Background: an optimization exercise with open tools, aiming at small area. Do not read the settings as production practice. The RTL was checked by simulation tests, not by an equivalence proof against the original design. The series may have gaps, and a smaller design here may also do less where the tests do not look. Power figures rest on the tool's default switching activity, not on a simulated workload.

File: flow/design.v
module simple_encrypt(
    input [127:0] plain_data,      
    input [127:0] key,            
    output [127:0] encrypted_data  
);
assign encrypted_data = plain_data ^ key;
endmodule
module simple_decrypt(
    input [127:0] encrypted_data,  
    input [127:0] key,            
    output [127:0] plain_data     
);
assign plain_data = encrypted_data ^ key;
endmodule
`timescale 1ns / 1ps
module simple_fifo_128(
    input              clk,
    input              rst_n,            
    input      [127:0]   data_in,
    input              wr_en,
    input              rd_en,
    output             full_o,
    output             emty_o,
    output reg [127:0]   data_out
);
    parameter DEPTH = 8;                 
    reg [127:0] mem [0:DEPTH-1];           
    reg [2:0] wr_ptr;                    
    reg [2:0] rd_ptr;                    
    reg [3:0] count;                     
    assign full_o = (count == DEPTH);
    assign emty_o = (count == 0);
    always @(posedge clk or negedge rst_n) begin
        if (!rst_n) begin
            wr_ptr <= 3'd0;
        end else if (wr_en && !full_o) begin
            mem[wr_ptr] <= data_in;
            wr_ptr      <= wr_ptr + 3'd1;
        end
    end
    always @(posedge clk or negedge rst_n) begin
        if (!rst_n) begin
            rd_ptr   <= 3'd0;
            data_out <= 8'd0;
        end else if (rd_en && !emty_o) begin
            data_out <= mem[rd_ptr];
            rd_ptr   <= rd_ptr + 3'd1;
        end
    end
    always @(posedge clk or negedge rst_n) begin
        if (!rst_n) begin
            count <= 4'd0;
        end else begin
            case ({wr_en && !full_o, rd_en && !emty_o})
                2'b10: count <= count + 4'd1;    
                2'b01: count <= count - 4'd1;    
                default: count <= count;         
            endcase
        end
    end
endmodule
`timescale 1ns/1ps
module beginner_encrypted_fifo (
    input              clk,
    input              rst_n,            
    input      [127:0] secret_key,
    input      [127:0] plain_data_in,
    input              wr_en,
    output             full_o,           
    input              rd_en,
    output     [127:0] plain_data_out,
    output             empty_o           
);
    wire [127:0] encrypted_data;   
    wire [127:0] stored_data;      
    simple_encrypt u_encrypt (
        .plain_data     (plain_data_in),
        .key            (secret_key),
        .encrypted_data (encrypted_data)
    );
    simple_fifo_128 u_fifo (
        .clk      (clk),
        .rst_n    (rst_n),
        .data_in  (encrypted_data),
        .wr_en    (wr_en),           
        .rd_en    (rd_en),           
        .data_out (stored_data),
        .full_o   (full_o),
        .emty_o   (empty_o)
    );
    simple_decrypt u_decrypt (
        .encrypted_data (stored_data),
        .key            (secret_key),
        .plain_data     (plain_data_out)
    );
endmodule
File: flow/run.sh
#!/bin/bash
# synth_recipe.tcl (not shown) runs the flow's synth.tcl, then flattens the netlist and writes it again
# the make line also repeats each setting of config.mk as NAME=value (left out here)
make -C /OpenROAD-flow-scripts/flow DESIGN_CONFIG=/design/flow/config.mk WORK_HOME=/design/flow/orfs CLKGATE_MAP_FILE= SYNTH_SCRIPT=/design/flow/synth_recipe.tcl finish
File: flow/config.mk
export PLATFORM = sky130hd
export DESIGN_NAME = beginner_encrypted_fifo
export DESIGN_NICKNAME = beginner_encrypted_fifo
export VERILOG_FILES = /design/flow/design.v
export SDC_FILE = /design/flow/constraint.sdc
export NUM_CORES = 4
export LEC_CHECK = 0
export CAP_MARGIN = 20
export CORE_MARGIN = 2
export CORE_UTILIZATION = 50
export SLEW_MARGIN = 20
File: flow/constraint.sdc
create_clock -name core_clock -period 5.0 [get_ports {clk}]
set_input_delay 1.0000 -clock core_clock [delete_from_list [all_inputs] [get_ports {clk}]]
set_output_delay 1.0000 -clock core_clock [all_outputs]
set_load 0.01 [all_outputs]
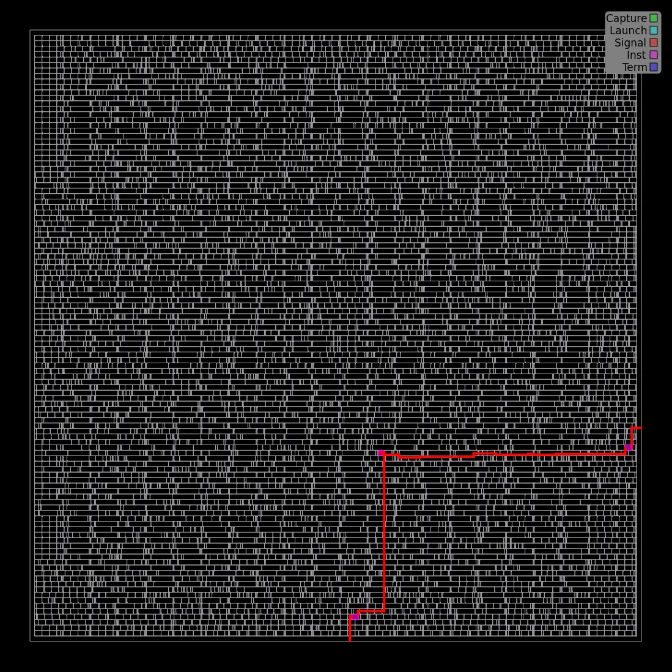
Fig. 1. The worst timing path (run 1).
Final WS setup: 1.28 ns
Final Non-Filler Cells: 4383

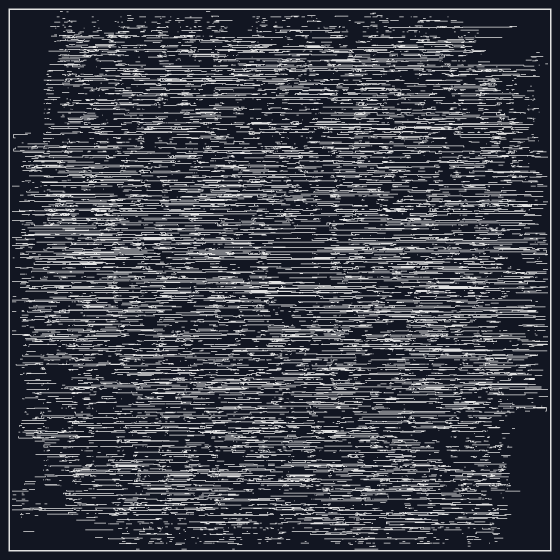
Fig. 2. Met1 routing (run 1).
nets with wire on the layer	3162
main direction	horizontal
overall routed net length: 113000 um
grt met1 use: 0.339

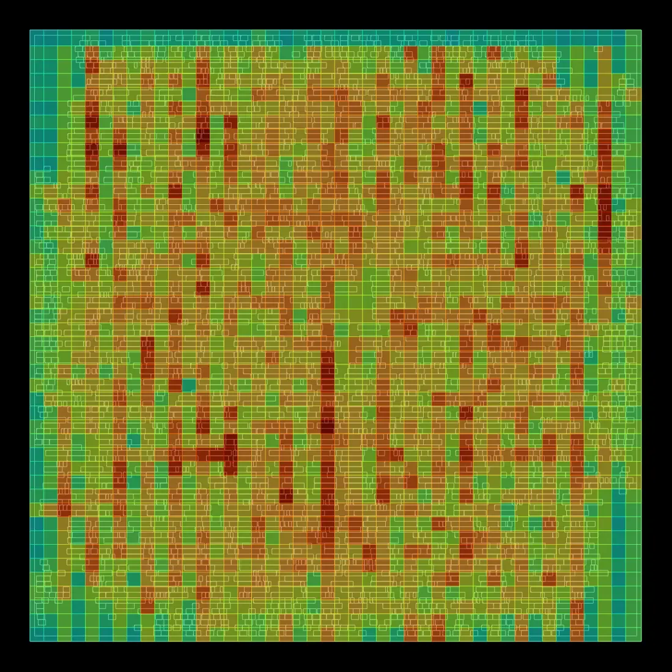
Fig. 3. Routing congestion (run 1).
GRT met2 Usage: 0.404
GRT Max-Usage Layer: met2
Layout Utilization: 0.606
gr usage total: 0.240
drt wl/cell: 25.8 um

==> summary.md, run 1 <==
| Metric | Value |
|---|---|
| Routed wl met3 | `around 6600 um` |
| Worst Clk Skew | `~0.028 ns` |
| Signal buf overhead | `0.0840` |
| Largest net degree at the start of global routing | `approximately 160` |
| Max VDD drop | `slightly above 0.0006 V` |
| Max reg flops | `1024` |
| Number of global-route vias before repair | `approximately 27000` |
| Syn avg cell area | `16.6 um2` |
| Metal-1 WL | `about 48000 um` |
| Main combinational cell family by area after synthesis | `compound AO/OA/AOI/OAI gates` |
| CTS Sinks | `about 1200` |
| RR Startpoint | `u_fifo.rd_ptr[2]` |
| Synth area leader | `edfxtp_1` |
| Worst path slowest cell | `clkdlybuf4s50_1` |
| Most frequent cells after synthesis | `1024 x edfxtp_1, 257 x xor2_1, 187 x o21ai_0` |
| FF-to-FF setup slack | `~1.7 ns` |
| Total Power | `about 31 mW` |
| Row count | `110` |
| Grt ovf | `0` |
| Main synth FF type | `edfxtp_1` |
| Sequential cell area share | `0.630` |
| Io pins | `390` |
| Die Footprint | `around 0.093 mm2` |
| Status | `no timing/DRC/antenna violations` |
| Post-Syn Nets | `about 3000` |
| Crit path from | `secret_key[56]` |
| Initial DRC count | `2457` |
| N_diodes | `0` |
| Delay-heaviest family, CP | `buffers and inverters` |
| Routed wl met2 | `55700 um` |
| Netlist cell types | `40` |
| Initial Utilization | `0.503` |
| Ranking of synthesized cells by area | `edfxtp_1 68%, dfrtp_1 7.6%, xor2_1 5.0%, mux2_2 2.2%, o21ai_0 2.1%` |
| TritonCTS Buffers | `around 120` |
| Register area | `between 0.03 and 0.04 mm2` |
| Register area share after synthesis | `0.757` |
| Clkbuf count | `around 170` |
| Slew Limit Fails | `0` |
| P_int | `~21 mW` |
| Hold_buf cts | `0` |
| Number of post-CTS setup repair buffers | `0` |
| Clock group | `between 8 and 9 mW` |
| Biggest cell delay along the critical path | `0.64 ns` |
| ClkCell Share | `0.0703` |
Fig. 4: run 1, signal wires by layer
Only two layers are drawn.
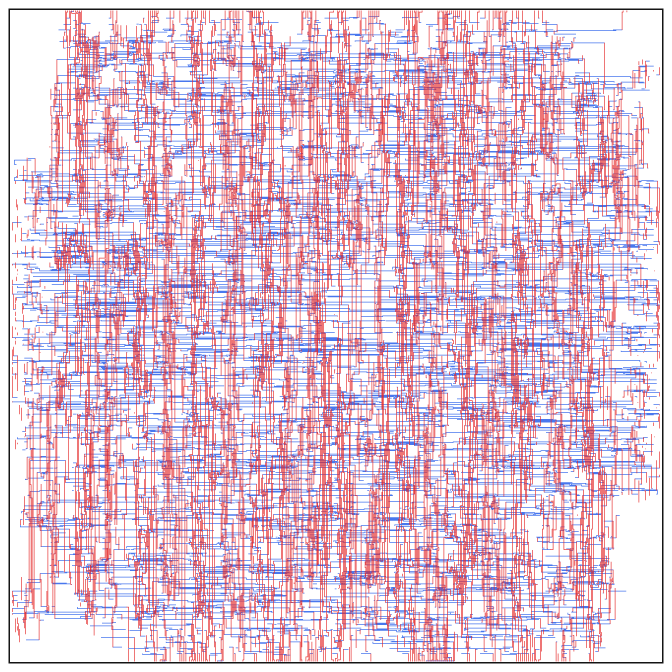

--- run 2 (diff from run 1) ---
--- a/flow/design.v
+++ b/flow/design.v
@@ -16,48 +16,59 @@
 module simple_fifo_128(
     input              clk,
     input              rst_n,            
-    input      [127:0]   data_in,
+    input      [127:0] data_in,
     input              wr_en,
     input              rd_en,
     output             full_o,
     output             emty_o,
-    output reg [127:0]   data_out
+    output     [127:0] data_out
 );
-    parameter DEPTH = 8;                 
-    reg [127:0] mem [0:DEPTH-1];           
-    reg [2:0] wr_ptr;                    
-    reg [2:0] rd_ptr;                    
-    reg [3:0] count;                     
-    assign full_o = (count == DEPTH);
-    assign emty_o = (count == 0);
+    reg [2:0] wr_ptr;
+    reg [2:0] rd_ptr;
+    reg       full_q;
+    reg       empty_q;
+    assign full_o = full_q;
+    assign emty_o = empty_q;
+    wire wr_acc = wr_en & ~full_q;
+    wire rd_acc = rd_en & ~empty_q;
+    wire [2:0] wr_ptr_inc = wr_ptr + 3'd1;
+    wire [2:0] rd_ptr_inc = rd_ptr + 3'd1;
     always @(posedge clk or negedge rst_n) begin
         if (!rst_n) begin
-            wr_ptr <= 3'd0;
-        end else if (wr_en && !full_o) begin
-            mem[wr_ptr] <= data_in;
-            wr_ptr      <= wr_ptr + 3'd1;
+            wr_ptr  <= 3'd0;
+            rd_ptr  <= 3'd0;
+            full_q  <= 1'b0;
+            empty_q <= 1'b1;
+        end else begin
+            if (wr_acc) wr_ptr <= wr_ptr_inc;
+            if (rd_acc) rd_ptr <= rd_ptr_inc;
+            if (wr_acc & ~rd_acc) begin
+                empty_q <= 1'b0;
+                full_q  <= (wr_ptr_inc == rd_ptr);
+            end else if (rd_acc & ~wr_acc) begin
+                full_q  <= 1'b0;
+                empty_q <= (rd_ptr_inc == wr_ptr);
+            end
         end
     end
-    always @(posedge clk or negedge rst_n) begin
-        if (!rst_n) begin
-            rd_ptr   <= 3'd0;
-            data_out <= 8'd0;
-        end else if (rd_en && !emty_o) begin
-            data_out <= mem[rd_ptr];
-            rd_ptr   <= rd_ptr + 3'd1;
+    reg  [127:0] rd_or;
+    wire [127:0] row_q [0:7];
+    genvar i;
+    generate
+        for (i = 0; i < 8; i = i + 1) begin : g_row
+            reg [127:0] q;
+            always @(posedge clk)
+                if (wr_acc && wr_ptr == i) q <= data_in;
+            assign row_q[i] = q;
         end
+    endgenerate
+    integer j;
+    always @* begin
+        rd_or = 128'd0;
+        for (j = 0; j < 8; j = j + 1)
+            rd_or = rd_or | ({128{rd_ptr == ((j + 1) % 8)}} & row_q[j]);
     end
-    always @(posedge clk or negedge rst_n) begin
-        if (!rst_n) begin
-            count <= 4'd0;
-        end else begin
-            case ({wr_en && !full_o, rd_en && !emty_o})
-                2'b10: count <= count + 4'd1;    
-                2'b01: count <= count - 4'd1;    
-                default: count <= count;         
-            endcase
-        end
-    end
+    assign data_out = rd_or;
 endmodule
 `timescale 1ns/1ps
 module beginner_encrypted_fifo (
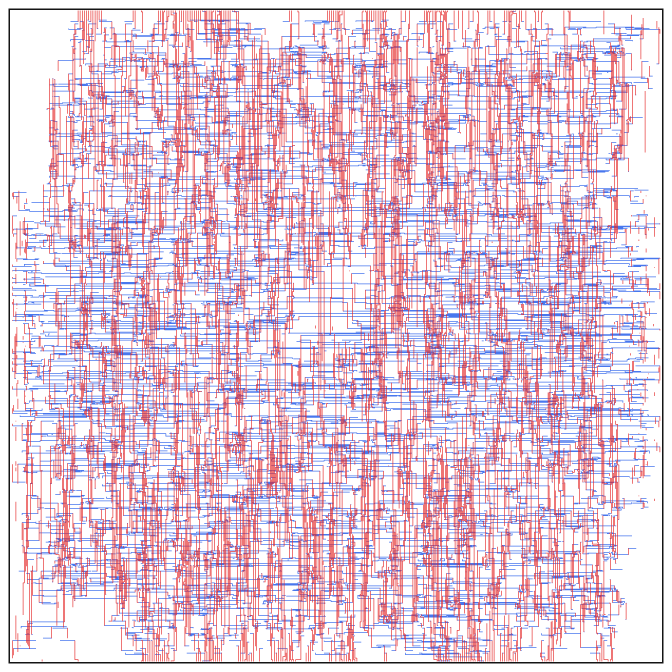
Fig. 5. Signal wires by layer (run 2).
Only two layers are drawn.
colour	layer	wire length
red	M2	47.5 mm
blue	M1	40.1 mm
gr usage total: 0.235
Vias: 22159
overall routed net length: 96700 um
drt wl/cell: 26.6 um

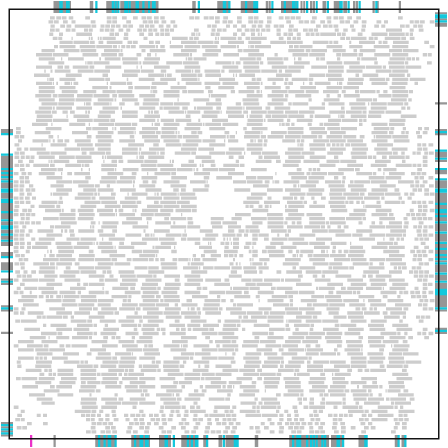
Fig. 6. Pin placement (run 2).
Pins as bars across the die edge, other pins in grey.
colour	port	pins	direction	edge
cyan	plain_data_out	128	output	39 bottom, 38 top, 28 right, 23 left
magenta	clk	1	input	bottom
all pins by edge	117 bottom, 115 top, 88 right, 70 left
Die Width: 284 um
Chip Height: 284 um

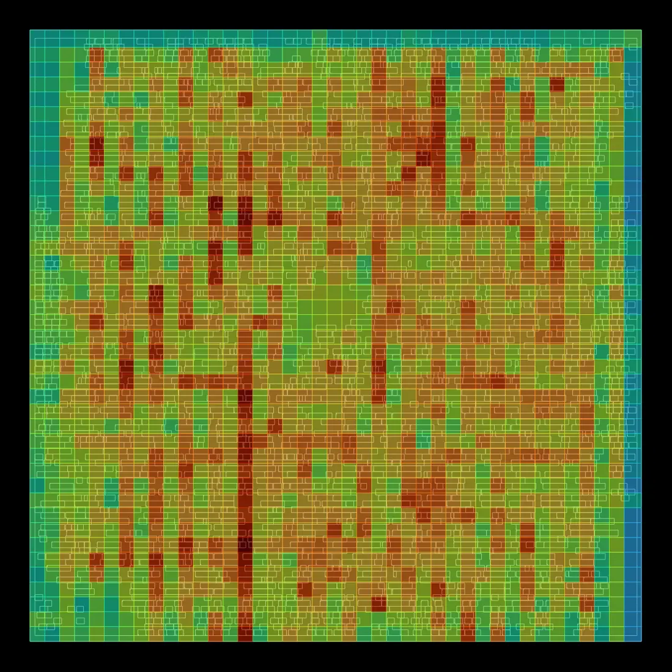
Fig. 7. Routing congestion (run 2).
Layout Utilization: 0.616
met3 Use GR: 0.0385

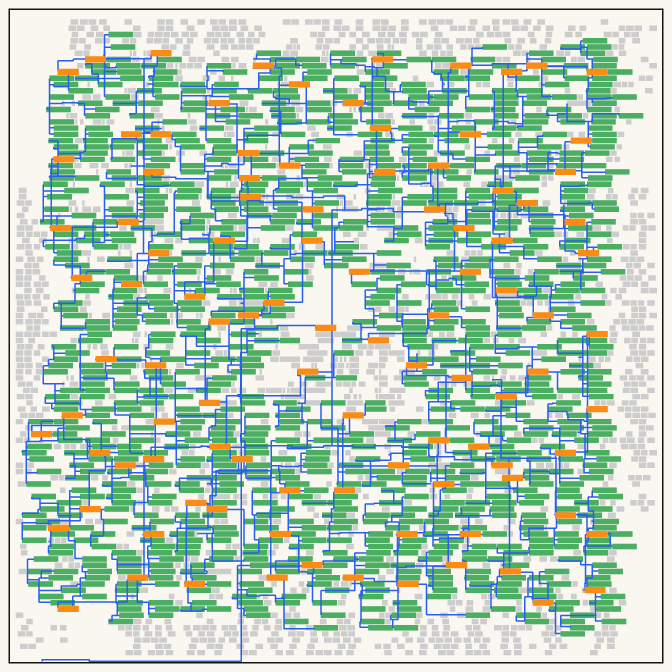
Fig. 8. Clock wires, drivers and flops (run 2).
[orange] clock-net drivers | count: 101
[green] flip-flops | count: 1032
[blue] clock wires | length: 10700 um
routed clock nets	102
flops lie	widely spread
Clk pwr share: 0.244
Clk Latency, worst-skew pair: 0.64 ns
Clock group: 7.05 mW
Worst Clk Skew: 0.00966 ns

==> summary.md, run 2 <==
| Metric | Value |
|---|---|
| Number of post-CTS setup repair buffers | `1 (was 0)` |
| FF-to-FF setup slack | `2.52 ns (was 1.66 ns)` |
| Row count | `102 (was 110)` |
| Signal buf overhead | `0.0981 (was 0.0840)` |
| Hold_buf cts | `0 (unchanged)` |
| Delay-heaviest family, CP | `compound AO/OA/AOI/OAI gates (was buffers and inverters)` |
| P_int | `19.5 mW (was 21.0 mW)` |
| Main synth FF type | `edfxtp_1 (unchanged)` |
| Synth area leader | `edfxtp_1 (unchanged)` |
| N_diodes | `0 (unchanged)` |
| Sequential cell area share | `0.648 (was 0.630)` |
| Register area share after synthesis | `0.789 (was 0.757)` |
| Syn avg cell area | `18.7 um2 (was 16.6 um2)` |
| Slew Limit Fails | `0 (unchanged)` |
| ClkCell Share | `0.0642 (was 0.0703)` |
| Worst path slowest cell | `a222oi_1 (was clkdlybuf4s50_1)` |
| TritonCTS Buffers | `101 (was 116)` |
| Number of global-route vias before repair | `22997 (was 27177)` |
| Status | `no timing/DRC/antenna violations (unchanged)` |
| Final Non-Filler Cells | `3633 (was 4383)` |
| Grt ovf | `0 (unchanged)` |
| RR Startpoint | `u_fifo.full_q (was u_fifo.rd_ptr[2])` |
| Post-Syn Nets | `2371 (was 3001)` |
| Routed wl met3 | `7290 um (was 6550 um)` |
| Grt met1 use | `0.325 (was 0.339)` |
| CTS Sinks | `1032 (was 1162)` |
| Ranking of synthesized cells by area | `edfxtp_1 78%, xor2_1 5.7%, a222oi_1 5.7%, a22oi_1 2.2%, o211ai_1 1.6% (was edfxtp_1 68%, dfrtp_1 7.6%, xor2_1 5.0%, mux2_2 2.2%, o21ai_0 2.1%)` |
| Die Footprint | `0.0807 mm2 (was 0.0928 mm2)` |
| GRT Max-Usage Layer | `met2 (unchanged)` |
| GRT met2 Usage | `0.393 (was 0.404)` |
Fig. 9: run 2, the worst timing path
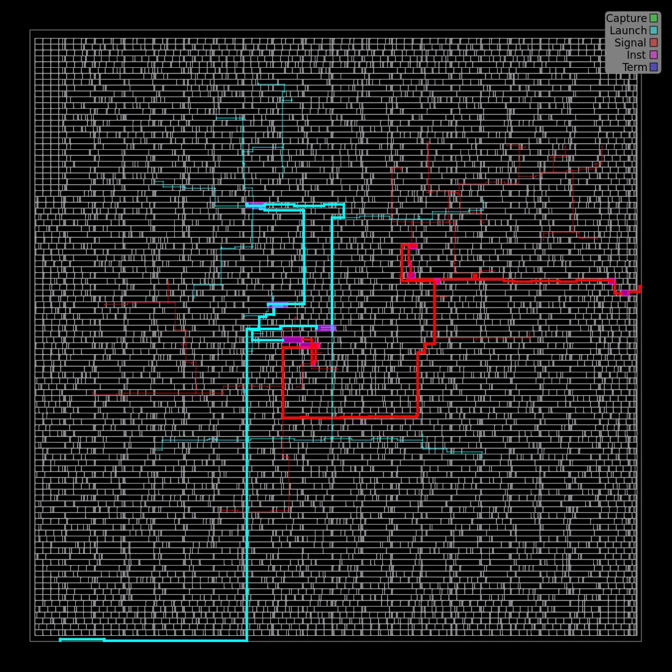

--- run 3 (diff from run 2) ---
--- a/flow/design.v
+++ b/flow/design.v
@@ -24,7 +24,7 @@
     output     [127:0] data_out
 );
     reg [2:0] wr_ptr;
-    reg [2:0] rd_ptr;
+    reg [7:0] rd_sel;    
     reg       full_q;
     reg       empty_q;
     assign full_o = full_q;
@@ -32,43 +32,69 @@
     wire wr_acc = wr_en & ~full_q;
     wire rd_acc = rd_en & ~empty_q;
     wire [2:0] wr_ptr_inc = wr_ptr + 3'd1;
-    wire [2:0] rd_ptr_inc = rd_ptr + 3'd1;
+    wire [7:0] rd_next = {rd_sel[6:0], rd_sel[7]};    
+    wire [7:0] rd_next2 = {rd_sel[5:0], rd_sel[7:6]};
     always @(posedge clk or negedge rst_n) begin
         if (!rst_n) begin
             wr_ptr  <= 3'd0;
-            rd_ptr  <= 3'd0;
+            rd_sel  <= 8'b1000_0000;
             full_q  <= 1'b0;
             empty_q <= 1'b1;
         end else begin
             if (wr_acc) wr_ptr <= wr_ptr_inc;
-            if (rd_acc) rd_ptr <= rd_ptr_inc;
+            if (rd_acc) rd_sel <= rd_next;
             if (wr_acc & ~rd_acc) begin
                 empty_q <= 1'b0;
-                full_q  <= (wr_ptr_inc == rd_ptr);
+                full_q  <= rd_next[wr_ptr_inc];
             end else if (rd_acc & ~wr_acc) begin
                 full_q  <= 1'b0;
-                empty_q <= (rd_ptr_inc == wr_ptr);
+                empty_q <= rd_next2[wr_ptr];
             end
         end
     end
-    reg  [127:0] rd_or;
     wire [127:0] row_q [0:7];
     genvar i;
     generate
         for (i = 0; i < 8; i = i + 1) begin : g_row
-            reg [127:0] q;
-            always @(posedge clk)
-                if (wr_acc && wr_ptr == i) q <= data_in;
+            reg  [127:0] q;
+            wire [127:0] q_next;
+            wire         we = wr_acc & (wr_ptr == i);
+            fifo_hold_mux u_hold (.q(q), .hold(~we), .load(we), .d(data_in), .y(q_next));
+            always @(posedge clk) q <= q_next;
             assign row_q[i] = q;
         end
     endgenerate
-    integer j;
-    always @* begin
-        rd_or = 128'd0;
-        for (j = 0; j < 8; j = j + 1)
-            rd_or = rd_or | ({128{rd_ptr == ((j + 1) % 8)}} & row_q[j]);
-    end
-    assign data_out = rd_or;
+    wire [127:0] grp0_n, grp1_n, grp2_n;
+    fifo_sel3_n u_grp0 (.s0(rd_sel[0]), .s1(rd_sel[1]), .s2(rd_sel[2]),
+                        .d0(row_q[0]), .d1(row_q[1]), .d2(row_q[2]), .y_n(grp0_n));
+    fifo_sel3_n u_grp1 (.s0(rd_sel[3]), .s1(rd_sel[4]), .s2(rd_sel[5]),
+                        .d0(row_q[3]), .d1(row_q[4]), .d2(row_q[5]), .y_n(grp1_n));
+    fifo_sel2_n u_grp2 (.s0(rd_sel[6]), .s1(rd_sel[7]),
+                        .d0(row_q[6]), .d1(row_q[7]), .y_n(grp2_n));
+    assign data_out = ~(grp0_n & grp1_n & grp2_n);
+endmodule
+module fifo_hold_mux(
+    input  [127:0] q,
+    input          hold,
+    input          load,
+    input  [127:0] d,
+    output [127:0] y
+);
+    assign y = (q & {128{hold}}) | (d & {128{load}});
+endmodule
+module fifo_sel3_n(
+    input          s0, s1, s2,
+    input  [127:0] d0, d1, d2,
+    output [127:0] y_n
+);
+    assign y_n = ~(({128{s0}} & d0) | ({128{s1}} & d1) | ({128{s2}} & d2));
+endmodule
+module fifo_sel2_n(
+    input          s0, s1,
+    input  [127:0] d0, d1,
+    output [127:0] y_n
+);
+    assign y_n = ~(({128{s0}} & d0) | ({128{s1}} & d1));
 endmodule
 `timescale 1ns/1ps
 module beginner_encrypted_fifo (
==> flow/flow/run.sh (new file) <==
#!/bin/bash
# The standard layout (standard.sh) with two changes:
#  - the port buffers are buf_1 rather than the resizer's default clkdlybuf4s50_1;
#  - CTS uses clkbuf_16 leaf buffers with larger sink clusters and no dummy loads.
# Every ORFS step writes its own log under orfs/logs/; make's output goes to flow_make.log.
set -euo pipefail
export BUFFER_PORTS_ARGS="-buffer_cell sky130_fd_sc_hd__buf_1"
export CTS_ARGS="-sink_clustering_enable -repair_clock_nets -dont_use_dummy_load -buf_list {sky130_fd_sc_hd__clkbuf_16} -sink_clustering_size 30 -sink_clustering_max_diameter 80"
bash standard.sh finish > flow_make.log 2>&1
==> flow/standard.sh (new file) <==
#!/bin/bash
# synth_recipe.tcl (not shown) runs the flow's synth.tcl, then flattens the netlist and writes it again
# the make line also repeats each setting of config.mk as NAME=value (left out here)
make -C /OpenROAD-flow-scripts/flow DESIGN_CONFIG=/design/flow/config.mk WORK_HOME=/design/flow/orfs CLKGATE_MAP_FILE= SYNTH_SCRIPT=/design/flow/synth_recipe.tcl "${@:-finish}"
--- a/flow/config.mk
+++ b/flow/config.mk
@@ -9,3 +9,5 @@
 export CORE_MARGIN = 2
 export CORE_UTILIZATION = 50
 export SLEW_MARGIN = 20
+export SYNTH_HIERARCHICAL = 1
+export SYNTH_MINIMUM_KEEP_SIZE = 0
removed: flow/run.sh
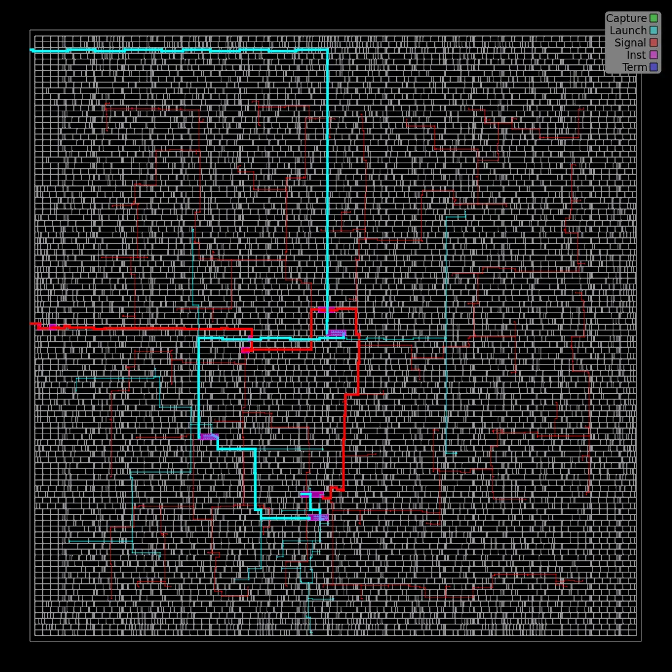
Fig. 10. The worst timing path (run 3).
Layout Utilization: 0.518
fin crit period: 4.12 ns
Final Non-Filler Cells: 4432

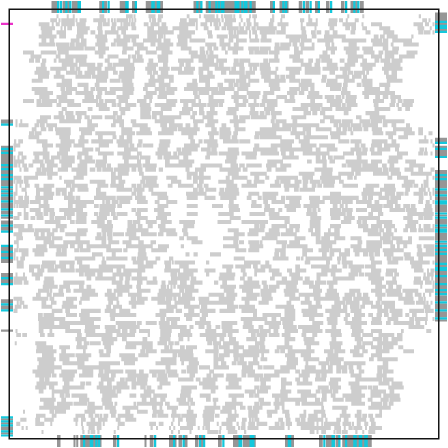
Fig. 11. Pin placement (run 3).
Pins as bars across the die edge, other pins in grey.
colour	port	pins	direction	edge
cyan	plain_data_out	128	output	39 top, 32 right, 30 bottom, 27 left
magenta	clk	1	input	left
all pins by edge	119 top, 99 bottom, 94 right, 78 left
IO Port Bufs: 389
Die Width: 288 um
Chip Height: 288 um

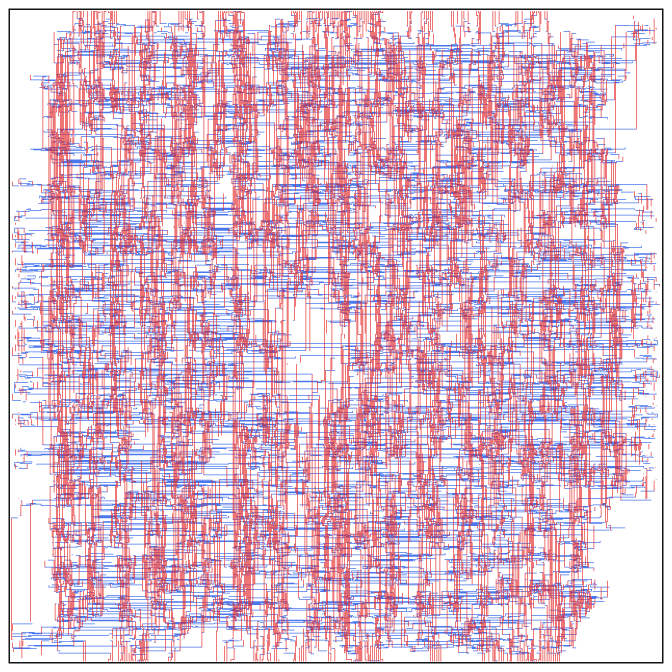
Fig. 12. Signal wires by layer (run 3).
Only two layers are drawn.
colour	layer	wire length
red	M2	60.4 mm
blue	M1	54.0 mm
gr usage total: 0.291
drt wl/cell: 28.7 um

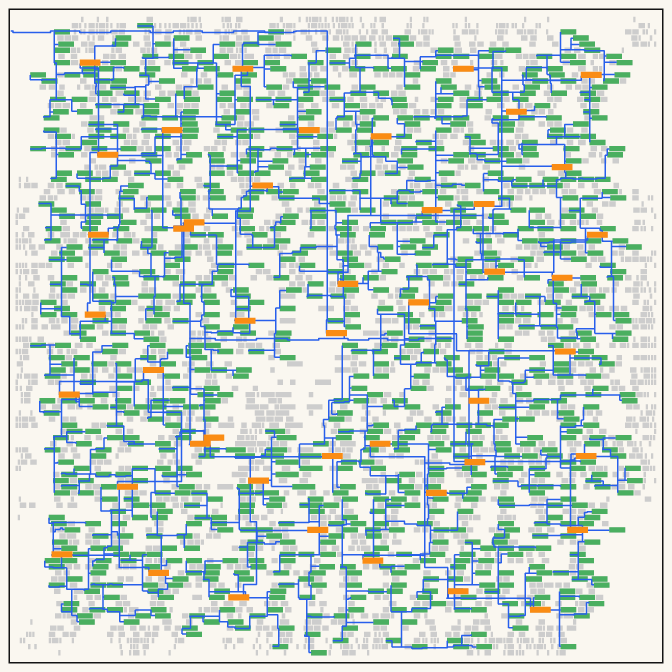
Fig. 13. Clock wires, drivers and flops (run 3).
[blue] clock wires | length: 10200 um
[green] flip-flops | count: 1037
[orange] clock-net drivers | count: 45
flops lie	widely spread
routed clock nets	46
Clk Latency, worst-skew pair: 0.63 ns
Clock group: 4.15 mW

==> summary.md, run 3 <==
| Metric | Value |
|---|---|
| Metal-1 WL | `54000 um (was 40100 um)` |
| Total Power | `25.6 mW (was 28.9 mW)` |
| Number of global-route vias before repair | `30099 (was 22997)` |
| Clkbuf count | `45 (was 129)` |
| Max reg flops | `1024 (unchanged)` |
| Slew Limit Fails | `0 (unchanged)` |
| Final WS setup | `0.875 ns (was 0.157 ns)` |
| Crit path from | `u_fifo.rd_sel[4] (was u_fifo.rd_ptr[1])` |
| FF-to-FF setup slack | `2.20 ns (was 2.52 ns)` |
| TritonCTS Buffers | `45 (was 101)` |
| Io pins | `390 (unchanged)` |
| Main synth FF type | `dfxtp_1 (was edfxtp_1)` |
| ClkCell Share | `0.0271 (was 0.0642)` |
| Worst Clk Skew | `0.0435 ns (was 0.00966 ns)` |
| Number of post-CTS setup repair buffers | `0 (was 1)` |
| Status | `no timing/DRC/antenna violations (unchanged)` |
| Most frequent cells after synthesis | `1024 x a22o_1, 1024 x dfxtp_1, 273 x buf_6 (was 1024 x edfxtp_1, 257 x xor2_1, 224 x a222oi_1)` |
| Synth area leader | `dfxtp_1 (was edfxtp_1)` |
| RR Startpoint | `u_fifo.wr_ptr[0] (was u_fifo.full_q)` |
| Hold_buf cts | `0 (unchanged)` |
| Initial DRC count | `4076 (was 2922)` |
| Vias | `30387 (was 22159)` |
| Met3 Use GR | `0.0365 (was 0.0385)` |
| Row count | `104 (was 102)` |
| Overall routed net length | `127000 um (was 96700 um)` |
| Initial Utilization | `0.504 (was 0.505)` |
Fig. 14: run 3, met1 routing
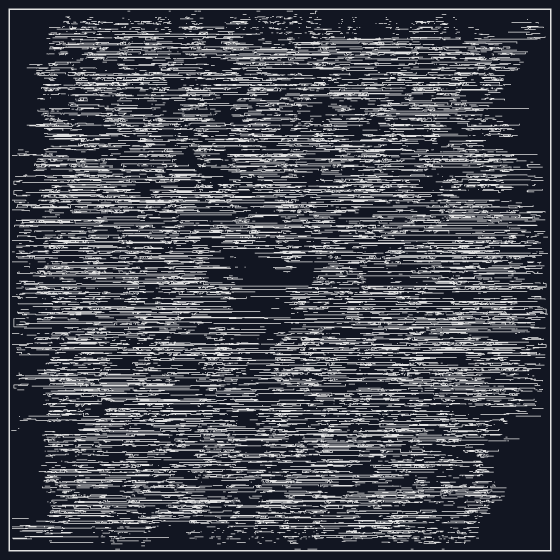

--- run 4 (diff from run 3) ---
--- a/flow/design.v
+++ b/flow/design.v
@@ -21,14 +21,17 @@
     input              rd_en,
     output             full_o,
     output             emty_o,
-    output     [127:0] data_out
+    output     [127:0] data_out,
+    output             phase_o
 );
     reg [2:0] wr_ptr;
     reg [7:0] rd_sel;    
     reg       full_q;
     reg       empty_q;
-    assign full_o = full_q;
-    assign emty_o = empty_q;
+    reg       phase;
+    assign full_o  = full_q;
+    assign emty_o  = empty_q;
+    assign phase_o = phase;
     wire wr_acc = wr_en & ~full_q;
     wire rd_acc = rd_en & ~empty_q;
     wire [2:0] wr_ptr_inc = wr_ptr + 3'd1;
@@ -40,7 +43,9 @@
             rd_sel  <= 8'b1000_0000;
             full_q  <= 1'b0;
             empty_q <= 1'b1;
+            phase   <= 1'b0;
         end else begin
+            phase <= ~phase;
             if (wr_acc) wr_ptr <= wr_ptr_inc;
             if (rd_acc) rd_sel <= rd_next;
             if (wr_acc & ~rd_acc) begin
@@ -59,7 +64,7 @@
             reg  [127:0] q;
             wire [127:0] q_next;
             wire         we = wr_acc & (wr_ptr == i);
-            fifo_hold_mux u_hold (.q(q), .hold(~we), .load(we), .d(data_in), .y(q_next));
+            fifo_flip_load u_next (.q(q), .load(we), .hold(~we), .d(data_in), .y(q_next));
             always @(posedge clk) q <= q_next;
             assign row_q[i] = q;
         end
@@ -73,14 +78,14 @@
                         .d0(row_q[6]), .d1(row_q[7]), .y_n(grp2_n));
     assign data_out = ~(grp0_n & grp1_n & grp2_n);
 endmodule
-module fifo_hold_mux(
+module fifo_flip_load(
     input  [127:0] q,
+    input          load,
     input          hold,
-    input          load,
     input  [127:0] d,
     output [127:0] y
 );
-    assign y = (q & {128{hold}}) | (d & {128{load}});
+    assign y = ~((q | {128{load}}) & (d | {128{hold}}));
 endmodule
 module fifo_sel3_n(
     input          s0, s1, s2,
@@ -108,11 +113,13 @@
     output     [127:0] plain_data_out,
     output             empty_o           
 );
+    wire         phase;
+    wire [127:0] key_ph = secret_key ^ {128{phase}};
     wire [127:0] encrypted_data;   
     wire [127:0] stored_data;      
     simple_encrypt u_encrypt (
         .plain_data     (plain_data_in),
-        .key            (secret_key),
+        .key            (key_ph),
         .encrypted_data (encrypted_data)
     );
     simple_fifo_128 u_fifo (
@@ -123,11 +130,12 @@
         .rd_en    (rd_en),           
         .data_out (stored_data),
         .full_o   (full_o),
-        .emty_o   (empty_o)
+        .emty_o   (empty_o),
+        .phase_o  (phase)
     );
     simple_decrypt u_decrypt (
         .encrypted_data (stored_data),
-        .key            (secret_key),
+        .key            (key_ph),
         .plain_data     (plain_data_out)
     );
 endmodule
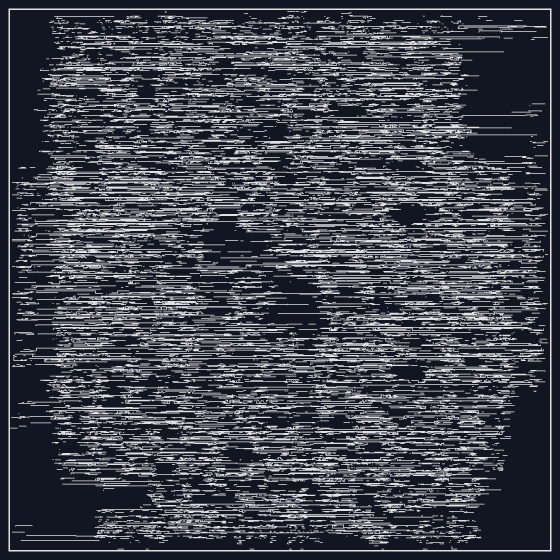
Fig. 15. Met1 routing (run 4).
nets with wire on the layer	3577
share of all routed wire	41%
Vias: 31398
grt met1 use: 0.395

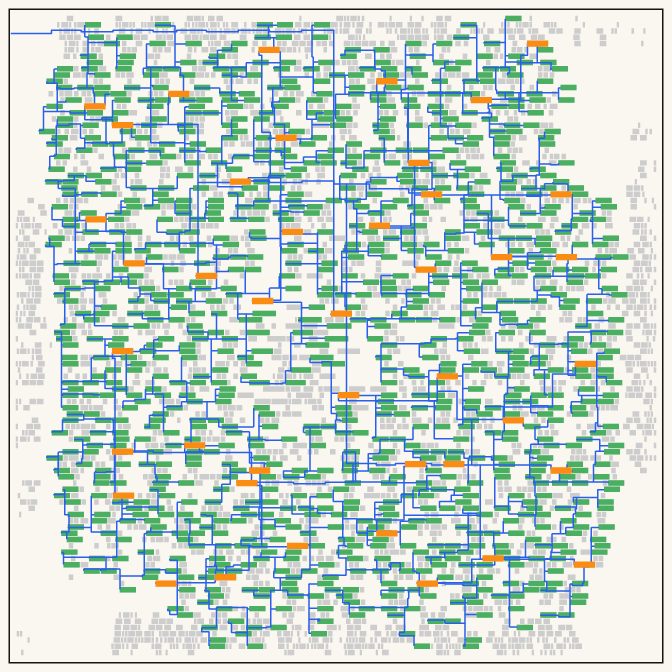
Fig. 16. Clock wires, drivers and flops (run 4).
[orange] clock-net drivers | count: 42
[blue] clock wires | length: 9710 um
[green] flip-flops | count: 1038
flops lie	widely spread
Clock group: 3.98 mW
Worst Clk Skew: 0.0708 ns
Clk pwr share: 0.158

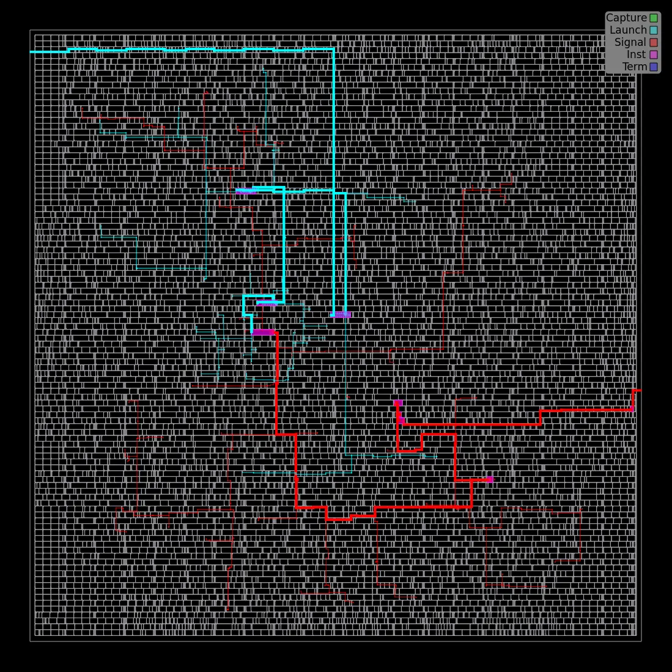
Fig. 17. The worst timing path (run 4).
Final WS setup: 0.830 ns
Layout Utilization: 0.520
fin crit period: 4.17 ns

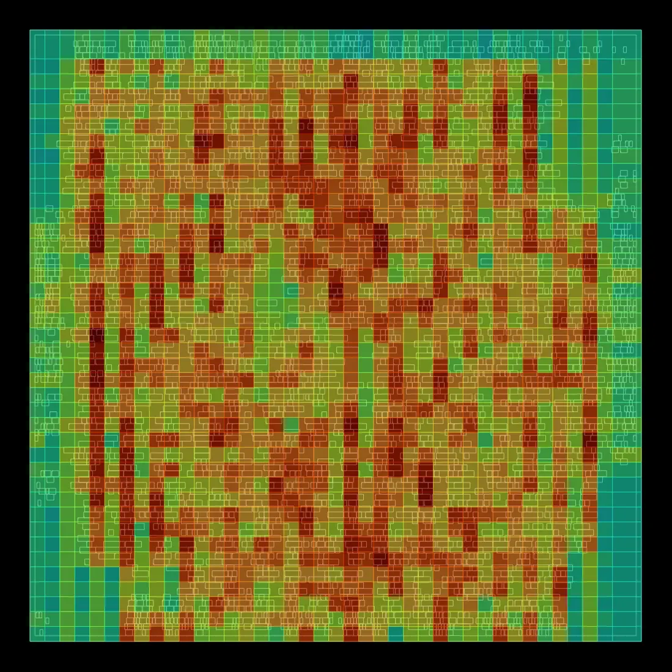
Fig. 18. Routing congestion (run 4).
drt wl/cell: 27.3 um
GRT met2 Usage: 0.488
gr usage total: 0.295
met3 Use GR: 0.0397

==> summary.md, run 4 <==
| Metric | Value |
|---|---|
| Metal-1 WL | `51000 um (was 54000 um)` |
| Biggest cell delay along the critical path | `1.15 ns (was 1.22 ns)` |
| N_diodes | `0 (was 1)` |
| IO Port Bufs | `389 (unchanged)` |
| Grt ovf | `0 (unchanged)` |
| Clkbuf count | `42 (was 45)` |
| Overall routed net length | `124000 um (was 127000 um)` |
| Routed wl met2 | `58500 um (was 60400 um)` |
| Register area | `0.0209 mm2 (about the same)` |
| FF-to-FF setup slack | `1.52 ns (was 2.20 ns)` |
| Final Non-Filler Cells | `4543 (was 4432)` |
| Die Footprint | `0.0798 mm2 (was 0.0832 mm2)` |
| Syn avg cell area | `11.5 um2 (was 12.5 um2)` |
| Worst path slowest cell | `dfrtp_4 (unchanged)` |
| CTS Sinks | `1038 (was 1037)` |
| Status | `no timing/DRC/antenna violations (unchanged)` |
| Main combinational cell family by area after synthesis | `compound AO/OA/AOI/OAI gates (unchanged)` |
| Signal buf overhead | `0.0531 (was 0.0510)` |
| P_int | `17.1 mW (was 17.7 mW)` |
| TritonCTS Buffers | `42 (was 45)` |
| Most frequent cells after synthesis | `1024 x dfxtp_1, 1024 x o22ai_1, 384 x xor2_1 (was 1024 x a22o_1, 1024 x dfxtp_1, 273 x buf_6)` |
| Max VDD drop | `0.000327 V (was 0.000333 V)` |
| Netlist cell types | `33 (unchanged)` |
| Sequential cell area share | `0.521 (was 0.502)` |
| Total Power | `25.3 mW (was 25.6 mW)` |
| Initial DRC count | `4448 (was 4076)` |
| Number of post-CTS setup repair buffers | `0 (unchanged)` |
| Hold_buf cts | `0 (unchanged)` |
| Die Width | `282 um (was 288 um)` |
| Initial Utilization | `0.503 (was 0.504)` |
| Clk Latency, worst-skew pair | `0.63 ns (about the same)` |
| Largest net degree at the start of global routing | `129 (unchanged)` |
| Number of global-route vias before repair | `30839 (was 30099)` |
| Row count | `102 (was 104)` |
Fig. 19: run 4, pin placement
Pins as bars across the die edge, other pins in grey.
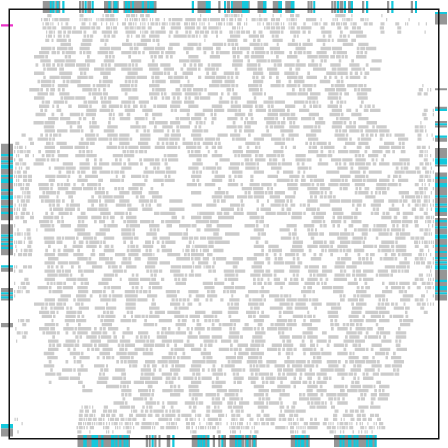

--- run 5 (diff from run 4) ---
--- a/flow/design.v
+++ b/flow/design.v
@@ -25,7 +25,7 @@
     output             phase_o
 );
     reg [2:0] wr_ptr;
-    reg [7:0] rd_sel;    
+    reg [7:0] rd_sel_n;  
     reg       full_q;
     reg       empty_q;
     reg       phase;
@@ -35,19 +35,20 @@
     wire wr_acc = wr_en & ~full_q;
     wire rd_acc = rd_en & ~empty_q;
     wire [2:0] wr_ptr_inc = wr_ptr + 3'd1;
+    wire [7:0] rd_sel = ~rd_sel_n;
     wire [7:0] rd_next = {rd_sel[6:0], rd_sel[7]};    
     wire [7:0] rd_next2 = {rd_sel[5:0], rd_sel[7:6]};
     always @(posedge clk or negedge rst_n) begin
         if (!rst_n) begin
             wr_ptr  <= 3'd0;
-            rd_sel  <= 8'b1000_0000;
+            rd_sel_n <= 8'b0111_1111;
             full_q  <= 1'b0;
             empty_q <= 1'b1;
             phase   <= 1'b0;
         end else begin
             phase <= ~phase;
             if (wr_acc) wr_ptr <= wr_ptr_inc;
-            if (rd_acc) rd_sel <= rd_next;
+            if (rd_acc) rd_sel_n <= ~rd_next;
             if (wr_acc & ~rd_acc) begin
                 empty_q <= 1'b0;
                 full_q  <= rd_next[wr_ptr_inc];
@@ -69,14 +70,14 @@
             assign row_q[i] = q;
         end
     endgenerate
-    wire [127:0] grp0_n, grp1_n, grp2_n;
-    fifo_sel3_n u_grp0 (.s0(rd_sel[0]), .s1(rd_sel[1]), .s2(rd_sel[2]),
-                        .d0(row_q[0]), .d1(row_q[1]), .d2(row_q[2]), .y_n(grp0_n));
-    fifo_sel3_n u_grp1 (.s0(rd_sel[3]), .s1(rd_sel[4]), .s2(rd_sel[5]),
-                        .d0(row_q[3]), .d1(row_q[4]), .d2(row_q[5]), .y_n(grp1_n));
-    fifo_sel2_n u_grp2 (.s0(rd_sel[6]), .s1(rd_sel[7]),
-                        .d0(row_q[6]), .d1(row_q[7]), .y_n(grp2_n));
-    assign data_out = ~(grp0_n & grp1_n & grp2_n);
+    wire [127:0] pair_z [0:3];
+    generate
+        for (i = 0; i < 4; i = i + 1) begin : g_pair
+            fifo_pick2_n u_pick (.ns0(rd_sel_n[2*i]), .ns1(rd_sel_n[2*i+1]),
+                                 .d0(row_q[2*i]), .d1(row_q[2*i+1]), .z(pair_z[i]));
+        end
+    endgenerate
+    assign data_out = ~(pair_z[0] | pair_z[1] | pair_z[2] | pair_z[3]);
 endmodule
 module fifo_flip_load(
     input  [127:0] q,
@@ -87,19 +88,12 @@
 );
     assign y = ~((q | {128{load}}) & (d | {128{hold}}));
 endmodule
-module fifo_sel3_n(
-    input          s0, s1, s2,
-    input  [127:0] d0, d1, d2,
-    output [127:0] y_n
+module fifo_pick2_n(
+    input          ns0, ns1,
+    input  [127:0] d0, d1,
+    output [127:0] z
 );
-    assign y_n = ~(({128{s0}} & d0) | ({128{s1}} & d1) | ({128{s2}} & d2));
-endmodule
-module fifo_sel2_n(
-    input          s0, s1,
-    input  [127:0] d0, d1,
-    output [127:0] y_n
-);
-    assign y_n = ~(({128{s0}} & d0) | ({128{s1}} & d1));
+    assign z = ~((d0 | {128{ns0}}) & (d1 | {128{ns1}}));
 endmodule
 `timescale 1ns/1ps
 module beginner_encrypted_fifo (
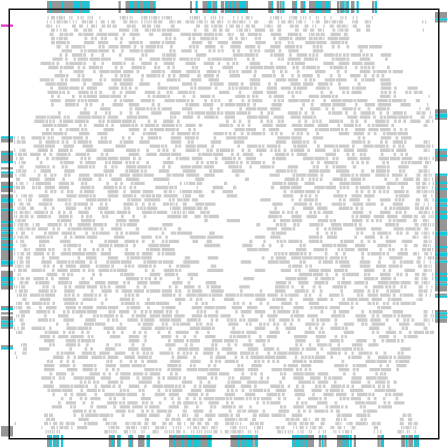
Fig. 20. Pin placement (run 5).
Pins as bars across the die edge, other pins in grey.
colour	port	pins	direction	edge
cyan	plain_data_out	128	output	40 top, 38 bottom, 27 right, 23 left
magenta	clk	1	input	left
all pins by edge	119 top, 111 bottom, 81 right, 79 left
Chip Height: 281 um
Die Width: 281 um

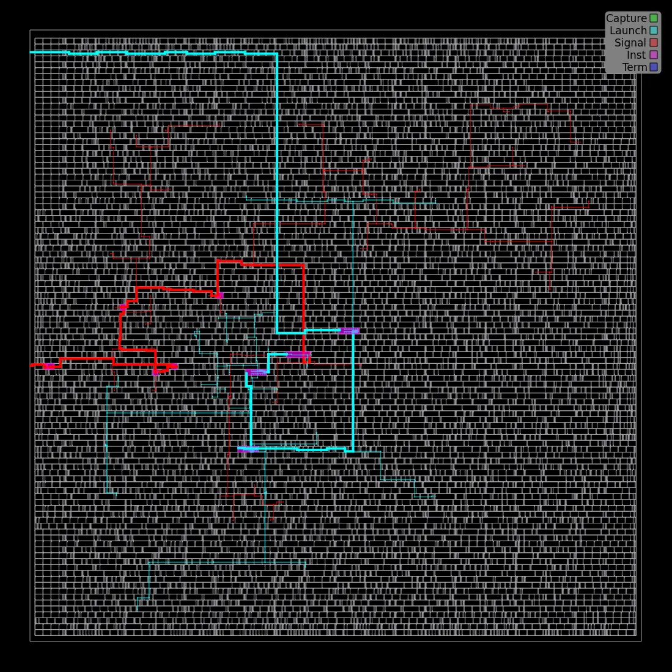
Fig. 21. The worst timing path (run 5).
Final WS setup: 0.579 ns
Final Non-Filler Cells: 4674
Layout Utilization: 0.525
fin crit period: 4.42 ns

==> summary.md, run 5 <==
| Metric | Value |
|---|---|
| Status | `no timing/DRC/antenna violations (unchanged)` |
| Die Footprint | `0.0791 mm2 (was 0.0798 mm2)` |
| Clock group | `4.09 mW (was 3.98 mW)` |
| GRT met2 Usage | `0.467 (was 0.488)` |
| Total Power | `26.0 mW (was 25.3 mW)` |
| Max reg flops | `1024 (unchanged)` |
| Ranking of synthesized cells by area | `dfxtp_1 53%, o22ai_1 25%, xor2_1 8.8%, buf_6 4.6%, buf_4 2.8% (was dfxtp_1 53%, o22ai_1 17%, xor2_1 8.7%, a222oi_1 6.6%, buf_6 5.2%)` |
| TritonCTS Buffers | `44 (was 42)` |
| Routed wl met3 | `8890 um (was 10800 um)` |
| Number of global-route vias before repair | `29430 (was 30839)` |
| Worst Min Path Start | `u_fifo.g_row[1].q[60]` |
| FF-to-FF setup slack | `1.91 ns (was 1.52 ns)` |
| Crit path from | `u_fifo.rd_sel_n[3] (was u_fifo.rd_sel[2])` |
| Clkbuf count | `44 (was 42)` |
| Number of post-CTS setup repair buffers | `0 (unchanged)` |
| Slew Limit Fails | `0 (unchanged)` |
| PostCTS Resize Cnt | `0 (unchanged)` |
| Main synth FF type | `dfxtp_1 (unchanged)` |
| Routed wl met2 | `55200 um (was 58500 um)` |
| Hold_buf cts | `0 (unchanged)` |
| ClkCell Share | `0.0276 (was 0.0262)` |
| Final Hold Viols | `0 (unchanged)` |
| CTS Sinks | `1038 (unchanged)` |
| Syn avg cell area | `11.0 um2 (was 11.5 um2)` |
| Io pins | `390 (unchanged)` |
| Met3 Use GR | `0.0382 (was 0.0397)` |
| Register area | `0.0209 mm2 (about the same)` |
| Initial DRC count | `2822 (was 4448)` |
| Delay-heaviest family, CP | `flip-flops (unchanged)` |
| P_int | `17.8 mW (was 17.1 mW)` |
| Grt met1 use | `0.403 (was 0.395)` |
| Post-Syn Nets | `3769 (was 3636)` |
| Most frequent cells after synthesis | `1536 x o22ai_1, 1024 x dfxtp_1, 384 x xor2_1 (was 1024 x dfxtp_1, 1024 x o22ai_1, 384 x xor2_1)` |
| Synth area leader | `dfxtp_1 (unchanged)` |
| Register area share after synthesis | `0.543 (was 0.538)` |
| Initial Utilization | `0.506 (was 0.503)` |
| Max VDD drop | `0.000260 V (was 0.000327 V)` |
| Largest net degree at the start of global routing | `129 (unchanged)` |
| Grt ovf | `0 (unchanged)` |
| Sequential cell area share | `0.524 (was 0.521)` |
| Signal buf overhead | `0.0552 (was 0.0531)` |
| Metal-1 WL | `52800 um (was 51000 um)` |
| IO Port Bufs | `389 (unchanged)` |
| N_diodes | `0 (unchanged)` |
| Area after DPL | `0.0387 mm2 (was 0.0390 mm2)` |
| GRT Max-Usage Layer | `met2 (unchanged)` |
| CP Buf/Inv Count | `3 (was 2)` |
| Row count | `101 (was 102)` |
| Top sig layer | `met4 (was met5)` |
| Main combinational cell family by area after synthesis | `compound AO/OA/AOI/OAI gates (unchanged)` |
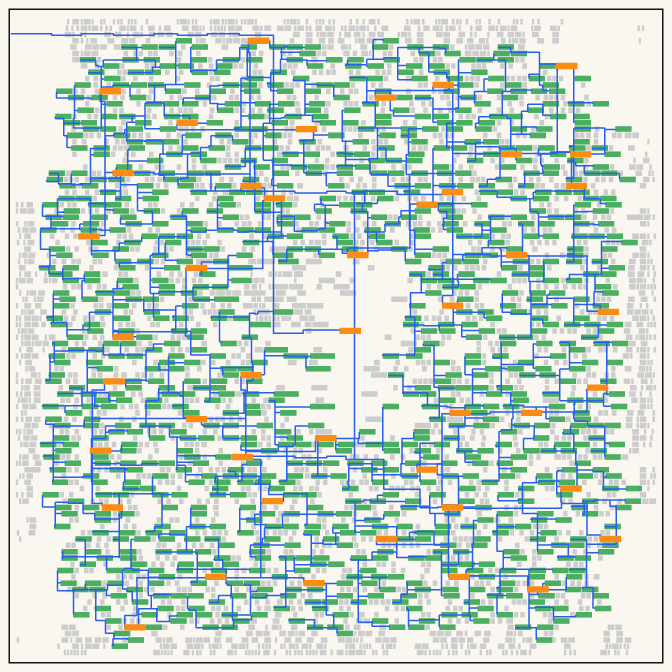
Fig. 22. Clock wires, drivers and flops (run 5).
[orange] clock-net drivers | count: 44
[green] flip-flops | count: 1038
[blue] clock wires | length: 9980 um
flops lie	widely spread
Clk pwr share: 0.157
Clk Latency, worst-skew pair: 0.62 ns
Worst Clk Skew: 0.0497 ns

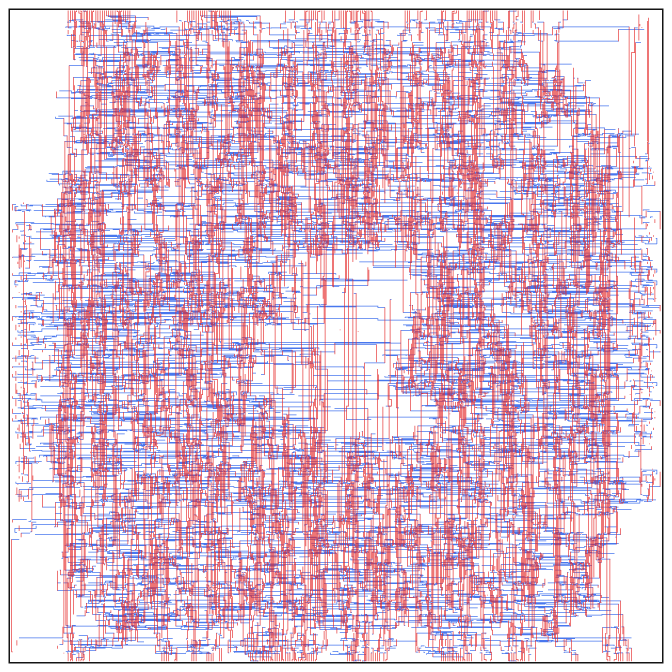
Fig. 23. Signal wires by layer (run 5).
Only two layers are drawn.
colour	layer	wire length
blue	M1	52.8 mm
red	M2	55.2 mm
gr usage total: 0.289
Vias: 31073
overall routed net length: 120000 um
drt wl/cell: 25.6 um

Fig. 24: run 5, routing congestion
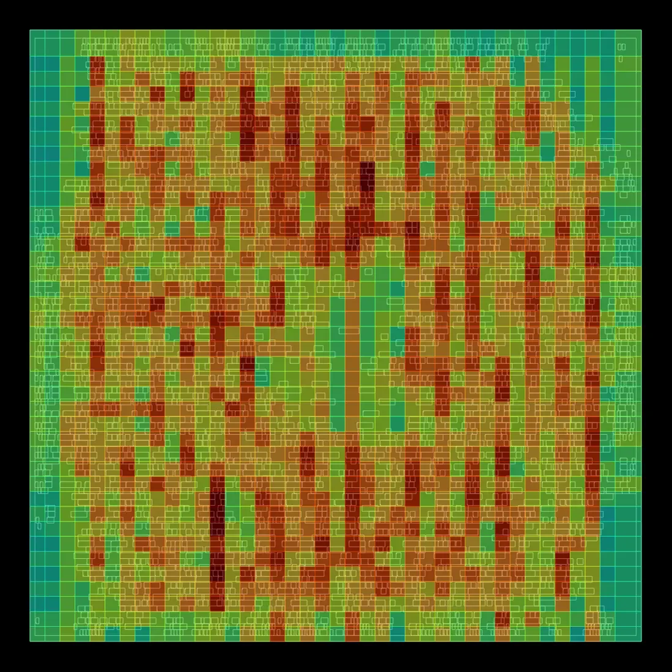

--- run 6 (diff from run 5) ---
--- a/flow/design.v
+++ b/flow/design.v
@@ -25,7 +25,7 @@
     output             phase_o
 );
     reg [2:0] wr_ptr;
-    reg [7:0] rd_sel_n;  
+    reg [2:0] rd_ptr;
     reg       full_q;
     reg       empty_q;
     reg       phase;
@@ -35,31 +35,35 @@
     wire wr_acc = wr_en & ~full_q;
     wire rd_acc = rd_en & ~empty_q;
     wire [2:0] wr_ptr_inc = wr_ptr + 3'd1;
-    wire [7:0] rd_sel = ~rd_sel_n;
-    wire [7:0] rd_next = {rd_sel[6:0], rd_sel[7]};    
-    wire [7:0] rd_next2 = {rd_sel[5:0], rd_sel[7:6]};
+    wire [2:0] rd_ptr_inc = rd_ptr + 3'd1;
     always @(posedge clk or negedge rst_n) begin
         if (!rst_n) begin
             wr_ptr  <= 3'd0;
-            rd_sel_n <= 8'b0111_1111;
+            rd_ptr  <= 3'd0;
             full_q  <= 1'b0;
             empty_q <= 1'b1;
             phase   <= 1'b0;
         end else begin
             phase <= ~phase;
             if (wr_acc) wr_ptr <= wr_ptr_inc;
-            if (rd_acc) rd_sel_n <= ~rd_next;
+            if (rd_acc) rd_ptr <= rd_ptr_inc;
             if (wr_acc & ~rd_acc) begin
                 empty_q <= 1'b0;
-                full_q  <= rd_next[wr_ptr_inc];
+                full_q  <= (wr_ptr_inc == rd_ptr);
             end else if (rd_acc & ~wr_acc) begin
                 full_q  <= 1'b0;
-                empty_q <= rd_next2[wr_ptr];
+                empty_q <= (rd_ptr_inc == wr_ptr);
             end
         end
     end
+    wire [7:0] rd_sel_n;
+    genvar i;
+    generate
+        for (i = 0; i < 8; i = i + 1) begin : g_sel
+            assign rd_sel_n[i] = ~(rd_ptr == ((i + 1) % 8));
+        end
+    endgenerate
     wire [127:0] row_q [0:7];
-    genvar i;
     generate
         for (i = 0; i < 8; i = i + 1) begin : g_row
             reg  [127:0] q;
--- a/flow/config.mk
+++ b/flow/config.mk
@@ -7,7 +7,7 @@
 export LEC_CHECK = 0
 export CAP_MARGIN = 20
 export CORE_MARGIN = 2
-export CORE_UTILIZATION = 50
+export CORE_UTILIZATION = 65
 export SLEW_MARGIN = 20
 export SYNTH_HIERARCHICAL = 1
 export SYNTH_MINIMUM_KEEP_SIZE = 0
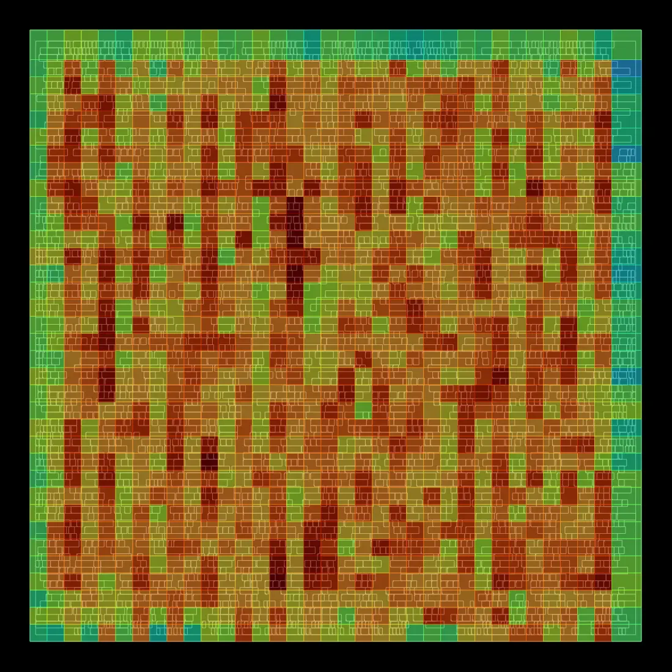
Fig. 25. Routing congestion (run 6).
Layout Utilization: 0.682
drt wl/cell: 27.4 um
grt met1 use: 0.509
met3 Use GR: 0.0630
GRT met2 Usage: 0.619

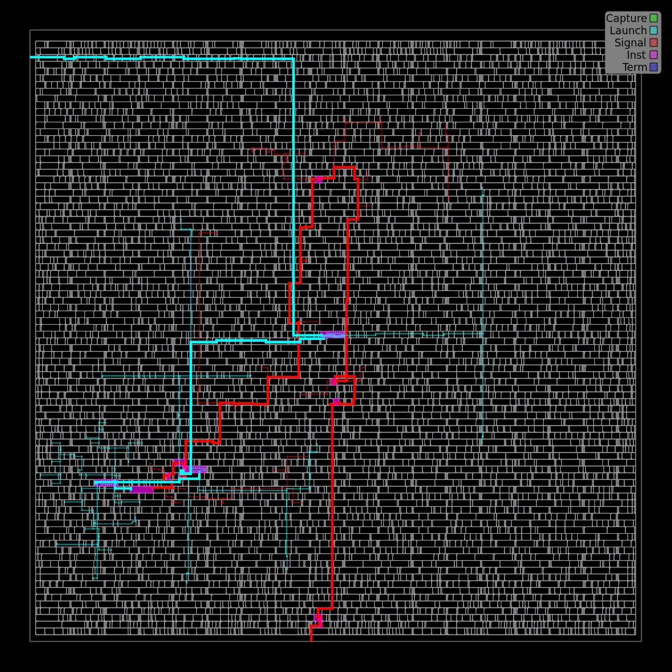
Fig. 26. The worst timing path (run 6).
Final WS setup: 0.244 ns
setup_tns: 0 ns
Final Non-Filler Cells: 4417
fin crit period: 4.76 ns

==> summary.md, run 6 <==
| Metric | Value |
|---|---|
| Largest net degree at the start of global routing | `129 (unchanged)` |
| Sequential cell area share | `0.525 (was 0.524)` |
| Reg power frac | `0.461 (was 0.580)` |
| Worst path slowest cell | `nor4_1 (was dfstp_4)` |
| FF-to-FF setup slack | `1.69 ns (was 1.91 ns)` |
| Initial DRC count | `3951 (was 2822)` |
| Grt ovf | `0 (unchanged)` |
| P_int | `19.8 mW (was 17.8 mW)` |
| Most common cell after layout, fill and taps aside | `o22ai_1 (unchanged)` |
| Total Power | `33.1 mW (was 26.0 mW)` |
| Register area | `0.0207 mm2 (was 0.0209 mm2)` |
| Number of post-CTS setup repair buffers | `0 (unchanged)` |
| Signal buf overhead | `0.0603 (was 0.0552)` |
| Status | `no timing/DRC/antenna violations (unchanged)` |
| N_diodes | `0 (unchanged)` |
| Crit path from | `u_fifo.rd_ptr[2] (was u_fifo.rd_sel_n[3])` |
| Netlist cell types | `23 (was 29)` |
| CP Buf/Inv Count | `4 (was 3)` |
| TritonCTS Buffers | `42 (was 44)` |
| Main combinational cell family by area after synthesis | `compound AO/OA/AOI/OAI gates (unchanged)` |
| ClkCell Share | `0.0266 (was 0.0276)` |
| RR Startpoint | `u_fifo.full_q (unchanged)` |
| IO Port Bufs | `389 (unchanged)` |
| Gr usage total | `0.380 (was 0.289)` |
| GRT Max-Usage Layer | `met2 (unchanged)` |
| PostCTS Resize Cnt | `0 (unchanged)` |
| Io pins | `390 (unchanged)` |
| Worst Clk Skew | `0.0571 ns (was 0.0497 ns)` |
| Chip Height | `247 um (was 281 um)` |
| Main synth FF type | `dfxtp_1 (unchanged)` |
| Top sig layer | `met5 (was met4)` |
| Max reg flops | `1024 (unchanged)` |
| Die Footprint | `0.0608 mm2 (was 0.0791 mm2)` |
| Synth area leader | `dfxtp_1 (unchanged)` |
| Area after DPL | `0.0384 mm2 (was 0.0387 mm2)` |
| Final Hold Viols | `0 (unchanged)` |
| Max VDD drop | `0.00100 V (was 0.000260 V)` |
| Number of global-route vias before repair | `31425 (was 29430)` |
| Biggest cell delay along the critical path | `0.79 ns (was 1.04 ns)` |
| Syn avg cell area | `10.9 um2 (was 11.0 um2)` |
| Most frequent cells after synthesis | `1536 x o22ai_1, 1024 x dfxtp_1, 386 x xor2_1 (was 1536 x o22ai_1, 1024 x dfxtp_1, 384 x xor2_1)` |
| Delay-heaviest family, CP | `buffers and inverters (was flip-flops)` |
| Routed wl met2 | `56800 um (was 55200 um)` |
| Final period utilization | `0.951 (was 0.884)` |
| Clkbuf count | `42 (was 44)` |
| Ranking of synthesized cells by area | `dfxtp_1 54%, o22ai_1 25%, xor2_1 8.8%, buf_6 4.7%, buf_4 2.8% (was dfxtp_1 53%, o22ai_1 25%, xor2_1 8.8%, buf_6 4.6%, buf_4 2.8%)` |
| Die Width | `247 um (was 281 um)` |
| Row count | `88 (was 101)` |
| Routed wl met3 | `12500 um (was 8890 um)` |
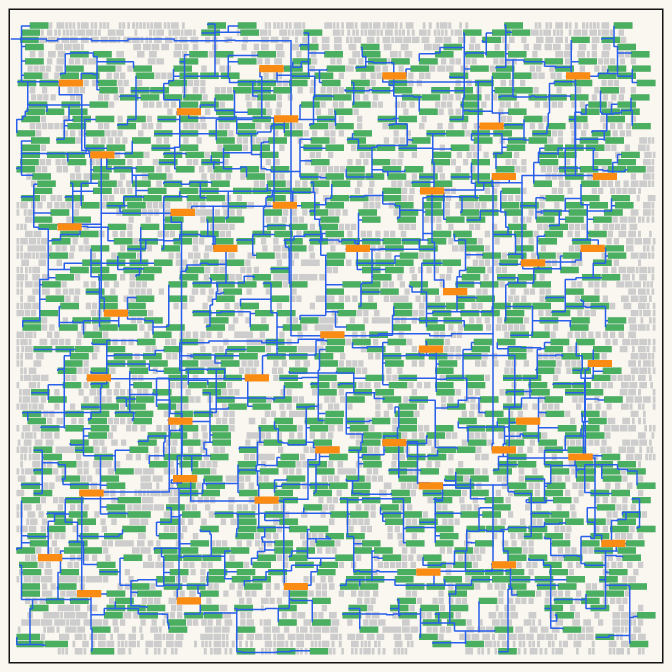
Fig. 27. Clock wires, drivers and flops (run 6).
[blue] clock wires | length: 9360 um
[orange] clock-net drivers | count: 42
[green] flip-flops | count: 1033
flops lie	widely spread
Clk Latency, worst-skew pair: 0.63 ns
Clock group: 3.99 mW
Clk pwr share: 0.121

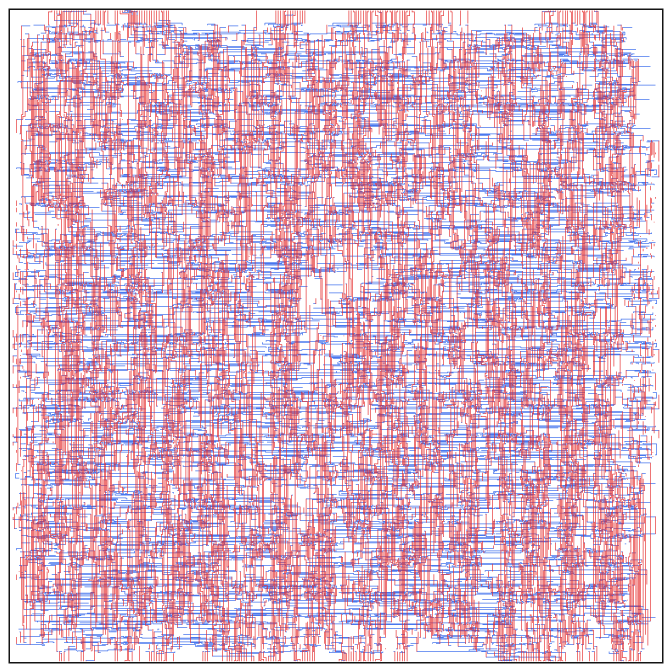
Fig. 28. Signal wires by layer (run 6).
Only two layers are drawn.
colour	layer	wire length
blue	M1	48.5 mm
red	M2	56.8 mm
overall routed net length: 121000 um
Vias: 32252


## Gallery

Met1 routing.
image #1
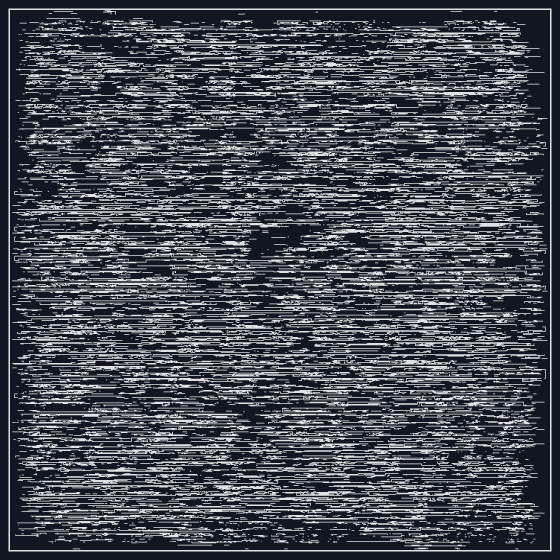
image #2
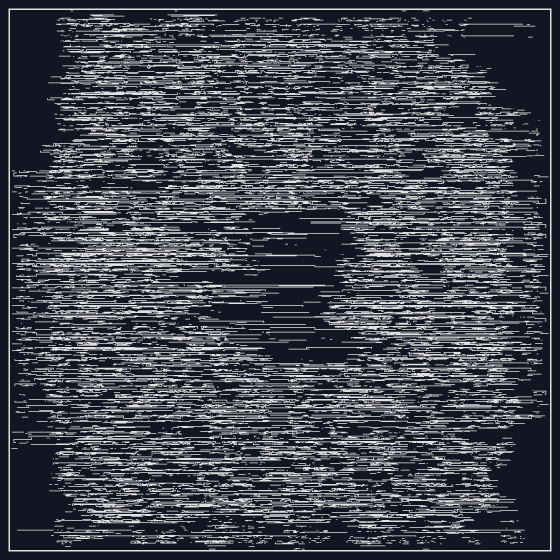
- run 6 = image #1
- run 5 = image #2

Key to image #1:
longest straight run	97.5 um
nets with wire on the layer	3717

static timing again, ports no longer ideal:
The flow's constraints put no driver on any port. The routed layouts listed below were extracted and timed again, unchanged, in two steps.
Step 1 sets driving cells, clkbuf_16 on the clock port and buf_2 on the other inputs (assumed; they add their load-dependent delay and slew).
Step 2 moves the port delays by t, midway between the first and last clock arrival at a register: inputs arrive t later, outputs are due t later. That takes back most of the time a late clock gives input paths.
a / b / c = no drivers / after step 1 / after step 2; a / b = the first two.
| run | shift t [ns] | setup slack, ns | pins driven straight from the clock port |
|---|---|---|---|
| run 1 | 0.732 | 1.284 / 1.256 / 1.245 | 1 |
| run 2 | 0.696 | 0.157 / 0.094 / 0.790 | 1 |
| run 3 | 0.688 | 0.875 / 0.802 / 1.490 | 1 |
| run 4 | 0.669 | 0.830 / 0.756 / 0.970 | 1 |
| run 5 | 0.670 | 0.579 / 0.510 / 1.180 | 1 |
| run 6 | 0.673 | 0.244 / 0.179 / 0.852 | 1 |
After both steps every run listed still meets setup and hold. The setup slack of run 1, which loses most, moves by -0.028 ns with the drivers and by -0.039 ns with both steps.
